Background: an optimization exercise with open tools, aiming at small area. Do not read the settings as production practice.
At most, simulation tests tie the RTL to the original design; equivalence was not proved.
The series may have gaps, and a smaller design here may also do less where the tests do not look.
No functional check of the RTL was part of runs 4 and 5.
Power is estimated from default activity; no workload was simulated.

## flow/run.sh

```bash
#!/bin/bash
# synth_recipe.tcl (not shown) runs the flow's synth.tcl, then flattens the netlist and writes it again
# the make line also repeats each setting of config.mk as NAME=value (left out here)
make -C /OpenROAD-flow-scripts/flow DESIGN_CONFIG=/design/flow/config.mk WORK_HOME=/design/flow/orfs CLKGATE_MAP_FILE= SYNTH_SCRIPT=/design/flow/synth_recipe.tcl finish
```

## flow/config.mk

```make
export PLATFORM = sky130hd
export DESIGN_NAME = armreduced
export DESIGN_NICKNAME = armreduced
export VERILOG_FILES = /design/flow/design.v
export SDC_FILE = /design/flow/constraint.sdc
export NUM_CORES = 4
export LEC_CHECK = 0
export CAP_MARGIN = 20
export CORE_MARGIN = 2
export CORE_UTILIZATION = 45
export SLEW_MARGIN = 20
```

## flow/constraint.sdc

```tcl
create_clock -name core_clock -period 10.0 [get_ports {clk}]
set_input_delay 2.0000 -clock core_clock [delete_from_list [all_inputs] [get_ports {clk}]]
set_output_delay 2.0000 -clock core_clock [all_outputs]
set_load 0.01 [all_outputs]
```

## flow/design.v

```verilog
module armreduced(
	input clk,
	input reset,
	output[31:0] pc,
	input[31:0] inst,
	input nIRQ,
	output [3:0] be,
	output[31:0] memaddr,
	output memwrite,
	output memread,
	output[31:0] writedata,
	input[31:0] readdata);
	assign be = 4'b1111;
	reg [31:0] r15;             
	reg [31:0] r14;             
	reg [32*14-1:0] rf;         
	reg [31:0] A, B;            
	reg [31:0] ALUout;          
	reg [31:0] B_MEM;           
	reg [31:0] WBdata;          
	reg z, c, setbubble;
	reg [9:0] st1, st2;         
	reg [3:0] st3;              
	reg [2:0] st4;              
	assign pc = r15;
	assign memaddr = ALUout;
	assign writedata = B_MEM;
	wire [31:0] ins = setbubble ? 32'd0 : inst;
	wire [11:0] F = ins[31:20];
	wire [1:0] cF = (F == 12'd0) ? 2'b00 : (&F[11:9]) ? 2'b11 : (F[8] ? 2'b10 : 2'b01);
	function pass_of(input [1:0] cc, input zz);
		pass_of = (cc[1] & cc[0]) | (cc[0] & zz) | (cc[1] & ~zz);
	endfunction
	wire p1 = pass_of(st1[9:8], z);
	wire s1_br = p1 & st1[7];
	wire s1_ls = p1 & ~st1[7] & st1[6];
	wire IRwrite = ~s1_br;
	wire PCsave = s1_br & st1[4];
	wire regbdst = s1_ls & ~st1[0];
	reg [31:0] imm;
	always @(*) begin
		if (s1_br)
			imm = {{6{ins[23]}}, ins[23:0], 2'b00};
		else if (s1_ls)
			imm = {20'd0, ins[11:0]};
		else
			imm = {{24{ins[7]}}, ins[7:0]};
	end
	wire [3:0] ra = ins[19:16];
	wire [3:0] rb = regbdst ? ins[15:12] : ins[3:0];
	function [31:0] rd(input [3:0] idx, input [32*14-1:0] f, input [31:0] x14, input [31:0] x15);
		integer k;
		begin
			rd = 32'd0;
			for (k = 0; k < 14; k = k + 1)
				rd = rd | ({32{idx == k}} & f[32*k +: 32]);
			rd = rd | ({32{idx == 4'd14}} & x14) | ({32{idx == 4'd15}} & x15);
		end
	endfunction
	wire [31:0] readA = rd(ra, rf, r14, r15);
	wire [31:0] readB = rd(rb, rf, r14, r15);
	wire p2 = pass_of(st2[9:8], z);
	wire [3:0] op = st2[4:1];
	wire isB = st2[7];
	wire isLS = ~st2[7] & st2[6];
	wire isDP = ~st2[7] & ~st2[6];
	wire isMOV = isDP & (op == 4'd13);
	wire useImm = isB | (isLS & ~st2[5]) | (isDP & st2[5]);
	wire [31:0] shifted = B << ins[11:7];
	wire [31:0] opA = isB ? r15 : isMOV ? 32'd0 : A;
	wire [31:0] opB = useImm ? imm : shifted;
	reg lg, sub, usec;       
	reg [1:0] lop;           
	always @(*) begin
		lg = 1'b0; sub = 1'b1; usec = 1'b0; lop = 2'd0;
		if (isB) begin
			sub = 1'b0;
		end else if (isLS) begin
			sub = ~st2[3];
		end else begin
			case (op)
			4'd0: begin lg = 1'b1; lop = 2'd0; end
			4'd1: begin lg = 1'b1; lop = 2'd1; end
			4'd12: begin lg = 1'b1; lop = 2'd2; end
			4'd4, 4'd13: sub = 1'b0;
			4'd5: begin sub = 1'b0; usec = 1'b1; end
			4'd6: begin sub = 1'b1; usec = 1'b1; end
			default: sub = 1'b1;
			endcase
		end
	end
	wire [31:0] bx = sub ? ~opB : opB;
	wire cin = usec ? c : sub;
	wire [32:0] sum = {1'b0, opA} + {1'b0, bx} + {32'd0, cin};
	wire [31:0] lres = (lop == 2'd0) ? (opA & opB) : (lop == 2'd1) ? (opA ^ opB) : (opA | opB);
	wire [31:0] res = lg ? lres : sum[31:0];
	wire [31:0] ALUresult = p2 ? res : {29'd0, r15[2], 2'b00};
	wire nzcv = p2 & isDP & ((op == 4'd10) | st2[0]);
	wire cnew = lg ? c : (sum[32] ^ sub);
	wire p3 = pass_of(st3[3:2], z);
	assign memwrite = p3 & (st3[1:0] == 2'b01);
	assign memread = p3 & (st3[1:0] == 2'b10);
	wire p4 = pass_of(st4[2:1], z);
	wire regwrite = p4 & st4[0];
	wire [3:0] rdst = ins[15:12];
	wire [31:0] wd = WBdata;    
	wire [1:0] tnext = isB ? 2'b00 : isLS ? (st2[0] ? 2'b10 : 2'b01) : ((op == 4'd10) ? 2'b00 : 2'b11);
	always @(posedge clk or posedge reset) begin
		if (reset) begin
			r15 <= 32'd0;
			B <= 32'd0;
			WBdata <= 32'd0;
			z <= 1'b0;
			c <= 1'b0;
			setbubble <= 1'b0;
			st1 <= 10'd0;
			st2 <= 10'd0;
			st3 <= 4'd0;
			st4 <= 3'd0;
		end else begin
			r15 <= setbubble ? ALUresult : r15 + 32'd4;
			B <= readB;
			WBdata <= (st3[1:0] == 2'b10) ? readdata : ALUout;
			if (nzcv) begin
				z <= (res == 32'd0);
				c <= cnew;
			end
			setbubble <= ~IRwrite;
			st1 <= {cF, F[7:0]};
			st2 <= st1;
			st3 <= {st2[9:8], tnext};
			st4 <= {st3[3:2], st3[1]};
		end
	end
	always @(posedge clk) begin
		A <= readA;
		ALUout <= ALUresult;
		B_MEM <= B;
		if (reset | PCsave)
			r14 <= r15;
	end
	genvar g;
	generate
		for (g = 0; g < 14; g = g + 1) begin : regs
			always @(posedge clk)
				if (reset | (regwrite & (rdst == g)))
					rf[32*g +: 32] <= wd;
		end
	endgenerate
endmodule
```

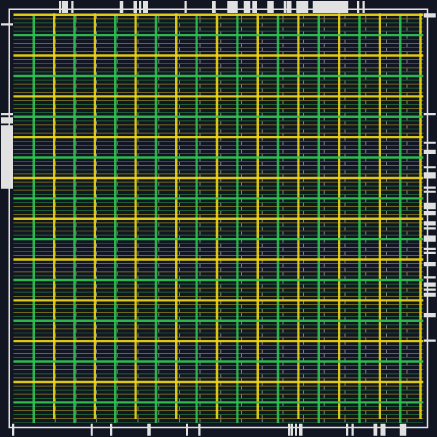
Run 1: PDN straps and rails
Drawn at 1.5 px/um. Pins as bars on the die edge. Tap cells in grey.
VDD -> yellow
VSS -> green
met5 straps = 20
met4 straps = 20
met1 rails = 101
die width: 278 um
worst vdd ir: 0.000168 V
core area: 0.0743 mm^2
die height: 278 um

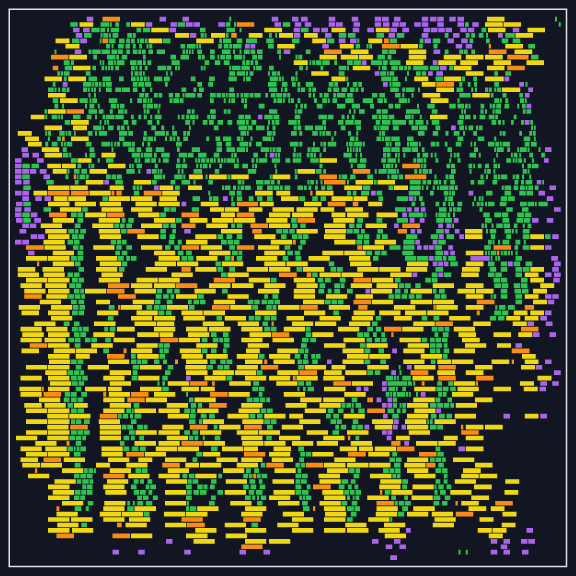
Run 1: placement by cell class
Drawn at 2 px/um.
remaining logic cells -> green  # cells 1875, share of their area 36%
registers -> yellow  # cells 702, share of their area 51%
remaining buffers and delay cells -> purple  # cells 249, share of their area 6.0%
clock drivers and dummy loads -> orange  # cells 143, share of their area 7.1%
Design Area, Final: 0.0396 mm^2
Final Util: 0.533
cell row count: 100
Seq/total area: 0.492

==> flow_summary.ini, run 1 <==
[run_status]
outcome = timing/DRC/antenna clean

[critical_path]
max_stage_delay_ps = 880
cp-start-kind = input port
worstSetupPathType = input port to register
critPathMaxFanout = 32
cp.required_ps = 10560
reg2regPathDepth = 19
cp.arrival_ps = 8500
ff2ff_setup_slack_ps = 3310
crit_end = z
r2r_start = setbubble
worst-path-buf-inv = 1

[clock_tree]
postCtsSetupRepairBufs = 0
clockRootBuffer = clkbuf_16
htree_levels = 3
numCtsBuffers = 77

[detailed_routing]
vias_per_cell = 7.08
drtAntennaViolNets = 0
wl_met1_um = 51400
routed_wirelength_um = 139000
drt-initial-drc-count = 4898
dr_wl_met2_um = 59600

[logic_synthesis]
synth_mux_area_frac = 0.0459
ys_seq_area_frac = 0.577
yosysWarningCount = 1
ys_async_sr_fraction = 0.179
synth_edf_count = 480
synth_compound_area_frac = 0.202
synthAdderAreaFrac = 0.0368
synth_area_mm2 = 0.0338
synth_cell_type_count = 80
synth_top_area_frac = 0.427
synth-seq-cells = 702

[worst_hold_path]
min_path_cells = 0

[global_routing]
gr-usage-met3 = 0.0988
grt_pass1_wl_um = 194000
grt_util_met2 = 0.520
grt_use_met1 = 0.462
grt-ovfl-total = 0
grt_usage = 0.352
grt_antenna_before_repair = 8

[pwr]
combPwrFrac = 0.324
clkPwrFrac = 0.253
leakagePower_nw = 14.9
powerDensity_mw_per_mm2 = 303

[placed_design]
dp.cells = 3794
place_ws_ps = 1630
port_buffers = 163
dp_hpwl_um = 86200

[timing]
slew_viol_final = 0
finalHoldViolations = 0
worst_hold_slack_ps = 346

[finish]
multi_input_area_share = 0.343
final_common_cell = edfxtp_1
buf_share = 0.0580
n_fill_cell = 6368

[job]
maxCapViolCount = 0

[floorplan]
die_area_mm2 = 0.0772
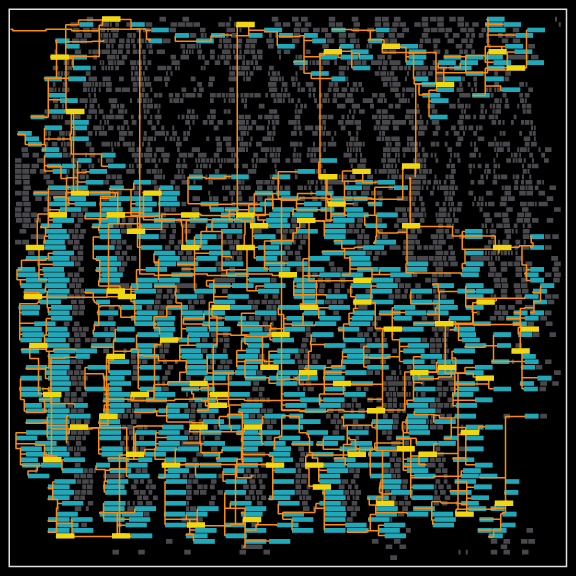
Run 1: routed clock nets over the placement
Drawn at 2 px/um.
clock wires -> orange  # length 8570 um
clock-net drivers -> yellow  # count 77
flip-flops -> cyan  # count 702
routed clock nets = 78
flops lie = all over the die

Run 1, the worst timing path:
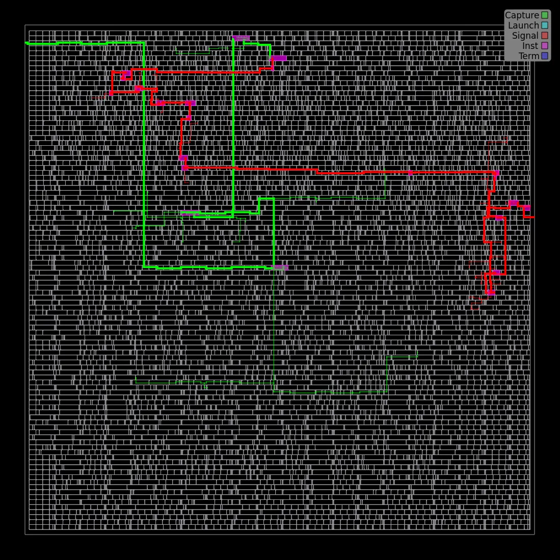

==> run 2: changes to the inputs <==
==> flow/flow/run.sh (new file) <==
#!/bin/bash
# Standard layout (standard.sh, unchanged synthesis) with smaller port
# buffers and a clock tree without dummy loads.
export BUFFER_PORTS_ARGS="-buffer_cell sky130_fd_sc_hd__buf_1"
export CTS_ARGS="-sink_clustering_enable -repair_clock_nets -dont_use_dummy_load"
bash standard.sh > standard.log 2>&1
==> flow/standard.sh (new file) <==
#!/bin/bash
# synth_recipe.tcl (not shown) runs the flow's synth.tcl, then flattens the netlist and writes it again
# the make line also repeats each setting of config.mk as NAME=value (left out here)
make -C /OpenROAD-flow-scripts/flow DESIGN_CONFIG=/design/flow/config.mk WORK_HOME=/design/flow/orfs CLKGATE_MAP_FILE= SYNTH_SCRIPT=/design/flow/synth_recipe.tcl "${@:-finish}"
--- a/flow/config.mk
+++ b/flow/config.mk
@@ -8,4 +8,4 @@
 export CAP_MARGIN = 20
 export CORE_MARGIN = 2
-export CORE_UTILIZATION = 45
+export CORE_UTILIZATION = 65
 export SLEW_MARGIN = 20
removed: flow/run.sh
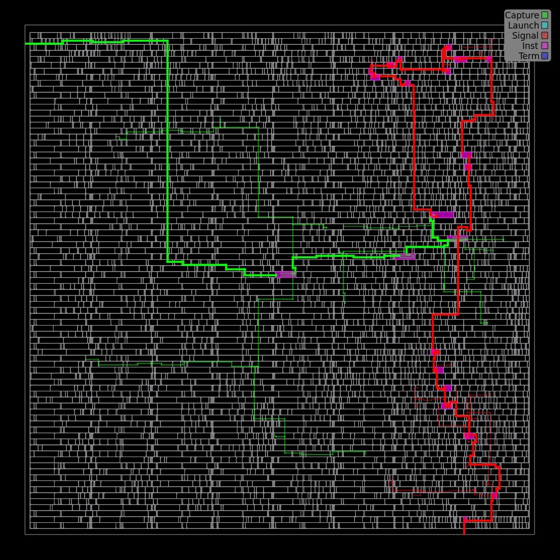
Run 2: the worst timing path
Final Util: 0.725
Finished Layout Cells: 3585

==> flow_summary.ini, run 2 <==
[finish]
buf_share = 0.0330
final_common_cell = edfxtp_1
multi_input_area_share = 0.363
finalInstanceArea_mm2 = 0.0372
n_fill_cell = 3515

[critical_path]
crit_end = z
worstSetupPathType = input port to register
r2r_start = setbubble
critPathMaxFanout = 13
ff2ff_setup_slack_ps = 3300
reg2regPathDepth = 19
cp.arrival_ps = 7950

[global_routing]
gr-usage-met3 = 0.208
grt-ovfl-total = 0
grt_util_met2 = 0.693
grt_antenna_before_repair = 18
grt_use_met1 = 0.591
grt_pass1_wl_um = 183000

[placed_design]
dp_hpwl_um = 80300
place_ws_ps = 2180
port_buffers = 163
dp.cells = 3502

[timing]
worst_hold_slack_ps = 351
slew_viol_final = 0
finalHoldViolations = 0

[detailed_routing]
drc = 0
drtAntennaViolNets = 0
dr_wl_met2_um = 54600
routed_wirelength_um = 130000
wl_met1_um = 42600
vias_per_cell = 7.88

[logic_synthesis]
synth-seq-cells = 702
ys_seq_area_frac = 0.577
ys_async_sr_fraction = 0.179
synth_area_mm2 = 0.0338
synth_top_area_frac = 0.427
synth_edf_count = 480
synth_compound_area_frac = 0.202
synth_mux_area_frac = 0.0459

[pwr]
combPwrFrac = 0.344
ir_worst_vdd_v = 0.000285
leakagePower_nw = 13.9
powerDensity_mw_per_mm2 = 298

[run_status]
outcome = timing/DRC/antenna clean

[clock_tree]
htree_levels = 3
numCtsBuffers = 71
postCtsSetupRepairBufs = 0

[floorplan]
die_area_mm2 = 0.0538
fp.dieH_um = 232
rows = 83
core_mm2 = 0.0513

[job]
maxCapViolCount = 0
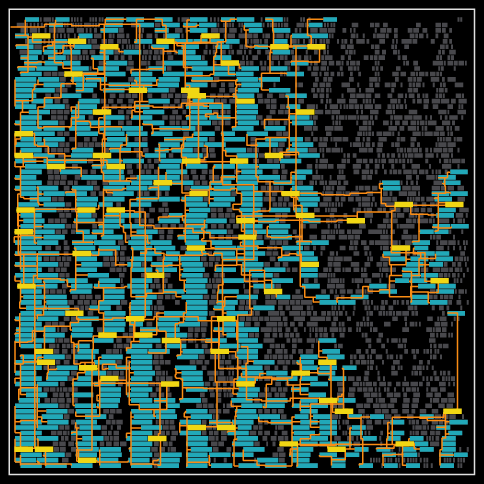
Run 2: routed clock nets over the placement
Drawn at 2 px/um.
flip-flops -> cyan  # count 702
clock-net drivers -> yellow  # count 71
clock wires -> orange  # length 7420 um
flops lie = all over the die
Worst Clk Skew: 66.3 ps
clock power share: 0.204
Worst-Skew Late Latency: 630 ps
P_clk: 0.00226 W

Run 2, placement by cell class:
Drawn at 2 px/um.
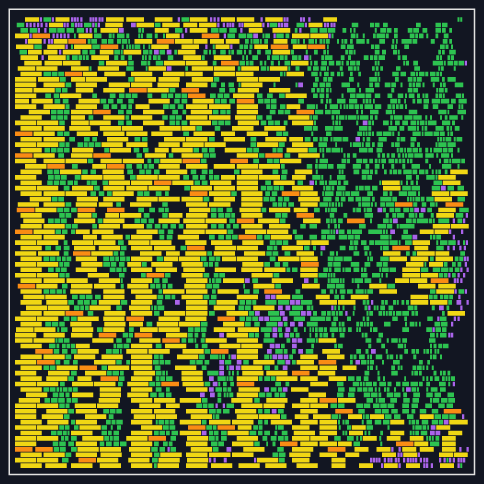

--- run 3 (changed files replaced; the others as in run 2) ---
==> flow/design.v <==
module armreduced(
	input clk,
	input reset,
	output[31:0] pc,
	input[31:0] inst,
	input nIRQ,
	output [3:0] be,
	output[31:0] memaddr,
	output memwrite,
	output memread,
	output[31:0] writedata,
	input[31:0] readdata);
	assign be = 4'b1111;
	reg [31:2] r15;             
	reg [31:2] r14;             
	reg [32*14-1:0] rf;         
	reg [31:0] A, B;            
	reg [31:0] ALUout;          
	reg [31:0] B_MEM;           
	reg [31:0] WBdata;          
	reg z, c, setbubble;
	reg [9:0] st1, st2;         
	reg [3:0] st3;              
	reg [2:0] st4;              
	assign pc = {r15, 2'b00};
	wire [31:0] pcv = {r15, 2'b00};
	wire [31:0] lrv = {r14, 2'b00};
	assign memaddr = ALUout;
	assign writedata = B_MEM;
	wire [31:0] ins = setbubble ? 32'd0 : inst;
	wire [11:0] F = ins[31:20];
	wire [1:0] cF = (F == 12'd0) ? 2'b00 : (&F[11:9]) ? 2'b11 : (F[8] ? 2'b10 : 2'b01);
	function pass_of(input [1:0] cc, input zz);
		pass_of = (cc[1] & cc[0]) | (cc[0] & zz) | (cc[1] & ~zz);
	endfunction
	wire p1 = pass_of(st1[9:8], z);
	wire s1_br = p1 & st1[7];
	wire s1_ls = p1 & ~st1[7] & st1[6];
	wire IRwrite = ~s1_br;
	wire PCsave = s1_br & st1[4];
	wire regbdst = s1_ls & ~st1[0];
	reg [31:0] imm;
	always @(*) begin
		if (s1_br)
			imm = {{6{ins[23]}}, ins[23:0], 2'b00};
		else if (s1_ls)
			imm = {20'd0, ins[11:0]};
		else
			imm = {{24{ins[7]}}, ins[7:0]};
	end
	wire [3:0] ra = ins[19:16];
	wire [3:0] rb = regbdst ? ins[15:12] : ins[3:0];
	wire [31:0] readA, readB;
	rfread_cells port_a (.idx(ra), .regs({pcv, lrv, rf}), .out(readA));
	rfread_cells port_b (.idx(rb), .regs({pcv, lrv, rf}), .out(readB));
	wire p2 = pass_of(st2[9:8], z);
	wire [3:0] op = st2[4:1];
	wire isB = st2[7];
	wire isLS = ~st2[7] & st2[6];
	wire isDP = ~st2[7] & ~st2[6];
	wire isMOV = isDP & (op == 4'd13);
	wire useImm = isB | (isLS & ~st2[5]) | (isDP & st2[5]);
	wire [31:0] shifted = B << ins[11:7];
	wire [31:0] opA = isB ? pcv : isMOV ? 32'd0 : A;
	wire [31:0] opB = useImm ? imm : shifted;
	reg lg, sub, usec;       
	reg [1:0] lop;           
	always @(*) begin
		lg = 1'b0; sub = 1'b1; usec = 1'b0; lop = 2'd0;
		if (isB) begin
			sub = 1'b0;
		end else if (isLS) begin
			sub = ~st2[3];
		end else begin
			case (op)
			4'd0: begin lg = 1'b1; sub = 1'b0; lop = 2'd0; end
			4'd1: begin lg = 1'b1; sub = 1'b0; lop = 2'd1; end
			4'd12: begin lg = 1'b1; sub = 1'b0; lop = 2'd2; end
			4'd4, 4'd13: sub = 1'b0;
			4'd5: begin sub = 1'b0; usec = 1'b1; end
			4'd6: begin sub = 1'b1; usec = 1'b1; end
			default: sub = 1'b1;
			endcase
		end
	end
	wire [31:0] bx = sub ? ~opB : opB;
	wire cin = usec ? c : sub;
	wire kp = ~(lg & (lop == 2'd0));
	wire kg = lg & (lop != 2'd1);
	wire kc = ~lg;
	wire [32:0] cy;
	wire [31:0] res;
	assign cy[0] = cin;
	genvar q;
	generate
		for (q = 0; q < 32; q = q + 1) begin : rca
			wire pp = opA[q] ^ bx[q];
			wire gg = opA[q] & bx[q];
			assign res[q] = (pp & kp) ^ (gg & kg) ^ (cy[q] & kc);
			assign cy[q+1] = gg | (cy[q] & pp);
		end
	endgenerate
	wire [32:0] sum = {cy[32], 32'd0};
	wire [31:0] ALUresult = p2 ? res : {29'd0, r15[2], 2'b00};
	wire nzcv = p2 & isDP & ((op == 4'd10) | st2[0]);
	wire cnew = lg ? c : (sum[32] ^ sub);
	wire [31:2] pc4;
	wire [32:2] ic;
	assign ic[2] = 1'b1;
	generate
		for (q = 2; q < 32; q = q + 1) begin : inc
			assign pc4[q] = r15[q] ^ ic[q];
			assign ic[q+1] = r15[q] & ic[q];
		end
	endgenerate
	wire p3 = pass_of(st3[3:2], z);
	assign memwrite = p3 & (st3[1:0] == 2'b01);
	assign memread = p3 & (st3[1:0] == 2'b10);
	wire p4 = pass_of(st4[2:1], z);
	wire regwrite = p4 & st4[0];
	wire [3:0] rdst = ins[15:12];
	wire [31:0] wd = WBdata;    
	wire [1:0] tnext = isB ? 2'b00 : isLS ? (st2[0] ? 2'b10 : 2'b01) : ((op == 4'd10) ? 2'b00 : 2'b11);
	always @(posedge clk or posedge reset) begin
		if (reset) begin
			r15 <= 30'd0;
			B <= 32'd0;
			WBdata <= 32'd0;
			z <= 1'b0;
			c <= 1'b0;
			setbubble <= 1'b0;
			st1 <= 10'd0;
			st2 <= 10'd0;
			st3 <= 4'd0;
			st4 <= 3'd0;
		end else begin
			r15 <= setbubble ? (p2 ? r15 : {29'd0, r15[2]}) : pc4;
			B <= readB;
			WBdata <= (st3[1:0] == 2'b10) ? readdata : ALUout;
			if (nzcv) begin
				z <= (res == 32'd0);
				c <= cnew;
			end
			setbubble <= ~IRwrite;
			st1 <= {cF, F[7:0]};
			st2 <= st1;
			st3 <= {st2[9:8], tnext};
			st4 <= {st3[3:2], st3[1]};
		end
	end
	always @(posedge clk) begin
		A <= readA;
		ALUout <= ALUresult;
		B_MEM <= B;
		if (reset | PCsave)
			r14 <= r15;
	end
	wire [13:0] en_lo, en_hi;
	rfwen_cells wen (.dst(rdst), .we(regwrite), .rst(reset), .en_lo(en_lo), .en_hi(en_hi));
	genvar g;
	generate
		for (g = 0; g < 14; g = g + 1) begin : regs
			always @(posedge clk) begin
				if (en_lo[g])
					rf[32*g +: 16] <= wd[15:0];
				if (en_hi[g])
					rf[32*g+16 +: 16] <= wd[31:16];
			end
		end
	endgenerate
endmodule
module rfread(input [3:0] idx, input [32*16-1:0] regs, output [31:0] out);
	reg [31:0] o;
	integer k;
	always @(*) begin
		o = 32'd0;
		for (k = 0; k < 16; k = k + 1)
			o = o | ({32{idx == k}} & regs[32*k +: 32]);
	end
	assign out = o;
endmodule
module rfwen(input [3:0] dst, input we, input rst, output [13:0] en_lo, output [13:0] en_hi);
	genvar g;
	generate
		for (g = 0; g < 14; g = g + 1) begin : e
			assign en_lo[g] = rst | (we & (dst == g));
		end
	endgenerate
	assign en_hi = en_lo;
endmodule
// Hand-mapped 16:1 x 32 read port: one-hot selects, a222oi AND-OR tree.
module rfread_cells(input [3:0] idx, input [32*16-1:0] regs, output [31:0] out);
	wire [15:0] s;
	wire [3:0] lo = 4'b0001 << idx[1:0];
	wire [3:0] hi = 4'b0001 << idx[3:2];
	genvar i, b;
	generate
		// each select drives 32 gates: use a strong and2 as its driver
		for (i = 0; i < 16; i = i + 1) begin : dec
			sky130_fd_sc_hd__and2_4 sd (.X(s[i]), .A(lo[i % 4]), .B(hi[i / 4]));
		end
		for (b = 0; b < 32; b = b + 1) begin : bit_
			wire t0, t1, t2, t3, t4, t5, u0, u1;
			sky130_fd_sc_hd__a222oi_1 g0 (.Y(t0), .A1(s[0]), .A2(regs[32*0+b]), .B1(s[1]), .B2(regs[32*1+b]), .C1(s[2]), .C2(regs[32*2+b]));
			sky130_fd_sc_hd__a222oi_1 g1 (.Y(t1), .A1(s[3]), .A2(regs[32*3+b]), .B1(s[4]), .B2(regs[32*4+b]), .C1(s[5]), .C2(regs[32*5+b]));
			sky130_fd_sc_hd__a222oi_1 g2 (.Y(t2), .A1(s[6]), .A2(regs[32*6+b]), .B1(s[7]), .B2(regs[32*7+b]), .C1(s[8]), .C2(regs[32*8+b]));
			sky130_fd_sc_hd__a222oi_1 g3 (.Y(t3), .A1(s[9]), .A2(regs[32*9+b]), .B1(s[10]), .B2(regs[32*10+b]), .C1(s[11]), .C2(regs[32*11+b]));
			sky130_fd_sc_hd__a222oi_1 g4 (.Y(t4), .A1(s[12]), .A2(regs[32*12+b]), .B1(s[13]), .B2(regs[32*13+b]), .C1(s[14]), .C2(regs[32*14+b]));
			sky130_fd_sc_hd__nand2_1 g5 (.Y(t5), .A(s[15]), .B(regs[32*15+b]));
			sky130_fd_sc_hd__nand3_1 g6 (.Y(u0), .A(t0), .B(t1), .C(t2));
			sky130_fd_sc_hd__nand3_1 g7 (.Y(u1), .A(t3), .B(t4), .C(t5));
			sky130_fd_sc_hd__or2_1 g8 (.X(out[b]), .A(u0), .B(u1));
		end
	endgenerate
endmodule
// Hand-mapped register-file write enables: one a21o_2 per register half.
module rfwen_cells(input [3:0] dst, input we, input rst, output [13:0] en_lo, output [13:0] en_hi);
	wire [3:0] lo = {4{we}} & (4'b0001 << dst[1:0]);
	wire [3:0] hi = 4'b0001 << dst[3:2];
	genvar g;
	generate
		for (g = 0; g < 14; g = g + 1) begin : e
			sky130_fd_sc_hd__a21o_2 dl (.X(en_lo[g]), .A1(lo[g % 4]), .A2(hi[g / 4]), .B1(rst));
			sky130_fd_sc_hd__a21o_2 dh (.X(en_hi[g]), .A1(lo[g % 4]), .A2(hi[g / 4]), .B1(rst));
		end
	endgenerate
endmodule
==> flow/flow/run.sh <==
#!/bin/bash
# Layout flow: the standard ORFS flow (standard.sh, standard synthesis
# script) with these changes:
#  - the instances of rfread (register-file read ports) and rfwen
#    (register-file write enables) are swapped for hand-mapped versions of
#    the same function (flow/*_cells.v) before synthesis; no register
#    changes;
#  - buf_1 port buffers;
#  - a clock tree of clkbuf_4/clkbuf_8 without dummy loads.
# Each tool's output goes to a log file in this folder.
set -euo pipefail
swap() {  # module, expected instance count
	local n
	n=$(grep -c "^[[:space:]]*$1 [a-z_]* (" design.v || true)
	if [[ "$n" != "$2" ]]; then echo "expected $2 $1 instances, found $n" >&2; exit 1; fi
	sed -i "s/^\([[:space:]]*\)$1 \([a-z_]*\) (/\1$1_cells \2 (/" design.v
	cat "flow/$1_cells.v" >> design.v
}
swap rfread 2
swap rfwen 1
export BUFFER_PORTS_ARGS="-buffer_cell sky130_fd_sc_hd__buf_1"
export CTS_ARGS="-sink_clustering_enable -repair_clock_nets -dont_use_dummy_load -buf_list {sky130_fd_sc_hd__clkbuf_4 sky130_fd_sc_hd__clkbuf_8} -sink_clustering_size 16 -sink_clustering_max_diameter 50"
bash standard.sh > standard.log 2>&1
==> flow/flow/rfread_cells.v <==
// Hand-mapped 16:1 x 32 read port: one-hot selects, a222oi AND-OR tree.
module rfread_cells(input [3:0] idx, input [32*16-1:0] regs, output [31:0] out);
	wire [15:0] s;
	wire [3:0] lo = 4'b0001 << idx[1:0];
	wire [3:0] hi = 4'b0001 << idx[3:2];
	genvar i, b;
	generate
		// each select drives 32 gates: use a strong and2 as its driver
		for (i = 0; i < 16; i = i + 1) begin : dec
			sky130_fd_sc_hd__and2_4 sd (.X(s[i]), .A(lo[i % 4]), .B(hi[i / 4]));
		end
		for (b = 0; b < 32; b = b + 1) begin : bit_
			wire t0, t1, t2, t3, t4, t5, u0, u1;
			sky130_fd_sc_hd__a222oi_1 g0 (.Y(t0), .A1(s[0]), .A2(regs[32*0+b]), .B1(s[1]), .B2(regs[32*1+b]), .C1(s[2]), .C2(regs[32*2+b]));
			sky130_fd_sc_hd__a222oi_1 g1 (.Y(t1), .A1(s[3]), .A2(regs[32*3+b]), .B1(s[4]), .B2(regs[32*4+b]), .C1(s[5]), .C2(regs[32*5+b]));
			sky130_fd_sc_hd__a222oi_1 g2 (.Y(t2), .A1(s[6]), .A2(regs[32*6+b]), .B1(s[7]), .B2(regs[32*7+b]), .C1(s[8]), .C2(regs[32*8+b]));
			sky130_fd_sc_hd__a222oi_1 g3 (.Y(t3), .A1(s[9]), .A2(regs[32*9+b]), .B1(s[10]), .B2(regs[32*10+b]), .C1(s[11]), .C2(regs[32*11+b]));
			sky130_fd_sc_hd__a222oi_1 g4 (.Y(t4), .A1(s[12]), .A2(regs[32*12+b]), .B1(s[13]), .B2(regs[32*13+b]), .C1(s[14]), .C2(regs[32*14+b]));
			sky130_fd_sc_hd__nand2_1 g5 (.Y(t5), .A(s[15]), .B(regs[32*15+b]));
			sky130_fd_sc_hd__nand3_1 g6 (.Y(u0), .A(t0), .B(t1), .C(t2));
			sky130_fd_sc_hd__nand3_1 g7 (.Y(u1), .A(t3), .B(t4), .C(t5));
			sky130_fd_sc_hd__or2_1 g8 (.X(out[b]), .A(u0), .B(u1));
		end
	endgenerate
endmodule
==> flow/flow/rfwen_cells.v <==
// Hand-mapped register-file write enables: one a21o_2 per register half.
module rfwen_cells(input [3:0] dst, input we, input rst, output [13:0] en_lo, output [13:0] en_hi);
	wire [3:0] lo = {4{we}} & (4'b0001 << dst[1:0]);
	wire [3:0] hi = 4'b0001 << dst[3:2];
	genvar g;
	generate
		for (g = 0; g < 14; g = g + 1) begin : e
			sky130_fd_sc_hd__a21o_2 dl (.X(en_lo[g]), .A1(lo[g % 4]), .A2(hi[g / 4]), .B1(rst));
			sky130_fd_sc_hd__a21o_2 dh (.X(en_hi[g]), .A1(lo[g % 4]), .A2(hi[g / 4]), .B1(rst));
		end
	endgenerate
endmodule
==> flow/config.mk <==
export PLATFORM = sky130hd
export DESIGN_NAME = armreduced
export DESIGN_NICKNAME = armreduced
export VERILOG_FILES = /design/flow/design.v
export SDC_FILE = /design/flow/constraint.sdc
export NUM_CORES = 4
export LEC_CHECK = 0
export CAP_MARGIN = 20
export CORE_MARGIN = 2
export CORE_UTILIZATION = 65
export GPL_TIMING_DRIVEN = 0
export SLEW_MARGIN = 20
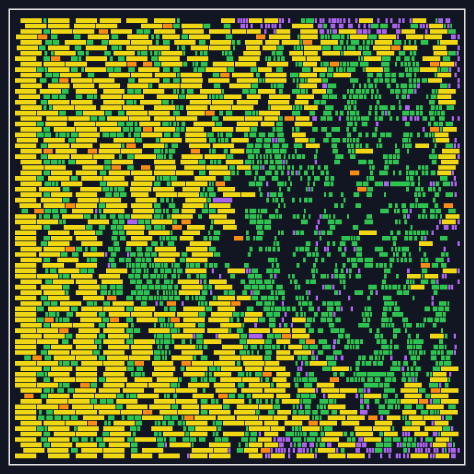
Run 3: placement by cell class
Drawn at 2 px/um.
core area: 0.0491 mm^2
Final Util: 0.708
Design Area, Final: 0.0347 mm^2

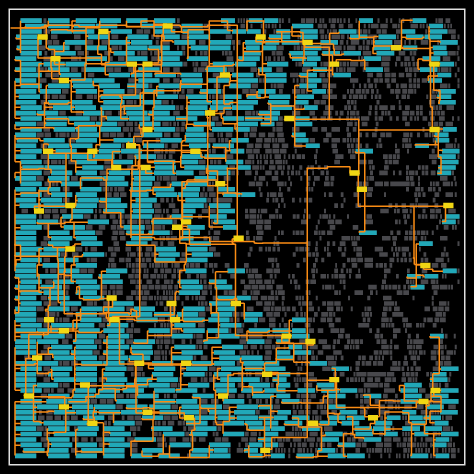
Run 3: routed clock nets over the placement
Drawn at 2 px/um.
clock wires -> orange  # length 6910 um
clock-net drivers -> yellow  # count 60
flip-flops -> cyan  # count 698
flops lie = all over the die

==> flow_summary.ini, run 3 <==
[logic_synthesis]
synth_area_mm2 = 0.0323
ys_seq_area_frac = 0.600
synth_mux_area_frac = 0.0385

[placed_design]
port_buffers = 161

[global_routing]
grt_antenna_before_repair = 11
grt_pass1_wl_um = 163000
gr-usage-met3 = 0.132

[floorplan]
fp.dieH_um = 227
die_area_mm2 = 0.0515

[finish]
final_common_cell = edfxtp_1
multi_input_area_share = 0.351
final-instance-count-excl-fill = 3438
n_fill_cell = 3418

[detailed_routing]
drc = 0
routed_wirelength_um = 113000
vias_per_cell = 7.66

[run_status]
outcome = timing/DRC/antenna clean

[timing]
slew_viol_final = 0
finalHoldViolations = 0

[pwr]
clkPwrFrac = 0.155
leakagePower_nw = 13.2

[critical_path]
crit_end = z
ff2ff_setup_slack_ps = 3100

[clock_tree]
numCtsBuffers = 60
clock_latency_ps = 770
postCtsSetupRepairBufs = 0
Run 3, PDN straps and rails:
Drawn at 2 px/um. Pins as bars on the die edge. Tap cells in grey.
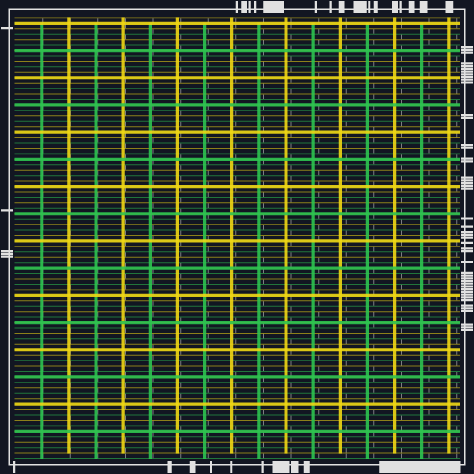

==> run 4: changes to the inputs <==
--- a/flow/design.v
+++ b/flow/design.v
@@ -49,10 +49,23 @@
 			imm = {{24{ins[7]}}, ins[7:0]};
 	end
+	wire p2 = pass_of(st2[9:8], z);
+	genvar q;
+	wire [31:2] pc4;
+	wire [32:2] ic;
+	assign ic[2] = 1'b1;
+	generate
+		for (q = 2; q < 32; q = q + 1) begin : inc
+			assign pc4[q] = r15[q] ^ ic[q];
+			assign ic[q+1] = r15[q] & ic[q];
+		end
+	endgenerate
+	wire [31:2] pc_next = setbubble ? (p2 ? r15 : {29'd0, r15[2]}) : pc4;
 	wire [3:0] ra = ins[19:16];
 	wire [3:0] rb = regbdst ? ins[15:12] : ins[3:0];
 	wire [31:0] readA, readB;
-	rfread_cells port_a (.idx(ra), .regs({pcv, lrv, rf}), .out(readA));
+	wire st1_br = st1[7];
+	wire st1_mov = ~st1[7] & ~st1[6] & (st1[4:1] == 4'd13);
+	rfreadA_cells port_a (.idx(ra), .regs({pcv, lrv, rf}), .alt({pc_next, 2'b00}), .use_alt(st1_br), .kill(st1_mov), .out(readA));
 	rfread_cells port_b (.idx(rb), .regs({pcv, lrv, rf}), .out(readB));
-	wire p2 = pass_of(st2[9:8], z);
 	wire [3:0] op = st2[4:1];
 	wire isB = st2[7];
@@ -62,5 +75,5 @@
 	wire useImm = isB | (isLS & ~st2[5]) | (isDP & st2[5]);
 	wire [31:0] shifted = B << ins[11:7];
-	wire [31:0] opA = isB ? pcv : isMOV ? 32'd0 : A;
+	wire [31:0] opA = A;
 	wire [31:0] opB = useImm ? imm : shifted;
 	reg lg, sub, usec;       
@@ -92,5 +105,4 @@
 	wire [31:0] res;
 	assign cy[0] = cin;
-	genvar q;
 	generate
 		for (q = 0; q < 32; q = q + 1) begin : rca
@@ -105,13 +117,4 @@
 	wire nzcv = p2 & isDP & ((op == 4'd10) | st2[0]);
 	wire cnew = lg ? c : (sum[32] ^ sub);
-	wire [31:2] pc4;
-	wire [32:2] ic;
-	assign ic[2] = 1'b1;
-	generate
-		for (q = 2; q < 32; q = q + 1) begin : inc
-			assign pc4[q] = r15[q] ^ ic[q];
-			assign ic[q+1] = r15[q] & ic[q];
-		end
-	endgenerate
 	wire p3 = pass_of(st3[3:2], z);
 	assign memwrite = p3 & (st3[1:0] == 2'b01);
@@ -135,5 +138,5 @@
 			st4 <= 3'd0;
 		end else begin
-			r15 <= setbubble ? (p2 ? r15 : {29'd0, r15[2]}) : pc4;
+			r15 <= pc_next;
 			B <= readB;
 			WBdata <= (st3[1:0] == 2'b10) ? readdata : ALUout;
@@ -189,4 +192,18 @@
 	assign en_hi = en_lo;
 endmodule
+module rfreadA(input [3:0] idx, input [32*16-1:0] regs, input [31:0] alt, input use_alt, input kill, output [31:0] out);
+	reg [31:0] o;
+	integer k;
+	always @(*) begin
+		o = 32'd0;
+		for (k = 0; k < 16; k = k + 1)
+			o = o | ({32{idx == k}} & regs[32*k +: 32]);
+		if (use_alt)
+			o = alt;
+		else if (kill)
+			o = 32'd0;
+	end
+	assign out = o;
+endmodule
 // Hand-mapped 16:1 x 32 read port: one-hot selects, a222oi AND-OR tree.
 module rfread_cells(input [3:0] idx, input [32*16-1:0] regs, output [31:0] out);
@@ -214,4 +231,32 @@
 	endgenerate
 endmodule
+// Hand-mapped port A: 16 register slots plus an alternative input.
+// out = use_alt ? alt : kill ? 0 : regs[idx]   (one-hot a222oi AND-OR tree)
+module rfreadA_cells(input [3:0] idx, input [32*16-1:0] regs, input [31:0] alt, input use_alt, input kill, output [31:0] out);
+	wire [15:0] s;
+	wire sa;
+	wire [3:0] lo = 4'b0001 << idx[1:0];
+	wire [3:0] hi = {4{~use_alt & ~kill}} & (4'b0001 << idx[3:2]);
+	genvar i, b;
+	generate
+		// each select drives 32 gates: use a strong driver
+		for (i = 0; i < 16; i = i + 1) begin : dec
+			sky130_fd_sc_hd__and2_4 sd (.X(s[i]), .A(lo[i % 4]), .B(hi[i / 4]));
+		end
+		sky130_fd_sc_hd__buf_4 sad (.X(sa), .A(use_alt));
+		for (b = 0; b < 32; b = b + 1) begin : bit_
+			wire t0, t1, t2, t3, t4, t5, u0, u1;
+			sky130_fd_sc_hd__a222oi_1 g0 (.Y(t0), .A1(s[0]), .A2(regs[32*0+b]), .B1(s[1]), .B2(regs[32*1+b]), .C1(s[2]), .C2(regs[32*2+b]));
+			sky130_fd_sc_hd__a222oi_1 g1 (.Y(t1), .A1(s[3]), .A2(regs[32*3+b]), .B1(s[4]), .B2(regs[32*4+b]), .C1(s[5]), .C2(regs[32*5+b]));
+			sky130_fd_sc_hd__a222oi_1 g2 (.Y(t2), .A1(s[6]), .A2(regs[32*6+b]), .B1(s[7]), .B2(regs[32*7+b]), .C1(s[8]), .C2(regs[32*8+b]));
+			sky130_fd_sc_hd__a222oi_1 g3 (.Y(t3), .A1(s[9]), .A2(regs[32*9+b]), .B1(s[10]), .B2(regs[32*10+b]), .C1(s[11]), .C2(regs[32*11+b]));
+			sky130_fd_sc_hd__a222oi_1 g4 (.Y(t4), .A1(s[12]), .A2(regs[32*12+b]), .B1(s[13]), .B2(regs[32*13+b]), .C1(s[14]), .C2(regs[32*14+b]));
+			sky130_fd_sc_hd__a22oi_1 g5 (.Y(t5), .A1(s[15]), .A2(regs[32*15+b]), .B1(sa), .B2(alt[b]));
+			sky130_fd_sc_hd__nand3_1 g6 (.Y(u0), .A(t0), .B(t1), .C(t2));
+			sky130_fd_sc_hd__nand3_1 g7 (.Y(u1), .A(t3), .B(t4), .C(t5));
+			sky130_fd_sc_hd__or2_1 g8 (.X(out[b]), .A(u0), .B(u1));
+		end
+	endgenerate
+endmodule
 // Hand-mapped register-file write enables: one a21o_2 per register half.
 module rfwen_cells(input [3:0] dst, input we, input rst, output [13:0] en_lo, output [13:0] en_hi);
--- a/flow/flow/run.sh
+++ b/flow/flow/run.sh
@@ -2,5 +2,5 @@
 # Layout flow: the standard ORFS flow (standard.sh, standard synthesis
 # script) with these changes:
-#  - the instances of rfread (register-file read ports) and rfwen
+#  - the instances of rfread and rfreadA (register-file read ports) and rfwen
 #    (register-file write enables) are swapped for hand-mapped versions of
 #    the same function (flow/*_cells.v) before synthesis; no register
@@ -17,5 +17,6 @@
 	cat "flow/$1_cells.v" >> design.v
 }
-swap rfread 2
+swap rfread 1
+swap rfreadA 1
 swap rfwen 1
 export BUFFER_PORTS_ARGS="-buffer_cell sky130_fd_sc_hd__buf_1"
==> flow/flow/rfreadA_cells.v (new file) <==
// Hand-mapped port A: 16 register slots plus an alternative input.
// out = use_alt ? alt : kill ? 0 : regs[idx]   (one-hot a222oi AND-OR tree)
module rfreadA_cells(input [3:0] idx, input [32*16-1:0] regs, input [31:0] alt, input use_alt, input kill, output [31:0] out);
	wire [15:0] s;
	wire sa;
	wire [3:0] lo = 4'b0001 << idx[1:0];
	wire [3:0] hi = {4{~use_alt & ~kill}} & (4'b0001 << idx[3:2]);
	genvar i, b;
	generate
		// each select drives 32 gates: use a strong driver
		for (i = 0; i < 16; i = i + 1) begin : dec
			sky130_fd_sc_hd__and2_4 sd (.X(s[i]), .A(lo[i % 4]), .B(hi[i / 4]));
		end
		sky130_fd_sc_hd__buf_4 sad (.X(sa), .A(use_alt));
		for (b = 0; b < 32; b = b + 1) begin : bit_
			wire t0, t1, t2, t3, t4, t5, u0, u1;
			sky130_fd_sc_hd__a222oi_1 g0 (.Y(t0), .A1(s[0]), .A2(regs[32*0+b]), .B1(s[1]), .B2(regs[32*1+b]), .C1(s[2]), .C2(regs[32*2+b]));
			sky130_fd_sc_hd__a222oi_1 g1 (.Y(t1), .A1(s[3]), .A2(regs[32*3+b]), .B1(s[4]), .B2(regs[32*4+b]), .C1(s[5]), .C2(regs[32*5+b]));
			sky130_fd_sc_hd__a222oi_1 g2 (.Y(t2), .A1(s[6]), .A2(regs[32*6+b]), .B1(s[7]), .B2(regs[32*7+b]), .C1(s[8]), .C2(regs[32*8+b]));
			sky130_fd_sc_hd__a222oi_1 g3 (.Y(t3), .A1(s[9]), .A2(regs[32*9+b]), .B1(s[10]), .B2(regs[32*10+b]), .C1(s[11]), .C2(regs[32*11+b]));
			sky130_fd_sc_hd__a222oi_1 g4 (.Y(t4), .A1(s[12]), .A2(regs[32*12+b]), .B1(s[13]), .B2(regs[32*13+b]), .C1(s[14]), .C2(regs[32*14+b]));
			sky130_fd_sc_hd__a22oi_1 g5 (.Y(t5), .A1(s[15]), .A2(regs[32*15+b]), .B1(sa), .B2(alt[b]));
			sky130_fd_sc_hd__nand3_1 g6 (.Y(u0), .A(t0), .B(t1), .C(t2));
			sky130_fd_sc_hd__nand3_1 g7 (.Y(u1), .A(t3), .B(t4), .C(t5));
			sky130_fd_sc_hd__or2_1 g8 (.X(out[b]), .A(u0), .B(u1));
		end
	endgenerate
endmodule
--- a/flow/config.mk
+++ b/flow/config.mk
@@ -8,5 +8,5 @@
 export CAP_MARGIN = 20
 export CORE_MARGIN = 2
-export CORE_UTILIZATION = 65
+export CORE_UTILIZATION = 55
 export GPL_TIMING_DRIVEN = 0
 export SLEW_MARGIN = 20
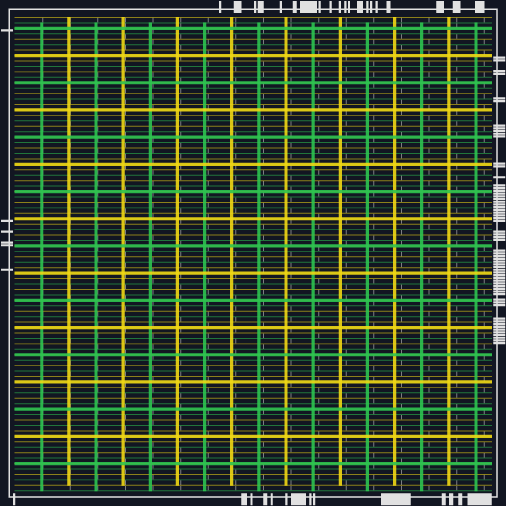
Run 4: PDN straps and rails
Drawn at 2 px/um. Pins as bars on the die edge. Tap cells in grey.
VDD -> yellow
VSS -> green
met5 straps = 17
met1 rails = 88
met4 straps = 17
signal pins = 169

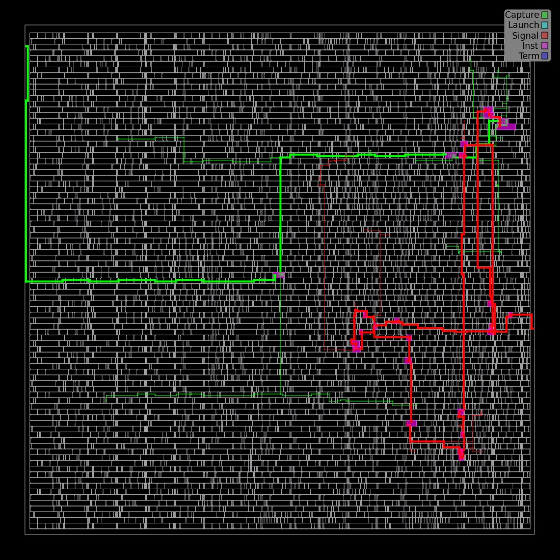
Run 4: the worst timing path
Final min period: 8560 ps
setup_tns: 0 ps
Finished Layout Cells: 3333
worst setup margin: 1440 ps

==> flow_summary.ini, run 4 <==
[finish]
n_fill_cell = 4444
multi_input_area_share = 0.338
finalInstanceArea_mm2 = 0.0341
final_common_cell = edfxtp_1
post-route-util = 0.603

[clock_tree]
clock_latency_ps = 690
postCtsSetupRepairBufs = 0

[critical_path]
crit_end = z
ff2ff_setup_slack_ps = 2180

[floorplan]
die_area_mm2 = 0.0591
core_mm2 = 0.0565
fp.dieH_um = 243

[placed_design]
port_buffers = 161

[detailed_routing]
routed_wirelength_um = 111000
drc = 0
vias_per_cell = 7.18

[logic_synthesis]
synth_area_mm2 = 0.0314
ys_seq_area_frac = 0.616
synth_mux_area_frac = 0.0439

[run_status]
outcome = timing/DRC/antenna clean

[timing]
finalHoldViolations = 0
slew_viol_final = 0

[pwr]
leakagePower_nw = 12.9

[global_routing]
grt_antenna_before_repair = 16
grt_pass1_wl_um = 158000
Run 4, placement by cell class:
Drawn at 2 px/um.
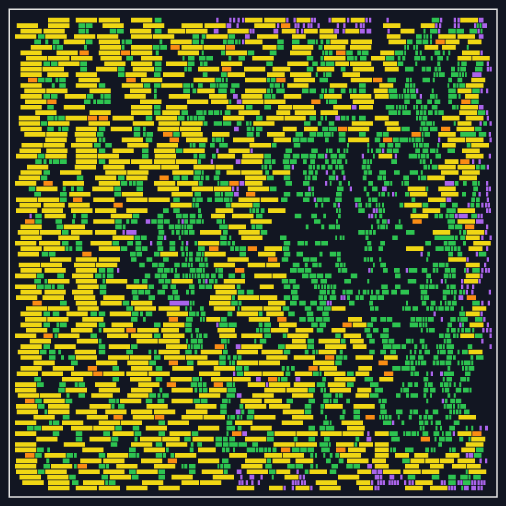

## Run 5: files that changed since run 4, shown whole
==> flow/design.v <==
module armreduced(
	input clk,
	input reset,
	output[31:0] pc,
	input[31:0] inst,
	input nIRQ,
	output [3:0] be,
	output[31:0] memaddr,
	output memwrite,
	output memread,
	output[31:0] writedata,
	input[31:0] readdata);
	assign be = 4'b1111;
	reg [31:2] r15;             
	reg [31:2] r14;             
	reg [32*14-1:0] rf;         
	reg [31:0] A, B;            
	reg [31:0] ALUout;          
	reg [31:0] B_MEM;           
	reg [31:0] WBdata;          
	reg z, c, setbubble;
	reg [1:0] c1, c2, c3, c4;   
	reg [7:0] f1, f2;           
	reg [1:0] t3;               
	reg w4;                     
	wire [9:0] st1 = {c1, f1};
	wire [9:0] st2 = {c2, f2};
	wire [3:0] st3 = {c3, t3};
	wire [2:0] st4 = {c4, w4};
	assign pc = {r15, 2'b00};
	wire [31:0] pcv = {r15, 2'b00};
	wire [31:0] lrv = {r14, 2'b00};
	assign memaddr = ALUout;
	assign writedata = B_MEM;
	wire [31:0] ins = setbubble ? 32'd0 : inst;
	wire [11:0] F = ins[31:20];
	wire [1:0] cF = (F == 12'd0) ? 2'b00 : (&F[11:9]) ? 2'b11 : (F[8] ? 2'b10 : 2'b01);
	function pass_of(input [1:0] cc, input zz);
		pass_of = (cc[1] & cc[0]) | (cc[0] & zz) | (cc[1] & ~zz);
	endfunction
	wire p1 = pass_of(st1[9:8], z);
	wire s1_br = p1 & st1[7];
	wire s1_ls = p1 & ~st1[7] & st1[6];
	wire IRwrite = ~s1_br;
	wire PCsave = s1_br & st1[4];
	wire regbdst = s1_ls & ~st1[0];
	reg [31:0] imm;
	always @(*) begin
		if (s1_br)
			imm = {{6{ins[23]}}, ins[23:0], 2'b00};
		else if (s1_ls)
			imm = {20'd0, ins[11:0]};
		else
			imm = {{24{ins[7]}}, ins[7:0]};
	end
	wire p2 = pass_of(st2[9:8], z);
	genvar q;
	wire [31:2] pc4;
	wire [32:2] ic;
	assign ic[2] = 1'b1;
	generate
		for (q = 2; q < 32; q = q + 1) begin : inc
			assign pc4[q] = r15[q] ^ ic[q];
			assign ic[q+1] = r15[q] & ic[q];
		end
	endgenerate
	wire [31:2] pc_next = setbubble ? (p2 ? r15 : {29'd0, r15[2]}) : pc4;
	wire [3:0] ra = ins[19:16];
	wire [3:0] rb = regbdst ? ins[15:12] : ins[3:0];
	wire [31:0] readA, readB;
	wire st1_br = st1[7];
	wire st1_mov = ~st1[7] & ~st1[6] & (st1[4:1] == 4'd13);
	rfreadA_cells port_a (.idx(ra), .regs({pcv, lrv, rf}), .alt({pc_next, 2'b00}), .use_alt(st1_br), .kill(st1_mov), .out(readA));
	rfread_cells port_b (.idx(rb), .regs({pcv, lrv, rf}), .out(readB));
	wire [3:0] op = st2[4:1];
	wire isB = st2[7];
	wire isLS = ~st2[7] & st2[6];
	wire isDP = ~st2[7] & ~st2[6];
	wire isMOV = isDP & (op == 4'd13);
	wire useImm = isB | (isLS & ~st2[5]) | (isDP & st2[5]);
	wire [31:0] shifted = B << ins[11:7];
	wire [31:0] opA = A;
	wire [31:0] opB = useImm ? imm : shifted;
	reg lg, sub, usec;       
	reg [1:0] lop;           
	always @(*) begin
		lg = 1'b0; sub = 1'b1; usec = 1'b0; lop = 2'd0;
		if (isB) begin
			sub = 1'b0;
		end else if (isLS) begin
			sub = ~st2[3];
		end else begin
			case (op)
			4'd0: begin lg = 1'b1; sub = 1'b0; lop = 2'd0; end
			4'd1: begin lg = 1'b1; sub = 1'b0; lop = 2'd1; end
			4'd12: begin lg = 1'b1; sub = 1'b0; lop = 2'd2; end
			4'd4, 4'd13: sub = 1'b0;
			4'd5: begin sub = 1'b0; usec = 1'b1; end
			4'd6: begin sub = 1'b1; usec = 1'b1; end
			default: sub = 1'b1;
			endcase
		end
	end
	wire cin = usec ? c : sub;
	wire kp = p2 & ~(lg & (lop == 2'd0));
	wire kg = p2 & lg & (lop != 2'd1);
	wire kc = ~lg;
	wire [31:0] res;
	wire cout, zero;
	alu32_cells alu (.a(opA), .b(opB), .sub(sub), .cin(cin), .kc(kc), .kp(kp), .kg(kg), .pcb(~p2 & r15[2]),
		.res(res), .cout(cout), .zero(zero));
	wire [31:0] ALUresult = res;
	wire nzcv = p2 & isDP & ((op == 4'd10) | st2[0]);
	wire cnew = lg ? c : (cout ^ sub);
	wire p3 = pass_of(st3[3:2], z);
	assign memwrite = p3 & (st3[1:0] == 2'b01);
	assign memread = p3 & (st3[1:0] == 2'b10);
	wire p4 = pass_of(st4[2:1], z);
	wire regwrite = p4 & st4[0];
	wire [3:0] rdst = ins[15:12];
	wire [31:0] wd = WBdata;    
	wire [1:0] tnext = isB ? 2'b00 : isLS ? (st2[0] ? 2'b10 : 2'b01) : ((op == 4'd10) ? 2'b00 : 2'b11);
	always @(posedge clk or posedge reset) begin
		if (reset) begin
			r15 <= 30'd0;
			B <= 32'd0;
			WBdata <= 32'd0;
			z <= 1'b0;
			c <= 1'b0;
			setbubble <= 1'b0;
			c1 <= 2'd0;
			c2 <= 2'd0;
			c3 <= 2'd0;
			c4 <= 2'd0;
		end else begin
			r15 <= pc_next;
			B <= readB;
			WBdata <= (st3[1:0] == 2'b10) ? readdata : ALUout;
			if (nzcv) begin
				z <= zero;
				c <= cnew;
			end
			setbubble <= ~IRwrite;
			c1 <= cF;
			c2 <= c1;
			c3 <= c2;
			c4 <= c3;
		end
	end
	always @(posedge clk) begin
		f1 <= F[7:0];
		f2 <= f1;
		t3 <= tnext;
		w4 <= t3[1];
		A <= readA;
		ALUout <= ALUresult;
		B_MEM <= B;
		if (reset | PCsave)
			r14 <= r15;
	end
	wire [13:0] en_lo, en_hi;
	rfwen_cells wen (.dst(rdst), .we(regwrite), .rst(reset), .en_lo(en_lo), .en_hi(en_hi));
	genvar g;
	generate
		for (g = 0; g < 14; g = g + 1) begin : regs
			always @(posedge clk) begin
				if (en_lo[g])
					rf[32*g +: 16] <= wd[15:0];
				if (en_hi[g])
					rf[32*g+16 +: 16] <= wd[31:16];
			end
		end
	endgenerate
endmodule
module rfread(input [3:0] idx, input [32*16-1:0] regs, output [31:0] out);
	reg [31:0] o;
	integer k;
	always @(*) begin
		o = 32'd0;
		for (k = 0; k < 16; k = k + 1)
			o = o | ({32{idx == k}} & regs[32*k +: 32]);
	end
	assign out = o;
endmodule
module rfwen(input [3:0] dst, input we, input rst, output [13:0] en_lo, output [13:0] en_hi);
	genvar g;
	generate
		for (g = 0; g < 14; g = g + 1) begin : e
			assign en_lo[g] = rst | (we & (dst == g));
		end
	endgenerate
	assign en_hi = en_lo;
endmodule
module rfreadA(input [3:0] idx, input [32*16-1:0] regs, input [31:0] alt, input use_alt, input kill, output [31:0] out);
	reg [31:0] o;
	integer k;
	always @(*) begin
		o = 32'd0;
		for (k = 0; k < 16; k = k + 1)
			o = o | ({32{idx == k}} & regs[32*k +: 32]);
		if (use_alt)
			o = alt;
		else if (kill)
			o = 32'd0;
	end
	assign out = o;
endmodule
module alu32(input [31:0] a, input [31:0] b, input sub, input cin, input kc, input kp, input kg, input pcb,
		output [31:0] res, output cout, output zero);
	wire [31:0] bx = b ^ {32{sub}};
	wire [31:0] p = a ^ bx;
	wire [31:0] g = a & bx;
	wire [32:0] cy;
	assign cy[0] = cin;
	genvar i;
	generate
		for (i = 0; i < 32; i = i + 1) begin : c
			assign cy[i+1] = (g[i] & kc) | (p[i] & cy[i]);
		end
	endgenerate
	wire [31:0] sum = p ^ cy[31:0];
	assign res = (sum & {32{kp}}) | (g & {32{kg}}) | {29'd0, pcb, 2'b00};
	assign cout = cy[32];
	assign zero = (res == 32'd0);
endmodule
// Hand-mapped 16:1 x 32 read port: one-hot selects, a222oi AND-OR tree.
module rfread_cells(input [3:0] idx, input [32*16-1:0] regs, output [31:0] out);
	wire [15:0] s;
	wire [3:0] lo = 4'b0001 << idx[1:0];
	wire [3:0] hi = 4'b0001 << idx[3:2];
	genvar i, b;
	generate
		// each select drives 32 gates: use a strong and2 as its driver
		for (i = 0; i < 16; i = i + 1) begin : dec
			sky130_fd_sc_hd__and2_4 sd (.X(s[i]), .A(lo[i % 4]), .B(hi[i / 4]));
		end
		for (b = 0; b < 32; b = b + 1) begin : bit_
			wire t0, t1, t2, t3, t4, t5, u0;
			sky130_fd_sc_hd__a222oi_1 g0 (.Y(t0), .A1(s[0]), .A2(regs[32*0+b]), .B1(s[1]), .B2(regs[32*1+b]), .C1(s[2]), .C2(regs[32*2+b]));
			sky130_fd_sc_hd__a222oi_1 g1 (.Y(t1), .A1(s[3]), .A2(regs[32*3+b]), .B1(s[4]), .B2(regs[32*4+b]), .C1(s[5]), .C2(regs[32*5+b]));
			sky130_fd_sc_hd__a222oi_1 g2 (.Y(t2), .A1(s[6]), .A2(regs[32*6+b]), .B1(s[7]), .B2(regs[32*7+b]), .C1(s[8]), .C2(regs[32*8+b]));
			sky130_fd_sc_hd__a222oi_1 g3 (.Y(t3), .A1(s[9]), .A2(regs[32*9+b]), .B1(s[10]), .B2(regs[32*10+b]), .C1(s[11]), .C2(regs[32*11+b]));
			sky130_fd_sc_hd__a222oi_1 g4 (.Y(t4), .A1(s[12]), .A2(regs[32*12+b]), .B1(s[13]), .B2(regs[32*13+b]), .C1(s[14]), .C2(regs[32*14+b]));
			sky130_fd_sc_hd__nand2_1 g5 (.Y(t5), .A(s[15]), .B(regs[32*15+b]));
			sky130_fd_sc_hd__and3_1 g6 (.X(u0), .A(t0), .B(t1), .C(t2));
			sky130_fd_sc_hd__nand4_1 g7 (.Y(out[b]), .A(u0), .B(t3), .C(t4), .D(t5));
		end
	endgenerate
endmodule
// Hand-mapped port A: 16 register slots plus an alternative input.
// out = use_alt ? alt : kill ? 0 : regs[idx]   (one-hot a222oi AND-OR tree)
module rfreadA_cells(input [3:0] idx, input [32*16-1:0] regs, input [31:0] alt, input use_alt, input kill, output [31:0] out);
	wire [15:0] s;
	wire sa;
	wire [3:0] lo = 4'b0001 << idx[1:0];
	wire [3:0] hi = {4{~use_alt & ~kill}} & (4'b0001 << idx[3:2]);
	genvar i, b;
	generate
		// each select drives 32 gates: use a strong driver
		for (i = 0; i < 16; i = i + 1) begin : dec
			sky130_fd_sc_hd__and2_4 sd (.X(s[i]), .A(lo[i % 4]), .B(hi[i / 4]));
		end
		sky130_fd_sc_hd__buf_4 sad (.X(sa), .A(use_alt));
		for (b = 0; b < 32; b = b + 1) begin : bit_
			wire t0, t1, t2, t3, t4, t5, u0;
			sky130_fd_sc_hd__a222oi_1 g0 (.Y(t0), .A1(s[0]), .A2(regs[32*0+b]), .B1(s[1]), .B2(regs[32*1+b]), .C1(s[2]), .C2(regs[32*2+b]));
			sky130_fd_sc_hd__a222oi_1 g1 (.Y(t1), .A1(s[3]), .A2(regs[32*3+b]), .B1(s[4]), .B2(regs[32*4+b]), .C1(s[5]), .C2(regs[32*5+b]));
			sky130_fd_sc_hd__a222oi_1 g2 (.Y(t2), .A1(s[6]), .A2(regs[32*6+b]), .B1(s[7]), .B2(regs[32*7+b]), .C1(s[8]), .C2(regs[32*8+b]));
			sky130_fd_sc_hd__a222oi_1 g3 (.Y(t3), .A1(s[9]), .A2(regs[32*9+b]), .B1(s[10]), .B2(regs[32*10+b]), .C1(s[11]), .C2(regs[32*11+b]));
			sky130_fd_sc_hd__a222oi_1 g4 (.Y(t4), .A1(s[12]), .A2(regs[32*12+b]), .B1(s[13]), .B2(regs[32*13+b]), .C1(s[14]), .C2(regs[32*14+b]));
			sky130_fd_sc_hd__a22oi_1 g5 (.Y(t5), .A1(s[15]), .A2(regs[32*15+b]), .B1(sa), .B2(alt[b]));
			sky130_fd_sc_hd__and3_1 g6 (.X(u0), .A(t0), .B(t1), .C(t2));
			sky130_fd_sc_hd__nand4_1 g7 (.Y(out[b]), .A(u0), .B(t3), .C(t4), .D(t5));
		end
	endgenerate
endmodule
// Hand-mapped register-file write enables: one a21o_2 per register half.
module rfwen_cells(input [3:0] dst, input we, input rst, output [13:0] en_lo, output [13:0] en_hi);
	wire [3:0] lo = {4{we}} & (4'b0001 << dst[1:0]);
	wire [3:0] hi = 4'b0001 << dst[3:2];
	genvar g;
	generate
		for (g = 0; g < 14; g = g + 1) begin : e
			sky130_fd_sc_hd__a21o_2 dl (.X(en_lo[g]), .A1(lo[g % 4]), .A2(hi[g / 4]), .B1(rst));
			sky130_fd_sc_hd__a21o_2 dh (.X(en_hi[g]), .A1(lo[g % 4]), .A2(hi[g / 4]), .B1(rst));
		end
	endgenerate
endmodule
// Hand-mapped ALU datapath (same function as module alu32 in ARMCPU.v).
// Ripple carry chain alternating a21oi (even bits, true carry in) and
// o21ai (odd bits, inverted carry in).
module alu32_cells(input [31:0] a, input [31:0] b, input sub, input cin, input kc, input kp, input kg, input pcb,
		output [31:0] res, output cout, output zero);
	wire subb, kpb, kgn, kcb, kcn;
	sky130_fd_sc_hd__buf_4 d_sub (.X(subb), .A(sub));
	sky130_fd_sc_hd__buf_4 d_kp (.X(kpb), .A(kp));
	sky130_fd_sc_hd__inv_4 d_kg (.Y(kgn), .A(kg));
	sky130_fd_sc_hd__buf_2 d_kc (.X(kcb), .A(kc));
	sky130_fd_sc_hd__inv_2 d_kcn (.Y(kcn), .A(kc));
	wire [32:0] cy;   // true carry at even positions, inverted at odd ones
	wire [31:0] r;
	assign cy[0] = cin;
	genvar i;
	generate
		for (i = 0; i < 32; i = i + 1) begin : bit_
			wire bx, gn, s;
			sky130_fd_sc_hd__xor2_1 u_bx (.X(bx), .A(b[i]), .B(subb));
			sky130_fd_sc_hd__nand2_1 u_gn (.Y(gn), .A(a[i]), .B(bx));
			if (i % 2 == 0) begin : ev
				wire p, gm;
				sky130_fd_sc_hd__xor2_1 u_p (.X(p), .A(a[i]), .B(bx));
				sky130_fd_sc_hd__nor2_1 u_gm (.Y(gm), .A(gn), .B(kcn));
				sky130_fd_sc_hd__a21oi_1 u_c (.Y(cy[i+1]), .A1(p), .A2(cy[i]), .B1(gm));
				sky130_fd_sc_hd__xor2_1 u_s (.X(s), .A(p), .B(cy[i]));
			end else begin : od
				wire pn, gmn;
				sky130_fd_sc_hd__xnor2_1 u_p (.Y(pn), .A(a[i]), .B(bx));
				sky130_fd_sc_hd__nand3_1 u_gm (.Y(gmn), .A(a[i]), .B(bx), .C(kcb));
				sky130_fd_sc_hd__o21ai_1 u_c (.Y(cy[i+1]), .A1(pn), .A2(cy[i]), .B1(gmn));
				sky130_fd_sc_hd__xor2_1 u_s (.X(s), .A(pn), .B(cy[i]));
			end
			if (i == 2) begin : b2
				wire r0;
				sky130_fd_sc_hd__a2bb2o_1 u_r (.X(r0), .A1_N(gn), .A2_N(kgn), .B1(s), .B2(kpb));
				sky130_fd_sc_hd__or2_1 u_o (.X(r[i]), .A(r0), .B(pcb));
			end else begin : bn
				sky130_fd_sc_hd__a2bb2o_1 u_r (.X(r[i]), .A1_N(gn), .A2_N(kgn), .B1(s), .B2(kpb));
			end
		end
	endgenerate
	assign res = r;
	assign cout = cy[32];
	// zero = ~|r
	wire [7:0] z4;
	wire [1:0] z16;
	generate
		for (i = 0; i < 8; i = i + 1) begin : zq
			sky130_fd_sc_hd__nor4_1 u_z (.Y(z4[i]), .A(r[4*i]), .B(r[4*i+1]), .C(r[4*i+2]), .D(r[4*i+3]));
		end
	endgenerate
	sky130_fd_sc_hd__nand4_1 u_z0 (.Y(z16[0]), .A(z4[0]), .B(z4[1]), .C(z4[2]), .D(z4[3]));
	sky130_fd_sc_hd__nand4_1 u_z1 (.Y(z16[1]), .A(z4[4]), .B(z4[5]), .C(z4[6]), .D(z4[7]));
	sky130_fd_sc_hd__nor2_1 u_z2 (.Y(zero), .A(z16[0]), .B(z16[1]));
endmodule
==> flow/flow/run.sh <==
#!/bin/bash
# Layout flow: the standard ORFS flow (standard.sh, standard synthesis
# script) with these changes:
#  - the instances of rfread and rfreadA (register-file read ports), rfwen
#    (register-file write enables) and alu32 (ALU datapath) are swapped for hand-mapped versions of
#    the same function (flow/*_cells.v) before synthesis; no register
#    changes;
#  - buf_1 port buffers;
#  - a clock tree of clkbuf_4/clkbuf_8 without dummy loads.
# Each tool's output goes to a log file in this folder.
set -euo pipefail
swap() {  # module, expected instance count
	local n
	n=$(grep -c "^[[:space:]]*$1 [a-z_]* (" design.v || true)
	if [[ "$n" != "$2" ]]; then echo "expected $2 $1 instances, found $n" >&2; exit 1; fi
	sed -i "s/^\([[:space:]]*\)$1 \([a-z_]*\) (/\1$1_cells \2 (/" design.v
	cat "flow/$1_cells.v" >> design.v
}
swap rfread 1
swap rfreadA 1
swap rfwen 1
swap alu32 1
export BUFFER_PORTS_ARGS="-buffer_cell sky130_fd_sc_hd__buf_1"
export CTS_ARGS="-sink_clustering_enable -repair_clock_nets -dont_use_dummy_load -buf_list {sky130_fd_sc_hd__clkbuf_4 sky130_fd_sc_hd__clkbuf_8} -sink_clustering_size 16 -sink_clustering_max_diameter 50"
bash standard.sh > standard.log 2>&1
==> flow/flow/alu32_cells.v <==
// Hand-mapped ALU datapath (same function as module alu32 in ARMCPU.v).
// Ripple carry chain alternating a21oi (even bits, true carry in) and
// o21ai (odd bits, inverted carry in).
module alu32_cells(input [31:0] a, input [31:0] b, input sub, input cin, input kc, input kp, input kg, input pcb,
		output [31:0] res, output cout, output zero);
	wire subb, kpb, kgn, kcb, kcn;
	sky130_fd_sc_hd__buf_4 d_sub (.X(subb), .A(sub));
	sky130_fd_sc_hd__buf_4 d_kp (.X(kpb), .A(kp));
	sky130_fd_sc_hd__inv_4 d_kg (.Y(kgn), .A(kg));
	sky130_fd_sc_hd__buf_2 d_kc (.X(kcb), .A(kc));
	sky130_fd_sc_hd__inv_2 d_kcn (.Y(kcn), .A(kc));
	wire [32:0] cy;   // true carry at even positions, inverted at odd ones
	wire [31:0] r;
	assign cy[0] = cin;
	genvar i;
	generate
		for (i = 0; i < 32; i = i + 1) begin : bit_
			wire bx, gn, s;
			sky130_fd_sc_hd__xor2_1 u_bx (.X(bx), .A(b[i]), .B(subb));
			sky130_fd_sc_hd__nand2_1 u_gn (.Y(gn), .A(a[i]), .B(bx));
			if (i % 2 == 0) begin : ev
				wire p, gm;
				sky130_fd_sc_hd__xor2_1 u_p (.X(p), .A(a[i]), .B(bx));
				sky130_fd_sc_hd__nor2_1 u_gm (.Y(gm), .A(gn), .B(kcn));
				sky130_fd_sc_hd__a21oi_1 u_c (.Y(cy[i+1]), .A1(p), .A2(cy[i]), .B1(gm));
				sky130_fd_sc_hd__xor2_1 u_s (.X(s), .A(p), .B(cy[i]));
			end else begin : od
				wire pn, gmn;
				sky130_fd_sc_hd__xnor2_1 u_p (.Y(pn), .A(a[i]), .B(bx));
				sky130_fd_sc_hd__nand3_1 u_gm (.Y(gmn), .A(a[i]), .B(bx), .C(kcb));
				sky130_fd_sc_hd__o21ai_1 u_c (.Y(cy[i+1]), .A1(pn), .A2(cy[i]), .B1(gmn));
				sky130_fd_sc_hd__xor2_1 u_s (.X(s), .A(pn), .B(cy[i]));
			end
			if (i == 2) begin : b2
				wire r0;
				sky130_fd_sc_hd__a2bb2o_1 u_r (.X(r0), .A1_N(gn), .A2_N(kgn), .B1(s), .B2(kpb));
				sky130_fd_sc_hd__or2_1 u_o (.X(r[i]), .A(r0), .B(pcb));
			end else begin : bn
				sky130_fd_sc_hd__a2bb2o_1 u_r (.X(r[i]), .A1_N(gn), .A2_N(kgn), .B1(s), .B2(kpb));
			end
		end
	endgenerate
	assign res = r;
	assign cout = cy[32];
	// zero = ~|r
	wire [7:0] z4;
	wire [1:0] z16;
	generate
		for (i = 0; i < 8; i = i + 1) begin : zq
			sky130_fd_sc_hd__nor4_1 u_z (.Y(z4[i]), .A(r[4*i]), .B(r[4*i+1]), .C(r[4*i+2]), .D(r[4*i+3]));
		end
	endgenerate
	sky130_fd_sc_hd__nand4_1 u_z0 (.Y(z16[0]), .A(z4[0]), .B(z4[1]), .C(z4[2]), .D(z4[3]));
	sky130_fd_sc_hd__nand4_1 u_z1 (.Y(z16[1]), .A(z4[4]), .B(z4[5]), .C(z4[6]), .D(z4[7]));
	sky130_fd_sc_hd__nor2_1 u_z2 (.Y(zero), .A(z16[0]), .B(z16[1]));
endmodule
==> flow/flow/rfreadA_cells.v <==
// Hand-mapped port A: 16 register slots plus an alternative input.
// out = use_alt ? alt : kill ? 0 : regs[idx]   (one-hot a222oi AND-OR tree)
module rfreadA_cells(input [3:0] idx, input [32*16-1:0] regs, input [31:0] alt, input use_alt, input kill, output [31:0] out);
	wire [15:0] s;
	wire sa;
	wire [3:0] lo = 4'b0001 << idx[1:0];
	wire [3:0] hi = {4{~use_alt & ~kill}} & (4'b0001 << idx[3:2]);
	genvar i, b;
	generate
		// each select drives 32 gates: use a strong driver
		for (i = 0; i < 16; i = i + 1) begin : dec
			sky130_fd_sc_hd__and2_4 sd (.X(s[i]), .A(lo[i % 4]), .B(hi[i / 4]));
		end
		sky130_fd_sc_hd__buf_4 sad (.X(sa), .A(use_alt));
		for (b = 0; b < 32; b = b + 1) begin : bit_
			wire t0, t1, t2, t3, t4, t5, u0;
			sky130_fd_sc_hd__a222oi_1 g0 (.Y(t0), .A1(s[0]), .A2(regs[32*0+b]), .B1(s[1]), .B2(regs[32*1+b]), .C1(s[2]), .C2(regs[32*2+b]));
			sky130_fd_sc_hd__a222oi_1 g1 (.Y(t1), .A1(s[3]), .A2(regs[32*3+b]), .B1(s[4]), .B2(regs[32*4+b]), .C1(s[5]), .C2(regs[32*5+b]));
			sky130_fd_sc_hd__a222oi_1 g2 (.Y(t2), .A1(s[6]), .A2(regs[32*6+b]), .B1(s[7]), .B2(regs[32*7+b]), .C1(s[8]), .C2(regs[32*8+b]));
			sky130_fd_sc_hd__a222oi_1 g3 (.Y(t3), .A1(s[9]), .A2(regs[32*9+b]), .B1(s[10]), .B2(regs[32*10+b]), .C1(s[11]), .C2(regs[32*11+b]));
			sky130_fd_sc_hd__a222oi_1 g4 (.Y(t4), .A1(s[12]), .A2(regs[32*12+b]), .B1(s[13]), .B2(regs[32*13+b]), .C1(s[14]), .C2(regs[32*14+b]));
			sky130_fd_sc_hd__a22oi_1 g5 (.Y(t5), .A1(s[15]), .A2(regs[32*15+b]), .B1(sa), .B2(alt[b]));
			sky130_fd_sc_hd__and3_1 g6 (.X(u0), .A(t0), .B(t1), .C(t2));
			sky130_fd_sc_hd__nand4_1 g7 (.Y(out[b]), .A(u0), .B(t3), .C(t4), .D(t5));
		end
	endgenerate
endmodule
==> flow/flow/rfread_cells.v <==
// Hand-mapped 16:1 x 32 read port: one-hot selects, a222oi AND-OR tree.
module rfread_cells(input [3:0] idx, input [32*16-1:0] regs, output [31:0] out);
	wire [15:0] s;
	wire [3:0] lo = 4'b0001 << idx[1:0];
	wire [3:0] hi = 4'b0001 << idx[3:2];
	genvar i, b;
	generate
		// each select drives 32 gates: use a strong and2 as its driver
		for (i = 0; i < 16; i = i + 1) begin : dec
			sky130_fd_sc_hd__and2_4 sd (.X(s[i]), .A(lo[i % 4]), .B(hi[i / 4]));
		end
		for (b = 0; b < 32; b = b + 1) begin : bit_
			wire t0, t1, t2, t3, t4, t5, u0;
			sky130_fd_sc_hd__a222oi_1 g0 (.Y(t0), .A1(s[0]), .A2(regs[32*0+b]), .B1(s[1]), .B2(regs[32*1+b]), .C1(s[2]), .C2(regs[32*2+b]));
			sky130_fd_sc_hd__a222oi_1 g1 (.Y(t1), .A1(s[3]), .A2(regs[32*3+b]), .B1(s[4]), .B2(regs[32*4+b]), .C1(s[5]), .C2(regs[32*5+b]));
			sky130_fd_sc_hd__a222oi_1 g2 (.Y(t2), .A1(s[6]), .A2(regs[32*6+b]), .B1(s[7]), .B2(regs[32*7+b]), .C1(s[8]), .C2(regs[32*8+b]));
			sky130_fd_sc_hd__a222oi_1 g3 (.Y(t3), .A1(s[9]), .A2(regs[32*9+b]), .B1(s[10]), .B2(regs[32*10+b]), .C1(s[11]), .C2(regs[32*11+b]));
			sky130_fd_sc_hd__a222oi_1 g4 (.Y(t4), .A1(s[12]), .A2(regs[32*12+b]), .B1(s[13]), .B2(regs[32*13+b]), .C1(s[14]), .C2(regs[32*14+b]));
			sky130_fd_sc_hd__nand2_1 g5 (.Y(t5), .A(s[15]), .B(regs[32*15+b]));
			sky130_fd_sc_hd__and3_1 g6 (.X(u0), .A(t0), .B(t1), .C(t2));
			sky130_fd_sc_hd__nand4_1 g7 (.Y(out[b]), .A(u0), .B(t3), .C(t4), .D(t5));
		end
	endgenerate
endmodule
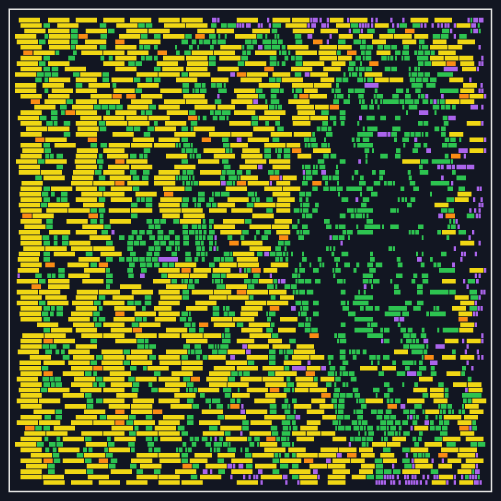
Run 5: placement by cell class
Drawn at 2 px/um.
registers -> yellow  # cells 698, share of their area 59%
clock-net drivers -> orange  # cells 70, share of their area 3.0%
remaining buffers and delay cells -> purple  # cells 254, share of their area 4.0%
remaining logic cells -> green  # cells 1350, share of their area 34%

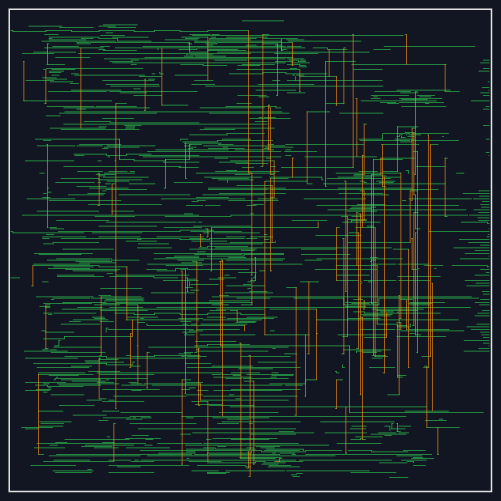
Run 5: metal layers overlaid
Drawn at 2 px/um. Only two layers are drawn.
M4 -> orange  # wire length 4180 um
M3 -> green  # wire length 16400 um
vias after detailed routing: 23.5k
DR WL/cell: 36.0 um
final WL: 112000 um
Overall Global Routing Usage: 0.385

==> flow_summary.ini, run 5 <==
[timing]
setup_tns_ps = 0
finalHoldViolations = 0
fin_ws_ps = 315
fin_crit_ps = 9690
slew_viol_final = 0

[global_routing]
grt_antenna_before_repair = 8
grt_pass1_wl_um = 156000

[clock_tree]
clock_latency_ps = 690
postCtsSetupRepairBufs = 2

[placed_design]
port_buffers = 158

[critical_path]
ff2ff_setup_slack_ps = 940

[run_status]
outcome = timing/DRC/antenna clean

[floorplan]
fp.dieH_um = 240
die_area_mm2 = 0.0578
core_mm2 = 0.0552

[detailed_routing]
vias_per_cell = 7.52
drc = 0

[finish]
multi_input_area_share = 0.326
finalInstanceArea_mm2 = 0.0335
final-instance-count-excl-fill = 3123
post-route-util = 0.607
n_fill_cell = 4283
final_common_cell = edfxtp_1

[logic_synthesis]
synth_mux_area_frac = 0.0408
ys_seq_area_frac = 0.628
synth_area_mm2 = 0.0307

[pwr]
leakagePower_nw = 12.1
Run 5, routed clock nets over the placement:
Drawn at 2 px/um.
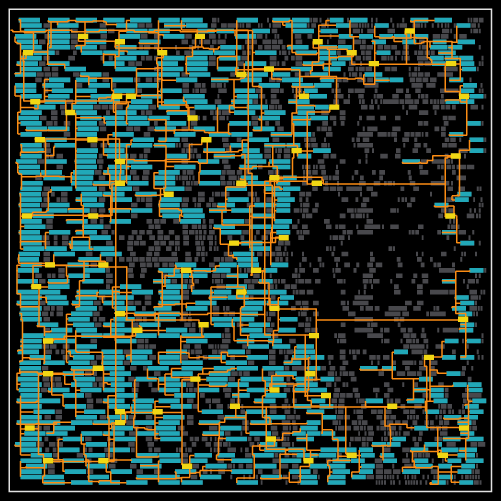

==> run 6: changes to the inputs <==
--- a/flow/design.v
+++ b/flow/design.v
@@ -19,5 +19,7 @@
 	reg [31:0] B_MEM;           
 	reg [31:0] WBdata;          
-	reg z, c, setbubble;
+	reg c, setbubble;
+	reg zlive, zs;
+	wire z = zlive ? (ALUout == 32'd0) : zs;
 	reg [1:0] c1, c2, c3, c4;   
 	reg [7:0] f1, f2;           
@@ -79,5 +81,6 @@
 	wire isMOV = isDP & (op == 4'd13);
 	wire useImm = isB | (isLS & ~st2[5]) | (isDP & st2[5]);
-	wire [31:0] shifted = B << ins[11:7];
+	wire [31:0] shifted;
+	shl_cells shifter (.d(B), .sh(ins[11:7]), .out(shifted));
 	wire [31:0] opA = A;
 	wire [31:0] opB = useImm ? imm : shifted;
@@ -107,7 +110,7 @@
 	wire kc = ~lg;
 	wire [31:0] res;
-	wire cout, zero;
+	wire cout;
 	alu32_cells alu (.a(opA), .b(opB), .sub(sub), .cin(cin), .kc(kc), .kp(kp), .kg(kg), .pcb(~p2 & r15[2]),
-		.res(res), .cout(cout), .zero(zero));
+		.res(res), .cout(cout));
 	wire [31:0] ALUresult = res;
 	wire nzcv = p2 & isDP & ((op == 4'd10) | st2[0]);
@@ -126,5 +129,6 @@
 			B <= 32'd0;
 			WBdata <= 32'd0;
-			z <= 1'b0;
+			zlive <= 1'b0;
+			zs <= 1'b0;
 			c <= 1'b0;
 			setbubble <= 1'b0;
@@ -137,8 +141,8 @@
 			B <= readB;
 			WBdata <= (st3[1:0] == 2'b10) ? readdata : ALUout;
-			if (nzcv) begin
-				z <= zero;
+			zlive <= nzcv;
+			zs <= z;
+			if (nzcv)
 				c <= cnew;
-			end
 			setbubble <= ~IRwrite;
 			c1 <= cF;
@@ -207,5 +211,5 @@
 endmodule
 module alu32(input [31:0] a, input [31:0] b, input sub, input cin, input kc, input kp, input kg, input pcb,
-		output [31:0] res, output cout, output zero);
+		output [31:0] res, output cout);
 	wire [31:0] bx = b ^ {32{sub}};
 	wire [31:0] p = a ^ bx;
@@ -222,5 +226,7 @@
 	assign res = (sum & {32{kp}}) | (g & {32{kg}}) | {29'd0, pcb, 2'b00};
 	assign cout = cy[32];
-	assign zero = (res == 32'd0);
+endmodule
+module shl(input [31:0] d, input [4:0] sh, output [31:0] out);
+	assign out = d << sh;
 endmodule
 // Hand-mapped 16:1 x 32 read port: one-hot selects, a222oi AND-OR tree.
@@ -288,8 +294,9 @@
 endmodule
 // Hand-mapped ALU datapath (same function as module alu32 in ARMCPU.v).
-// Ripple carry chain alternating a21oi (even bits, true carry in) and
-// o21ai (odd bits, inverted carry in).
+// Carries ripple inside 4-bit blocks, alternating a21oi (even bits, true
+// carry in) and o21ai (odd bits, inverted carry in); each block's carry in
+// comes from a block-level generate/propagate chain.
 module alu32_cells(input [31:0] a, input [31:0] b, input sub, input cin, input kc, input kp, input kg, input pcb,
-		output [31:0] res, output cout, output zero);
+		output [31:0] res, output cout);
 	wire subb, kpb, kgn, kcb, kcn;
 	sky130_fd_sc_hd__buf_4 d_sub (.X(subb), .A(sub));
@@ -298,7 +305,9 @@
 	sky130_fd_sc_hd__buf_2 d_kc (.X(kcb), .A(kc));
 	sky130_fd_sc_hd__inv_2 d_kcn (.Y(kcn), .A(kc));
-	wire [32:0] cy;   // true carry at even positions, inverted at odd ones
+	wire [31:0] cy;   // true carry at even positions, inverted at odd ones
 	wire [31:0] r;
-	assign cy[0] = cin;
+	wire [31:0] P, GM; // propagate, masked generate (true polarity)
+	wire [8:0] C;      // block carries
+	assign C[0] = cin;
 	genvar i;
 	generate
@@ -311,4 +320,6 @@
 				sky130_fd_sc_hd__xor2_1 u_p (.X(p), .A(a[i]), .B(bx));
 				sky130_fd_sc_hd__nor2_1 u_gm (.Y(gm), .A(gn), .B(kcn));
+				assign P[i] = p;
+				assign GM[i] = gm;
 				sky130_fd_sc_hd__a21oi_1 u_c (.Y(cy[i+1]), .A1(p), .A2(cy[i]), .B1(gm));
 				sky130_fd_sc_hd__xor2_1 u_s (.X(s), .A(p), .B(cy[i]));
@@ -317,5 +328,9 @@
 				sky130_fd_sc_hd__xnor2_1 u_p (.Y(pn), .A(a[i]), .B(bx));
 				sky130_fd_sc_hd__nand3_1 u_gm (.Y(gmn), .A(a[i]), .B(bx), .C(kcb));
-				sky130_fd_sc_hd__o21ai_1 u_c (.Y(cy[i+1]), .A1(pn), .A2(cy[i]), .B1(gmn));
+				assign P[i] = ~pn;
+				assign GM[i] = ~gmn;
+				if (i % 4 == 1) begin : rc
+					sky130_fd_sc_hd__o21ai_1 u_c (.Y(cy[i+1]), .A1(pn), .A2(cy[i]), .B1(gmn));
+				end
 				sky130_fd_sc_hd__xor2_1 u_s (.X(s), .A(pn), .B(cy[i]));
 			end
@@ -329,16 +344,47 @@
 		end
 	endgenerate
+	generate
+		for (i = 0; i < 8; i = i + 1) begin : blk
+			wire G = GM[4*i+3] | (P[4*i+3] & (GM[4*i+2] | (P[4*i+2] & (GM[4*i+1] | (P[4*i+1] & GM[4*i])))));
+			wire PP = &P[4*i+3:4*i];
+			assign C[i+1] = G | (PP & C[i]);
+			assign cy[4*i] = C[i];
+		end
+	endgenerate
 	assign res = r;
-	assign cout = cy[32];
-	// zero = ~|r
-	wire [7:0] z4;
-	wire [1:0] z16;
+	assign cout = C[8];
+endmodule
+// Hand-mapped 32-bit left shifter (zero fill): five mux2i levels, each
+// inverting; the inverted result of level 5 is inverted back at the end.
+module shl_cells(input [31:0] d, input [4:0] sh, output [31:0] out);
+	wire [4:0] s;
+	genvar k;
+	generate
+		for (k = 0; k < 5; k = k + 1) begin : sd
+			sky130_fd_sc_hd__buf_2 u_s (.X(s[k]), .A(sh[k]));
+		end
+	endgenerate
+	wire [31:0] l0 = d;
+	wire [31:0] l1n, l2, l3n, l4, l5n;
+	genvar i;
 	generate
-		for (i = 0; i < 8; i = i + 1) begin : zq
-			sky130_fd_sc_hd__nor4_1 u_z (.Y(z4[i]), .A(r[4*i]), .B(r[4*i+1]), .C(r[4*i+2]), .D(r[4*i+3]));
+		for (i = 0; i < 32; i = i + 1) begin : b
+			// level 1: shift by 1, output inverted
+			if (i >= 1) sky130_fd_sc_hd__mux2i_1 m1 (.Y(l1n[i]), .A0(l0[i]), .A1(l0[i-1]), .S(s[0]));
+			else        sky130_fd_sc_hd__nand2b_1 m1 (.Y(l1n[i]), .A_N(s[0]), .B(l0[i]));
+			// level 2: shift by 2, inverted input -> true output
+			if (i >= 2) sky130_fd_sc_hd__mux2i_1 m2 (.Y(l2[i]), .A0(l1n[i]), .A1(l1n[i-2]), .S(s[1]));
+			else        sky130_fd_sc_hd__nor2_1 m2 (.Y(l2[i]), .A(l1n[i]), .B(s[1]));
+			// level 3: shift by 4, output inverted
+			if (i >= 4) sky130_fd_sc_hd__mux2i_1 m3 (.Y(l3n[i]), .A0(l2[i]), .A1(l2[i-4]), .S(s[2]));
+			else        sky130_fd_sc_hd__nand2b_1 m3 (.Y(l3n[i]), .A_N(s[2]), .B(l2[i]));
+			// level 4: shift by 8, true output
+			if (i >= 8) sky130_fd_sc_hd__mux2i_1 m4 (.Y(l4[i]), .A0(l3n[i]), .A1(l3n[i-8]), .S(s[3]));
+			else        sky130_fd_sc_hd__nor2_1 m4 (.Y(l4[i]), .A(l3n[i]), .B(s[3]));
+			// level 5: shift by 16, output inverted
+			if (i >= 16) sky130_fd_sc_hd__mux2i_1 m5 (.Y(l5n[i]), .A0(l4[i]), .A1(l4[i-16]), .S(s[4]));
+			else         sky130_fd_sc_hd__nand2b_1 m5 (.Y(l5n[i]), .A_N(s[4]), .B(l4[i]));
 		end
 	endgenerate
-	sky130_fd_sc_hd__nand4_1 u_z0 (.Y(z16[0]), .A(z4[0]), .B(z4[1]), .C(z4[2]), .D(z4[3]));
-	sky130_fd_sc_hd__nand4_1 u_z1 (.Y(z16[1]), .A(z4[4]), .B(z4[5]), .C(z4[6]), .D(z4[7]));
-	sky130_fd_sc_hd__nor2_1 u_z2 (.Y(zero), .A(z16[0]), .B(z16[1]));
+	assign out = ~l5n;
 endmodule
==> flow/flow/run.sh (replaced) <==
#!/bin/bash
# Layout flow: the standard ORFS flow (standard.sh, standard synthesis
# script) with these changes:
#  - the instances of rfread and rfreadA (register-file read ports), rfwen
#    (register-file write enables), alu32 (ALU datapath) and shl (shifter)
#    are swapped for hand-mapped versions of
#    the same function (flow/*_cells.v) before synthesis; no register
#    changes;
#  - buf_1 port buffers;
#  - a clock tree of clkbuf_16 with large clusters, without dummy loads.
# Each tool's output goes to a log file in this folder.
set -euo pipefail
swap() {  # module, expected instance count
	local n
	n=$(grep -c "^[[:space:]]*$1 [a-z_]* (" design.v || true)
	if [[ "$n" != "$2" ]]; then echo "expected $2 $1 instances, found $n" >&2; exit 1; fi
	sed -i "s/^\([[:space:]]*\)$1 \([a-z_]*\) (/\1$1_cells \2 (/" design.v
	cat "flow/$1_cells.v" >> design.v
}
swap rfread 1
swap rfreadA 1
swap rfwen 1
swap alu32 1
swap shl 1
export BUFFER_PORTS_ARGS="-buffer_cell sky130_fd_sc_hd__buf_1"
export CTS_ARGS="-sink_clustering_enable -repair_clock_nets -dont_use_dummy_load -buf_list {sky130_fd_sc_hd__clkbuf_16} -sink_clustering_size 32 -sink_clustering_max_diameter 80"
bash standard.sh > standard.log 2>&1
==> flow/flow/alu32_cells.v (replaced) <==
// Hand-mapped ALU datapath (same function as module alu32 in ARMCPU.v).
// Carries ripple inside 4-bit blocks, alternating a21oi (even bits, true
// carry in) and o21ai (odd bits, inverted carry in); each block's carry in
// comes from a block-level generate/propagate chain.
module alu32_cells(input [31:0] a, input [31:0] b, input sub, input cin, input kc, input kp, input kg, input pcb,
		output [31:0] res, output cout);
	wire subb, kpb, kgn, kcb, kcn;
	sky130_fd_sc_hd__buf_4 d_sub (.X(subb), .A(sub));
	sky130_fd_sc_hd__buf_4 d_kp (.X(kpb), .A(kp));
	sky130_fd_sc_hd__inv_4 d_kg (.Y(kgn), .A(kg));
	sky130_fd_sc_hd__buf_2 d_kc (.X(kcb), .A(kc));
	sky130_fd_sc_hd__inv_2 d_kcn (.Y(kcn), .A(kc));
	wire [31:0] cy;   // true carry at even positions, inverted at odd ones
	wire [31:0] r;
	wire [31:0] P, GM; // propagate, masked generate (true polarity)
	wire [8:0] C;      // block carries
	assign C[0] = cin;
	genvar i;
	generate
		for (i = 0; i < 32; i = i + 1) begin : bit_
			wire bx, gn, s;
			sky130_fd_sc_hd__xor2_1 u_bx (.X(bx), .A(b[i]), .B(subb));
			sky130_fd_sc_hd__nand2_1 u_gn (.Y(gn), .A(a[i]), .B(bx));
			if (i % 2 == 0) begin : ev
				wire p, gm;
				sky130_fd_sc_hd__xor2_1 u_p (.X(p), .A(a[i]), .B(bx));
				sky130_fd_sc_hd__nor2_1 u_gm (.Y(gm), .A(gn), .B(kcn));
				assign P[i] = p;
				assign GM[i] = gm;
				sky130_fd_sc_hd__a21oi_1 u_c (.Y(cy[i+1]), .A1(p), .A2(cy[i]), .B1(gm));
				sky130_fd_sc_hd__xor2_1 u_s (.X(s), .A(p), .B(cy[i]));
			end else begin : od
				wire pn, gmn;
				sky130_fd_sc_hd__xnor2_1 u_p (.Y(pn), .A(a[i]), .B(bx));
				sky130_fd_sc_hd__nand3_1 u_gm (.Y(gmn), .A(a[i]), .B(bx), .C(kcb));
				assign P[i] = ~pn;
				assign GM[i] = ~gmn;
				if (i % 4 == 1) begin : rc
					sky130_fd_sc_hd__o21ai_1 u_c (.Y(cy[i+1]), .A1(pn), .A2(cy[i]), .B1(gmn));
				end
				sky130_fd_sc_hd__xor2_1 u_s (.X(s), .A(pn), .B(cy[i]));
			end
			if (i == 2) begin : b2
				wire r0;
				sky130_fd_sc_hd__a2bb2o_1 u_r (.X(r0), .A1_N(gn), .A2_N(kgn), .B1(s), .B2(kpb));
				sky130_fd_sc_hd__or2_1 u_o (.X(r[i]), .A(r0), .B(pcb));
			end else begin : bn
				sky130_fd_sc_hd__a2bb2o_1 u_r (.X(r[i]), .A1_N(gn), .A2_N(kgn), .B1(s), .B2(kpb));
			end
		end
	endgenerate
	generate
		for (i = 0; i < 8; i = i + 1) begin : blk
			wire G = GM[4*i+3] | (P[4*i+3] & (GM[4*i+2] | (P[4*i+2] & (GM[4*i+1] | (P[4*i+1] & GM[4*i])))));
			wire PP = &P[4*i+3:4*i];
			assign C[i+1] = G | (PP & C[i]);
			assign cy[4*i] = C[i];
		end
	endgenerate
	assign res = r;
	assign cout = C[8];
endmodule
==> flow/flow/shl_cells.v (new file) <==
// Hand-mapped 32-bit left shifter (zero fill): five mux2i levels, each
// inverting; the inverted result of level 5 is inverted back at the end.
module shl_cells(input [31:0] d, input [4:0] sh, output [31:0] out);
	wire [4:0] s;
	genvar k;
	generate
		for (k = 0; k < 5; k = k + 1) begin : sd
			sky130_fd_sc_hd__buf_2 u_s (.X(s[k]), .A(sh[k]));
		end
	endgenerate
	wire [31:0] l0 = d;
	wire [31:0] l1n, l2, l3n, l4, l5n;
	genvar i;
	generate
		for (i = 0; i < 32; i = i + 1) begin : b
			// level 1: shift by 1, output inverted
			if (i >= 1) sky130_fd_sc_hd__mux2i_1 m1 (.Y(l1n[i]), .A0(l0[i]), .A1(l0[i-1]), .S(s[0]));
			else        sky130_fd_sc_hd__nand2b_1 m1 (.Y(l1n[i]), .A_N(s[0]), .B(l0[i]));
			// level 2: shift by 2, inverted input -> true output
			if (i >= 2) sky130_fd_sc_hd__mux2i_1 m2 (.Y(l2[i]), .A0(l1n[i]), .A1(l1n[i-2]), .S(s[1]));
			else        sky130_fd_sc_hd__nor2_1 m2 (.Y(l2[i]), .A(l1n[i]), .B(s[1]));
			// level 3: shift by 4, output inverted
			if (i >= 4) sky130_fd_sc_hd__mux2i_1 m3 (.Y(l3n[i]), .A0(l2[i]), .A1(l2[i-4]), .S(s[2]));
			else        sky130_fd_sc_hd__nand2b_1 m3 (.Y(l3n[i]), .A_N(s[2]), .B(l2[i]));
			// level 4: shift by 8, true output
			if (i >= 8) sky130_fd_sc_hd__mux2i_1 m4 (.Y(l4[i]), .A0(l3n[i]), .A1(l3n[i-8]), .S(s[3]));
			else        sky130_fd_sc_hd__nor2_1 m4 (.Y(l4[i]), .A(l3n[i]), .B(s[3]));
			// level 5: shift by 16, output inverted
			if (i >= 16) sky130_fd_sc_hd__mux2i_1 m5 (.Y(l5n[i]), .A0(l4[i]), .A1(l4[i-16]), .S(s[4]));
			else         sky130_fd_sc_hd__nand2b_1 m5 (.Y(l5n[i]), .A_N(s[4]), .B(l4[i]));
		end
	endgenerate
	assign out = ~l5n;
endmodule
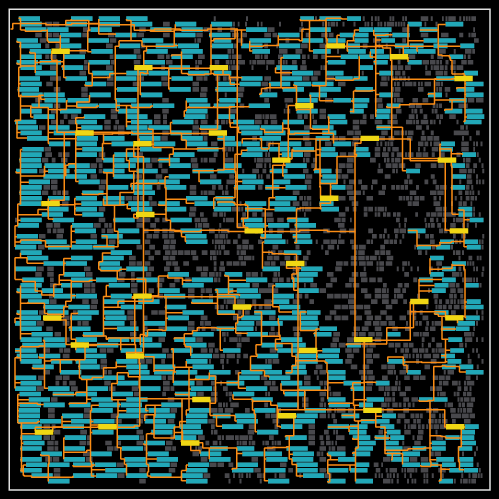
Run 6: routed clock nets over the placement
Drawn at 2 px/um.
clock-net drivers -> yellow  # count 35
flip-flops -> cyan  # count 699
clock wires -> orange  # length 7160 um
flops lie = all over the die
clock power share: 0.191
P_clk: 0.00151 W
Worst-Skew Late Latency: 610 ps
Worst Clk Skew: 68.8 ps

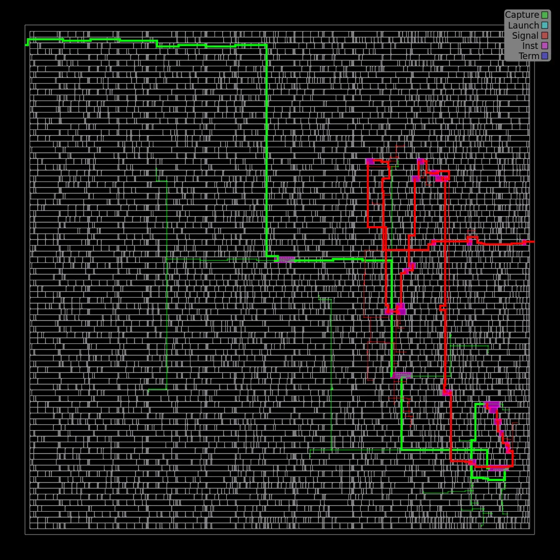
Run 6: the worst timing path
Finished Layout Cells: 3118
worst setup margin: 2490 ps

==> flow_summary.ini, run 6 <==
[run_status]
outcome = timing/DRC/antenna clean

[logic_synthesis]
synthSimpleGateAreaFrac = 0.0861
synth_edf_count = 478
yosysWarningCount = 1
synth_mux_area_frac = 0.0581
synth_area_mm2 = 0.0305
synthXorXnorAreaFrac = 0.0287
syn_avg_cell_area_um2 = 14.2
ys_seq_area_frac = 0.632

[finish]
buf_share = 0.0340
drive_gt1_frac = 0.0848
multi_input_area_share = 0.322
n_fill_cell = 4397
antennaDiodeCount = 1
finalInstanceArea_mm2 = 0.0331
post-route-util = 0.602
largest_reg_flops = 448
largest-register = rf
final_common_cell = edfxtp_1

[global_routing]
grt_pass1_wl_um = 147000
grt_usage = 0.357
grt_antenna_before_repair = 5

[pwr]
powerDensity_mw_per_mm2 = 239
leakagePower_nw = 12.0

[timing]
fin_crit_ps = 7510
finalHoldViolations = 0
setup_tns_ps = 0
slew_viol_final = 0

[detailed_routing]
routed_wirelength_um = 104000
vias = 22500
routed.top_layer = met5
wire_per_inst_um = 33.4
dr_wl_met2_um = 47100
vias_per_cell = 7.22
drc = 0

[placed_design]
port_buffers = 161
gp_congestion = 0.945

[critical_path]
reg2reg_to = A[31]
critPathMostFrequentCell = mux2i_1
critPathMaxFanout = 32
ff2ff_setup_slack_ps = 2700
max_stage_delay_ps = 900

[clock_tree]
cts_tree = yes
postCtsSetupRepairBufs = 0

[floorplan]
core_mm2 = 0.0550
die_area_mm2 = 0.0574
fp.dieH_um = 240

[worst_hold_path]
hold_path_class = register to register
Run 6, full-chip view from the flow's report step:
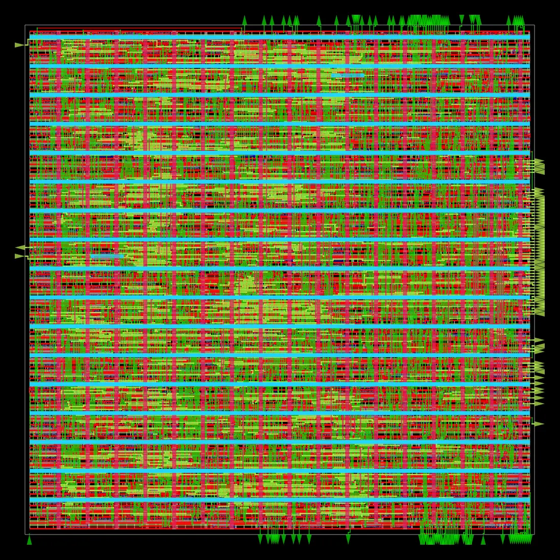

==> run 7: changes to the inputs <==
--- a/flow/flow/run.sh
+++ b/flow/flow/run.sh
@@ -8,5 +8,5 @@
 #    changes;
 #  - buf_1 port buffers;
-#  - a clock tree of clkbuf_16 with large clusters, without dummy loads.
+#  - a clock tree of clkbuf_4/clkbuf_8 without dummy loads.
 # Each tool's output goes to a log file in this folder.
 set -euo pipefail
@@ -24,4 +24,4 @@
 swap shl 1
 export BUFFER_PORTS_ARGS="-buffer_cell sky130_fd_sc_hd__buf_1"
-export CTS_ARGS="-sink_clustering_enable -repair_clock_nets -dont_use_dummy_load -buf_list {sky130_fd_sc_hd__clkbuf_16} -sink_clustering_size 32 -sink_clustering_max_diameter 80"
+export CTS_ARGS="-sink_clustering_enable -repair_clock_nets -dont_use_dummy_load -buf_list {sky130_fd_sc_hd__clkbuf_4 sky130_fd_sc_hd__clkbuf_8} -sink_clustering_size 16 -sink_clustering_max_diameter 50"
 bash standard.sh > standard.log 2>&1
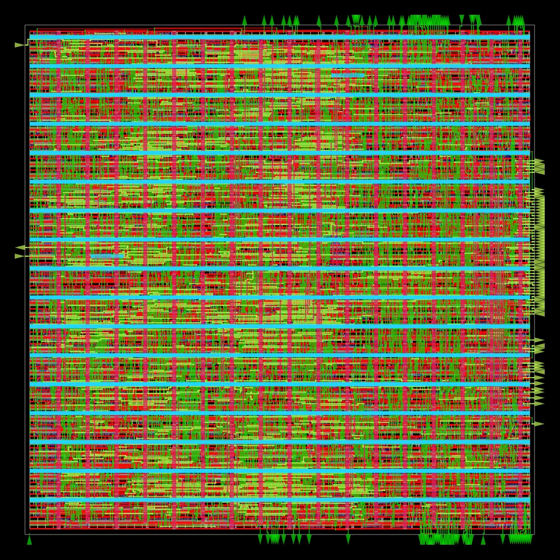
Run 7: full-chip view from the flow's report step
die height: 240 um
final WL: 104000 um
cell row count: 86
Design Area, Final: 0.0332 mm^2
Final Util: 0.604

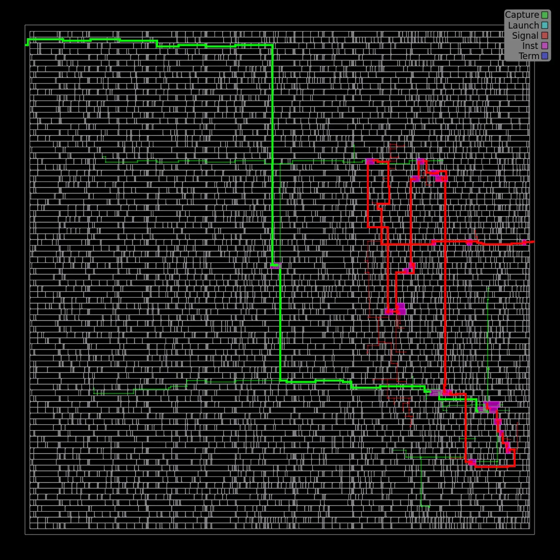
Run 7: the worst timing path
Final min period: 7550 ps
Finished Layout Cells: 3152
worst setup margin: 2450 ps

==> flow_summary.ini, run 7 <==
[run_status]
outcome = timing/DRC/antenna clean

[logic_synthesis]
synthSimpleGateAreaFrac = 0.0861
yosysWarningCount = 1
synth_top_family_by_area = compound AO/OA/AOI/OAI gates
synth_edf_count = 478
ys_seq_area_frac = 0.632
synthCells = 2156
synth_mux_area_frac = 0.0581
synth_area_mm2 = 0.0305
synthXorXnorAreaFrac = 0.0287
syn_avg_cell_area_um2 = 14.2

[pwr]
powerDensity_mw_per_mm2 = 240
leakagePower_nw = 12.1
clkPwrFrac = 0.194
p_clk_w = 0.00154
combPwrFrac = 0.208

[critical_path]
ff2ff_setup_slack_ps = 2670
reg2reg_to = ALUout[31]
critPathMostFrequentCell = mux2i_1
reg2regPathDepth = 22
max_stage_delay_ps = 940
critPathMaxFanout = 32

[global_routing]
grt_antenna_before_repair = 4
grt_usage = 0.359
grt_pass1_wl_um = 147000

[clock_tree]
postCtsSetupRepairBufs = 0
clkSinkCount = 699
cts_tree = yes
clock_latency_ps = 670

[detailed_routing]
dr_wl_met2_um = 46700
routed.top_layer = met5
wire_per_inst_um = 33.1

[floorplan]
core_mm2 = 0.0550
die_area_mm2 = 0.0574

[finish]
n_fill_cell = 4425
antennaDiodeCount = 0
largest_reg_flops = 448
multi_input_area_share = 0.321
layout_common_cells = 478 x edfxtp_1, 322 x a222oi_1, 163 x buf_1
buf_share = 0.0338
drive_gt1_frac = 0.0982
largest-register = rf
seq_area_frac = 0.582
final_common_cell = edfxtp_1

[timing]
slew_viol_final = 0
finalHoldViolations = 0
fin_skew_ps = 84.3
setup_tns_ps = 0

[worst_hold_path]
hold_path_class = register to register
hp-start = f1[5]
holdPathEnd = f2[5]

[placed_design]
port_buffers = 161
Run 7, metal layers overlaid:
Drawn at 2 px/um. Only two layers are drawn.
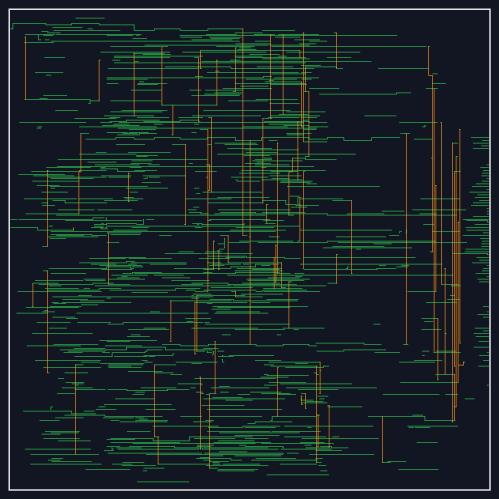

==> run 8: changes to the inputs <==
--- a/flow/design.v
+++ b/flow/design.v
@@ -239,5 +239,5 @@
 		// each select drives 32 gates: use a strong and2 as its driver
 		for (i = 0; i < 16; i = i + 1) begin : dec
-			sky130_fd_sc_hd__and2_4 sd (.X(s[i]), .A(lo[i % 4]), .B(hi[i / 4]));
+			sky130_fd_sc_hd__and2_2 sd (.X(s[i]), .A(lo[i % 4]), .B(hi[i / 4]));
 		end
 		for (b = 0; b < 32; b = b + 1) begin : bit_
@@ -265,5 +265,5 @@
 		// each select drives 32 gates: use a strong driver
 		for (i = 0; i < 16; i = i + 1) begin : dec
-			sky130_fd_sc_hd__and2_4 sd (.X(s[i]), .A(lo[i % 4]), .B(hi[i / 4]));
+			sky130_fd_sc_hd__and2_2 sd (.X(s[i]), .A(lo[i % 4]), .B(hi[i / 4]));
 		end
 		sky130_fd_sc_hd__buf_4 sad (.X(sa), .A(use_alt));
@@ -281,5 +281,5 @@
 	endgenerate
 endmodule
-// Hand-mapped register-file write enables: one a21o_2 per register half.
+// Hand-mapped register-file write enables: one a21o_1 per register half.
 module rfwen_cells(input [3:0] dst, input we, input rst, output [13:0] en_lo, output [13:0] en_hi);
 	wire [3:0] lo = {4{we}} & (4'b0001 << dst[1:0]);
@@ -288,6 +288,6 @@
 	generate
 		for (g = 0; g < 14; g = g + 1) begin : e
-			sky130_fd_sc_hd__a21o_2 dl (.X(en_lo[g]), .A1(lo[g % 4]), .A2(hi[g / 4]), .B1(rst));
-			sky130_fd_sc_hd__a21o_2 dh (.X(en_hi[g]), .A1(lo[g % 4]), .A2(hi[g / 4]), .B1(rst));
+			sky130_fd_sc_hd__a21o_1 dl (.X(en_lo[g]), .A1(lo[g % 4]), .A2(hi[g / 4]), .B1(rst));
+			sky130_fd_sc_hd__a21o_1 dh (.X(en_hi[g]), .A1(lo[g % 4]), .A2(hi[g / 4]), .B1(rst));
 		end
 	endgenerate
--- a/flow/flow/run.sh
+++ b/flow/flow/run.sh
@@ -8,5 +8,5 @@
 #    changes;
 #  - buf_1 port buffers;
-#  - a clock tree of clkbuf_4/clkbuf_8 without dummy loads.
+#  - a clock tree of clkbuf_16 with large clusters, without dummy loads.
 # Each tool's output goes to a log file in this folder.
 set -euo pipefail
@@ -24,4 +24,4 @@
 swap shl 1
 export BUFFER_PORTS_ARGS="-buffer_cell sky130_fd_sc_hd__buf_1"
-export CTS_ARGS="-sink_clustering_enable -repair_clock_nets -dont_use_dummy_load -buf_list {sky130_fd_sc_hd__clkbuf_4 sky130_fd_sc_hd__clkbuf_8} -sink_clustering_size 16 -sink_clustering_max_diameter 50"
+export CTS_ARGS="-sink_clustering_enable -repair_clock_nets -dont_use_dummy_load -buf_list {sky130_fd_sc_hd__clkbuf_16} -sink_clustering_size 32 -sink_clustering_max_diameter 80"
 bash standard.sh > standard.log 2>&1
--- a/flow/flow/rfreadA_cells.v
+++ b/flow/flow/rfreadA_cells.v
@@ -10,5 +10,5 @@
 		// each select drives 32 gates: use a strong driver
 		for (i = 0; i < 16; i = i + 1) begin : dec
-			sky130_fd_sc_hd__and2_4 sd (.X(s[i]), .A(lo[i % 4]), .B(hi[i / 4]));
+			sky130_fd_sc_hd__and2_2 sd (.X(s[i]), .A(lo[i % 4]), .B(hi[i / 4]));
 		end
 		sky130_fd_sc_hd__buf_4 sad (.X(sa), .A(use_alt));
--- a/flow/flow/rfread_cells.v
+++ b/flow/flow/rfread_cells.v
@@ -8,5 +8,5 @@
 		// each select drives 32 gates: use a strong and2 as its driver
 		for (i = 0; i < 16; i = i + 1) begin : dec
-			sky130_fd_sc_hd__and2_4 sd (.X(s[i]), .A(lo[i % 4]), .B(hi[i / 4]));
+			sky130_fd_sc_hd__and2_2 sd (.X(s[i]), .A(lo[i % 4]), .B(hi[i / 4]));
 		end
 		for (b = 0; b < 32; b = b + 1) begin : bit_
==> flow/flow/rfwen_cells.v (replaced) <==
// Hand-mapped register-file write enables: one a21o_1 per register half.
module rfwen_cells(input [3:0] dst, input we, input rst, output [13:0] en_lo, output [13:0] en_hi);
	wire [3:0] lo = {4{we}} & (4'b0001 << dst[1:0]);
	wire [3:0] hi = 4'b0001 << dst[3:2];
	genvar g;
	generate
		for (g = 0; g < 14; g = g + 1) begin : e
			sky130_fd_sc_hd__a21o_1 dl (.X(en_lo[g]), .A1(lo[g % 4]), .A2(hi[g / 4]), .B1(rst));
			sky130_fd_sc_hd__a21o_1 dh (.X(en_hi[g]), .A1(lo[g % 4]), .A2(hi[g / 4]), .B1(rst));
		end
	endgenerate
endmodule
--- a/flow/config.mk
+++ b/flow/config.mk
@@ -8,5 +8,5 @@
 export CAP_MARGIN = 20
 export CORE_MARGIN = 2
-export CORE_UTILIZATION = 55
+export CORE_UTILIZATION = 60
 export GPL_TIMING_DRIVEN = 0
 export SLEW_MARGIN = 20
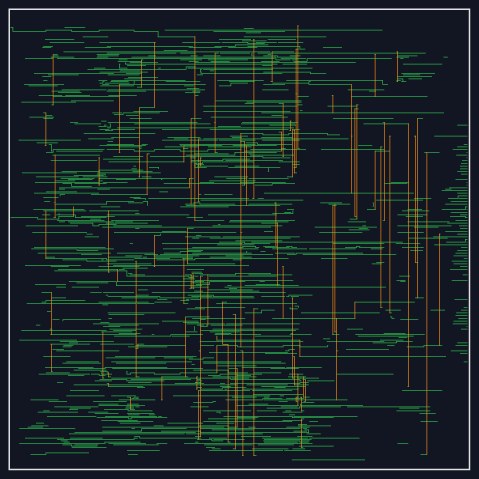
Run 8: metal layers overlaid
Drawn at 2 px/um. Only two layers are drawn.
M4 -> orange  # wire length 2990 um
M3 -> green  # wire length 14900 um
vias after detailed routing: 22.6k
Overall Global Routing Usage: 0.376
DR WL/cell: 33.3 um
final WL: 101000 um

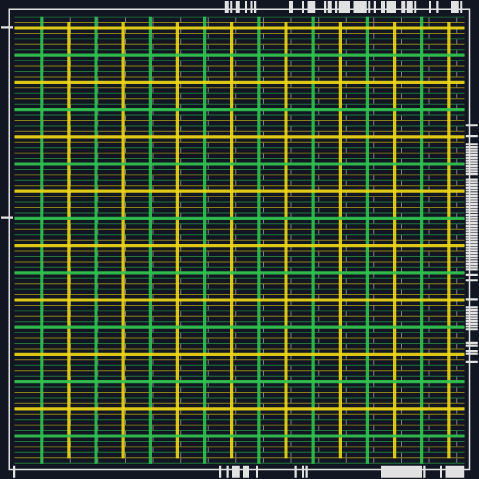
Run 8: PDN straps and rails
Drawn at 2 px/um. Pins as bars on the die edge. Tap cells in grey.
die height: 229 um
core area: 0.0502 mm^2
worst vdd ir: 0.000226 V

==> flow_summary.ini, run 8 <==
[logic_synthesis]
synthXorXnorAreaFrac = 0.0288
synthCells = 2156
synth_area_mm2 = 0.0305
yosysWarningCount = 1
synth_mux_area_frac = 0.0582
ys_seq_area_frac = 0.634
syn_avg_cell_area_um2 = 14.1

[finish]
post-route-util = 0.655
seq_area_frac = 0.587
largest-register = rf
antennaDiodeCount = 1
drive_gt1_frac = 0.0719
final-instance-count-excl-fill = 3039
largest_reg_flops = 448

[critical_path]
reg2regPathDepth = 32

[global_routing]
grt_antenna_before_repair = 4
grt_pass1_wl_um = 144000

[pwr]
combPwrFrac = 0.210
clkPwrFrac = 0.188

[timing]
setup_tns_ps = 0

[worst_hold_path]
hold_path_class = register to register
hp-start = f1[0]

[run_status]
outcome = timing/DRC/antenna clean

[clock_tree]
cts_tree = yes
clock_latency_ps = 620

[floorplan]
rows = 82
Run 8, routed clock nets over the placement:
Drawn at 2 px/um.
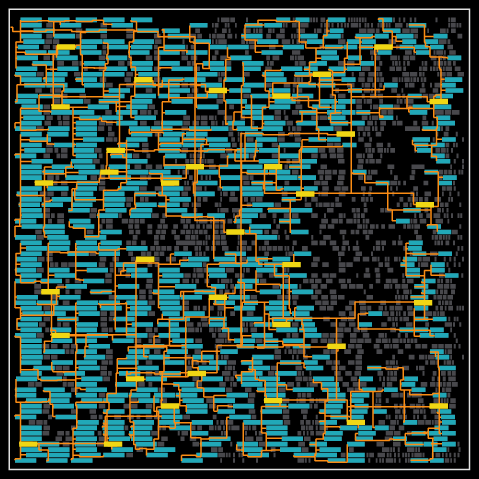

==> run 9: changes to the inputs <==
--- a/flow/config.mk
+++ b/flow/config.mk
@@ -6,4 +6,5 @@
 export NUM_CORES = 4
 export LEC_CHECK = 0
+export ABC_AREA = 1
 export CAP_MARGIN = 20
 export CORE_MARGIN = 2
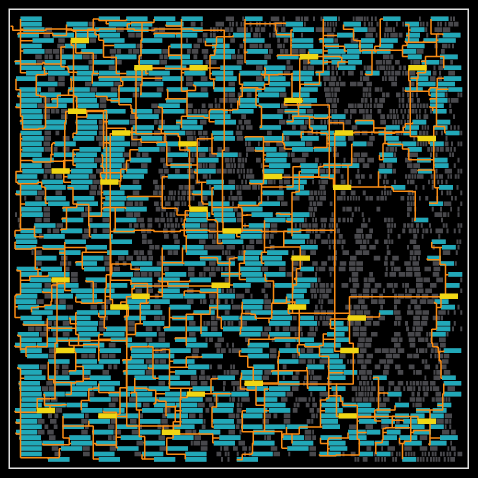
Run 9: routed clock nets over the placement
Drawn at 2 px/um.
clock-net drivers -> yellow  # count 34
clock wires -> orange  # length 6700 um
flip-flops -> cyan  # count 699
routed clock nets = 35

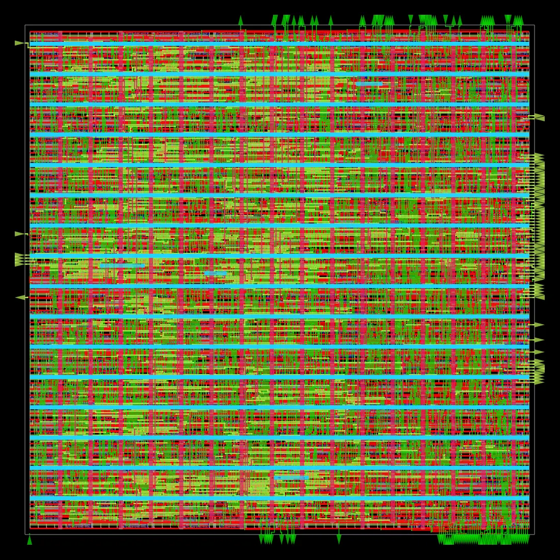
Run 9: full-chip view from the flow's report step
die area: 0.0523 mm^2
I/O pins: 169
die width: 229 um
Design Area, Final: 0.0327 mm^2

==> flow_summary.ini, run 9 <==
[run_status]
outcome = timing/DRC/antenna clean

[logic_synthesis]
synth_mux_area_frac = 0.0548
synth_area_mm2 = 0.0303
synthCells = 2233
syn_avg_cell_area_um2 = 13.6
synthAdderAreaFrac = 0.0116
yosysWarningCount = 1
ys_seq_area_frac = 0.637
synthXorXnorAreaFrac = 0.0283
yosys.cell_count.top_type = edfxtp_1

[global_routing]
grt_use_met1 = 0.538
grt_antenna_before_repair = 5
grt-ovfl-total = 0
grt_pass1_wl_um = 141000
grt_util_met2 = 0.552
grt_usage = 0.369

[detailed_routing]
wl_met3_um = 14300
wire_per_inst_um = 31.8
routed_wirelength_um = 99000
vias = 22600

[clock_tree]
postCtsSetupRepairBufs = 0
clock_latency_ps = 610
cts_tree = yes

[finish]
largest_class = flip-flops and latches
post-route-util = 0.655
drive_gt1_frac = 0.0683
seq_cells = 699
largest_reg_flops = 448
final-instance-count-excl-fill = 3117
antennaDiodeCount = 1
buf_share = 0.0333
seq_area_frac = 0.590
largest-register = rf

[floorplan]
core_mm2 = 0.0500
rows = 82

[pwr]
ir_worst_vdd_v = 0.000180
power.net_switching_w = 0.00274
combPwrFrac = 0.216
clkPwrFrac = 0.182
switching_share = 0.339
leakagePower_nw = 12.3
p_int_w = 0.00534

[critical_path]
worst-path-buf-inv = 1
cp.arrival_ps = 7810
cp.depth = 34
max_stage_delay_ps = 520
reg2regPathDepth = 34
ff2ff_setup_slack_ps = 2630

[job]
maxCapViolCount = 0

[worst_hold_path]
hold_path_class = register to register
hp-start = f1[1]

[placed_design]
place_area_mm2 = 0.0319
dp.cells = 3082

[timing]
slew_viol_final = 0
slew_headroom = 0.297
finalHoldViolations = 0
setup_tns_ps = 0
finalCritPeriodShare = 0.737
Run 9, PDN straps and rails:
Drawn at 2 px/um. Pins as bars on the die edge. Tap cells in grey.
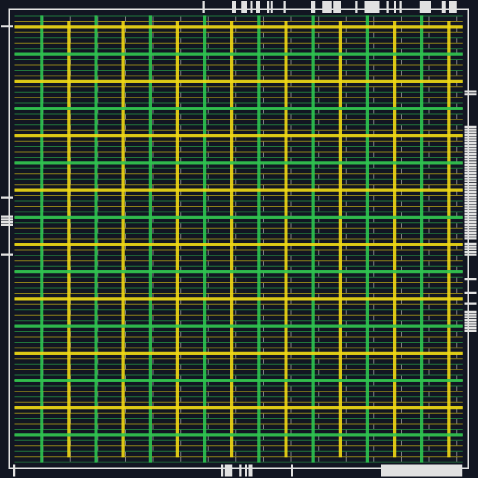

==> run 10: changes to the inputs <==
--- a/flow/config.mk
+++ b/flow/config.mk
@@ -9,5 +9,5 @@
 export CAP_MARGIN = 20
 export CORE_MARGIN = 2
-export CORE_UTILIZATION = 60
+export CORE_UTILIZATION = 70
 export GPL_TIMING_DRIVEN = 0
 export SLEW_MARGIN = 20
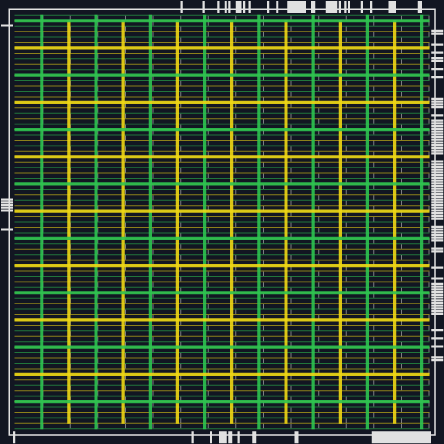
Run 10: PDN straps and rails
Drawn at 2 px/um. Pins as bars on the die edge. Tap cells in grey.
VDD -> yellow
VSS -> green
met5 straps = 15
met4 straps = 15
rows = 76
die width: 212 um
die height: 212 um
core area: 0.0429 mm^2

==> flow_summary.ini, run 10 <==
[global_routing]
grt_util_met2 = 0.642
grt_usage = 0.423
grt_pass1_wl_um = 138000
grt_use_met1 = 0.602

[placed_design]
dp.cells = 2995
place_area_mm2 = 0.0318

[clock_tree]
postCtsSetupRepairBufs = 0

[worst_hold_path]
hp-start = f1[6]
hold_path_class = register to register

[pwr]
p_int_w = 0.00526
ir_worst_vdd_v = 0.000276
total_power_w = 0.00798
clkPwrFrac = 0.171
leakagePower_nw = 12.2
switching_share = 0.340
power.net_switching_w = 0.00272

[run_status]
outcome = timing/DRC/antenna clean

[job]
maxCapViolCount = 0

[critical_path]
worst-path-buf-inv = 1
reg2regPathDepth = 34
cp.arrival_ps = 7920
max_stage_delay_ps = 490
cp.depth = 34
ff2ff_setup_slack_ps = 2560

[detailed_routing]
wire_per_inst_um = 31.9
wl_met3_um = 17100
vias = 23100

[logic_synthesis]
synth_area_mm2 = 0.0303
yosys.cell_count.top_type = edfxtp_1
synthAdderAreaFrac = 0.0116

[timing]
finalHoldViolations = 0
fmax_mhz = 134
slew_headroom = 0.300
slew_viol_final = 0
setup_tns_ps = 0
finalCritPeriodShare = 0.744

[finish]
largest_reg_flops = 448
final_common_cell = edfxtp_1
multi_input_area_share = 0.319
seq_cells = 699
seq_area_frac = 0.594
antennaDiodeCount = 1
drive_gt1_frac = 0.0668
largest-register = rf
buf_share = 0.0335
post-route-util = 0.758
largest_class = flip-flops and latches
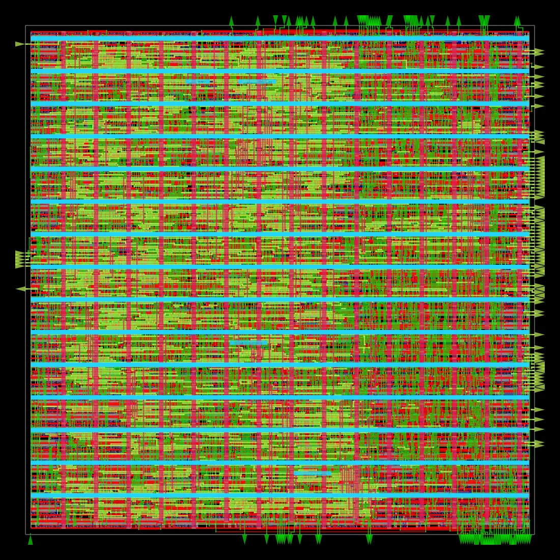
Run 10: full-chip view from the flow's report step
Finished Layout Cells: 3026
Design Area, Final: 0.0325 mm^2
cell row count: 76
final WL: 96600 um

Run 10, metal layers overlaid:
Drawn at 2 px/um. Only two layers are drawn.
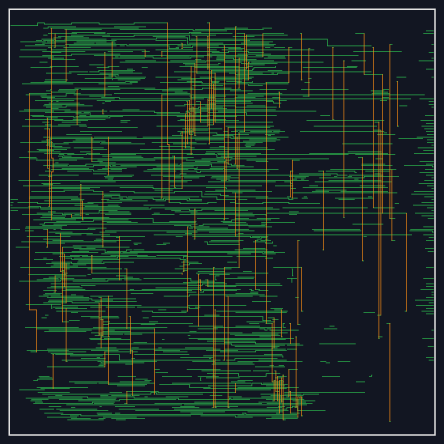

==> run 11: changes to the inputs <==
--- a/flow/flow/run.sh
+++ b/flow/flow/run.sh
@@ -24,4 +24,4 @@
 swap shl 1
 export BUFFER_PORTS_ARGS="-buffer_cell sky130_fd_sc_hd__buf_1"
-export CTS_ARGS="-sink_clustering_enable -repair_clock_nets -dont_use_dummy_load -buf_list {sky130_fd_sc_hd__clkbuf_16} -sink_clustering_size 32 -sink_clustering_max_diameter 80"
+export CTS_ARGS="-sink_clustering_enable -repair_clock_nets -dont_use_dummy_load -buf_list {sky130_fd_sc_hd__clkbuf_16} -sink_clustering_size 24 -sink_clustering_max_diameter 70"
 bash standard.sh > standard.log 2>&1
--- a/flow/config.mk
+++ b/flow/config.mk
@@ -9,5 +9,5 @@
 export CAP_MARGIN = 20
 export CORE_MARGIN = 2
-export CORE_UTILIZATION = 70
+export CORE_UTILIZATION = 60
 export GPL_TIMING_DRIVEN = 0
 export SLEW_MARGIN = 20
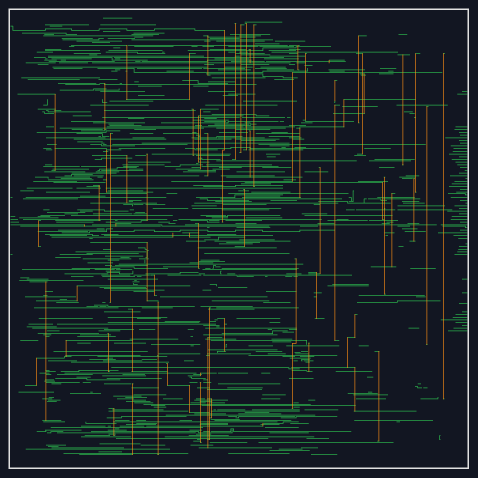
Run 11: metal layers overlaid
Drawn at 2 px/um. Only two layers are drawn.
M4 -> orange  # wire length 2610 um
M3 -> green  # wire length 14700 um

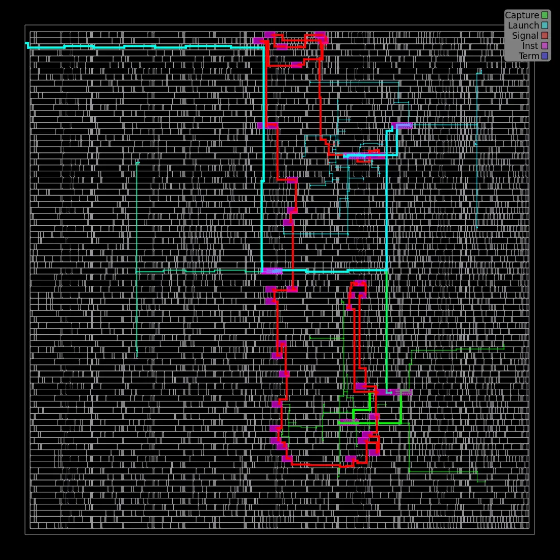
Run 11: the worst timing path
Finished Layout Cells: 3126
worst setup margin: 2610 ps
Final Util: 0.658
Final min period: 7390 ps

==> flow_summary.ini, run 11 <==
[timing]
setup_tns_ps = 0
fmax_mhz = 135
finalCritPeriodShare = 0.739
slew_viol_final = 0
slew_headroom = 0.303

[finish]
final_common_cell = edfxtp_1
drive_gt1_frac = 0.0706
buf_share = 0.0331
antennaDiodeCount = 4
multi_input_area_share = 0.316
finalInstanceArea_mm2 = 0.0329
seq_cells = 699
largest_reg_flops = 448
largest-register = rf

[detailed_routing]
wl_met3_um = 14700
routed_wirelength_um = 99400
vias = 22700

[worst_hold_path]
hold_path_class = register to register
hp-start = f1[5]

[job]
maxCapViolCount = 0

[placed_design]
place_area_mm2 = 0.0319
dp.cells = 3082

[global_routing]
grt_pass1_wl_um = 142000
grt_use_met1 = 0.538
busiest_layer = met2
grt_usage = 0.370

[pwr]
switching_share = 0.337
leakagePower_nw = 12.4
clkPwrFrac = 0.194
p_int_w = 0.00544
total_power_w = 0.00821

[floorplan]
rows = 82
core_mm2 = 0.0500
fp.dieH_um = 229
die_w_um = 229

[critical_path]
ff2ff_setup_slack_ps = 2610
cp.depth = 34
max_stage_delay_ps = 530
reg2regPathDepth = 34

[run_status]
outcome = timing/DRC/antenna clean

[logic_synthesis]
yosys.cell_count.top_type = edfxtp_1
synth_area_mm2 = 0.0303
synthAdderAreaFrac = 0.0116

[clock_tree]
postCtsSetupRepairBufs = 0

## static timing again, ports no longer ideal
Ports are ideal in the flow. The routed layouts listed here were re-timed in OpenROAD. Step 1, drivers: a clkbuf_16 drives clk and a buf_2 each remaining input, both assumed. Step 2 times the ports against the registers' clock, not the clock port: input delays grow and output delays shrink by t, the midpoint of the rising clock arrivals with the driver on. Slacks: no drivers / after step 1 / after step 2; pairs: no drivers / after step 1.
run	t, ns	slack for setup (ns)	worst setup path after step 2	slew at the worst register clock pin (ns)	cell pins on the clock port's net
run 1	0.700	2.064 / 2.106 / 1.406	input to register	0.07 / 0.07	1
run 2	0.663	2.556 / 2.597 / 1.934	input to register	0.07 / 0.07	1
run 3	0.744	2.359 / 2.317 / 1.573	input to register	0.10 / 0.10	1
run 4	0.691	1.440 / 1.459 / 0.769	input to register	0.10 / 0.10	1
run 5	0.724	0.315 / 0.347 / -0.377	input to register	0.10 / 0.10	1
run 6	0.639	2.486 / 2.530 / 1.891	input to register	0.12 / 0.12	1
run 7	0.693	2.448 / 2.485 / 1.793	input to register	0.10 / 0.10	1
run 8	0.638	2.256 / 2.282 / 1.644	input to register	0.11 / 0.11	1
run 9	0.625	2.627 / 2.627 / 2.067	input to register	0.12 / 0.12	1
run 10	0.677	2.559 / 2.559 / 2.241	input to register	0.12 / 0.12	1
run 11	0.630	2.607 / 2.607 / 2.086	input to register	0.10 / 0.10	1
Met with ideal ports but missed after step 2: setup timing in run 5. The setup slack of run 3, which loses most, moves by -0.042 ns with the drivers and by -0.786 ns with both steps.
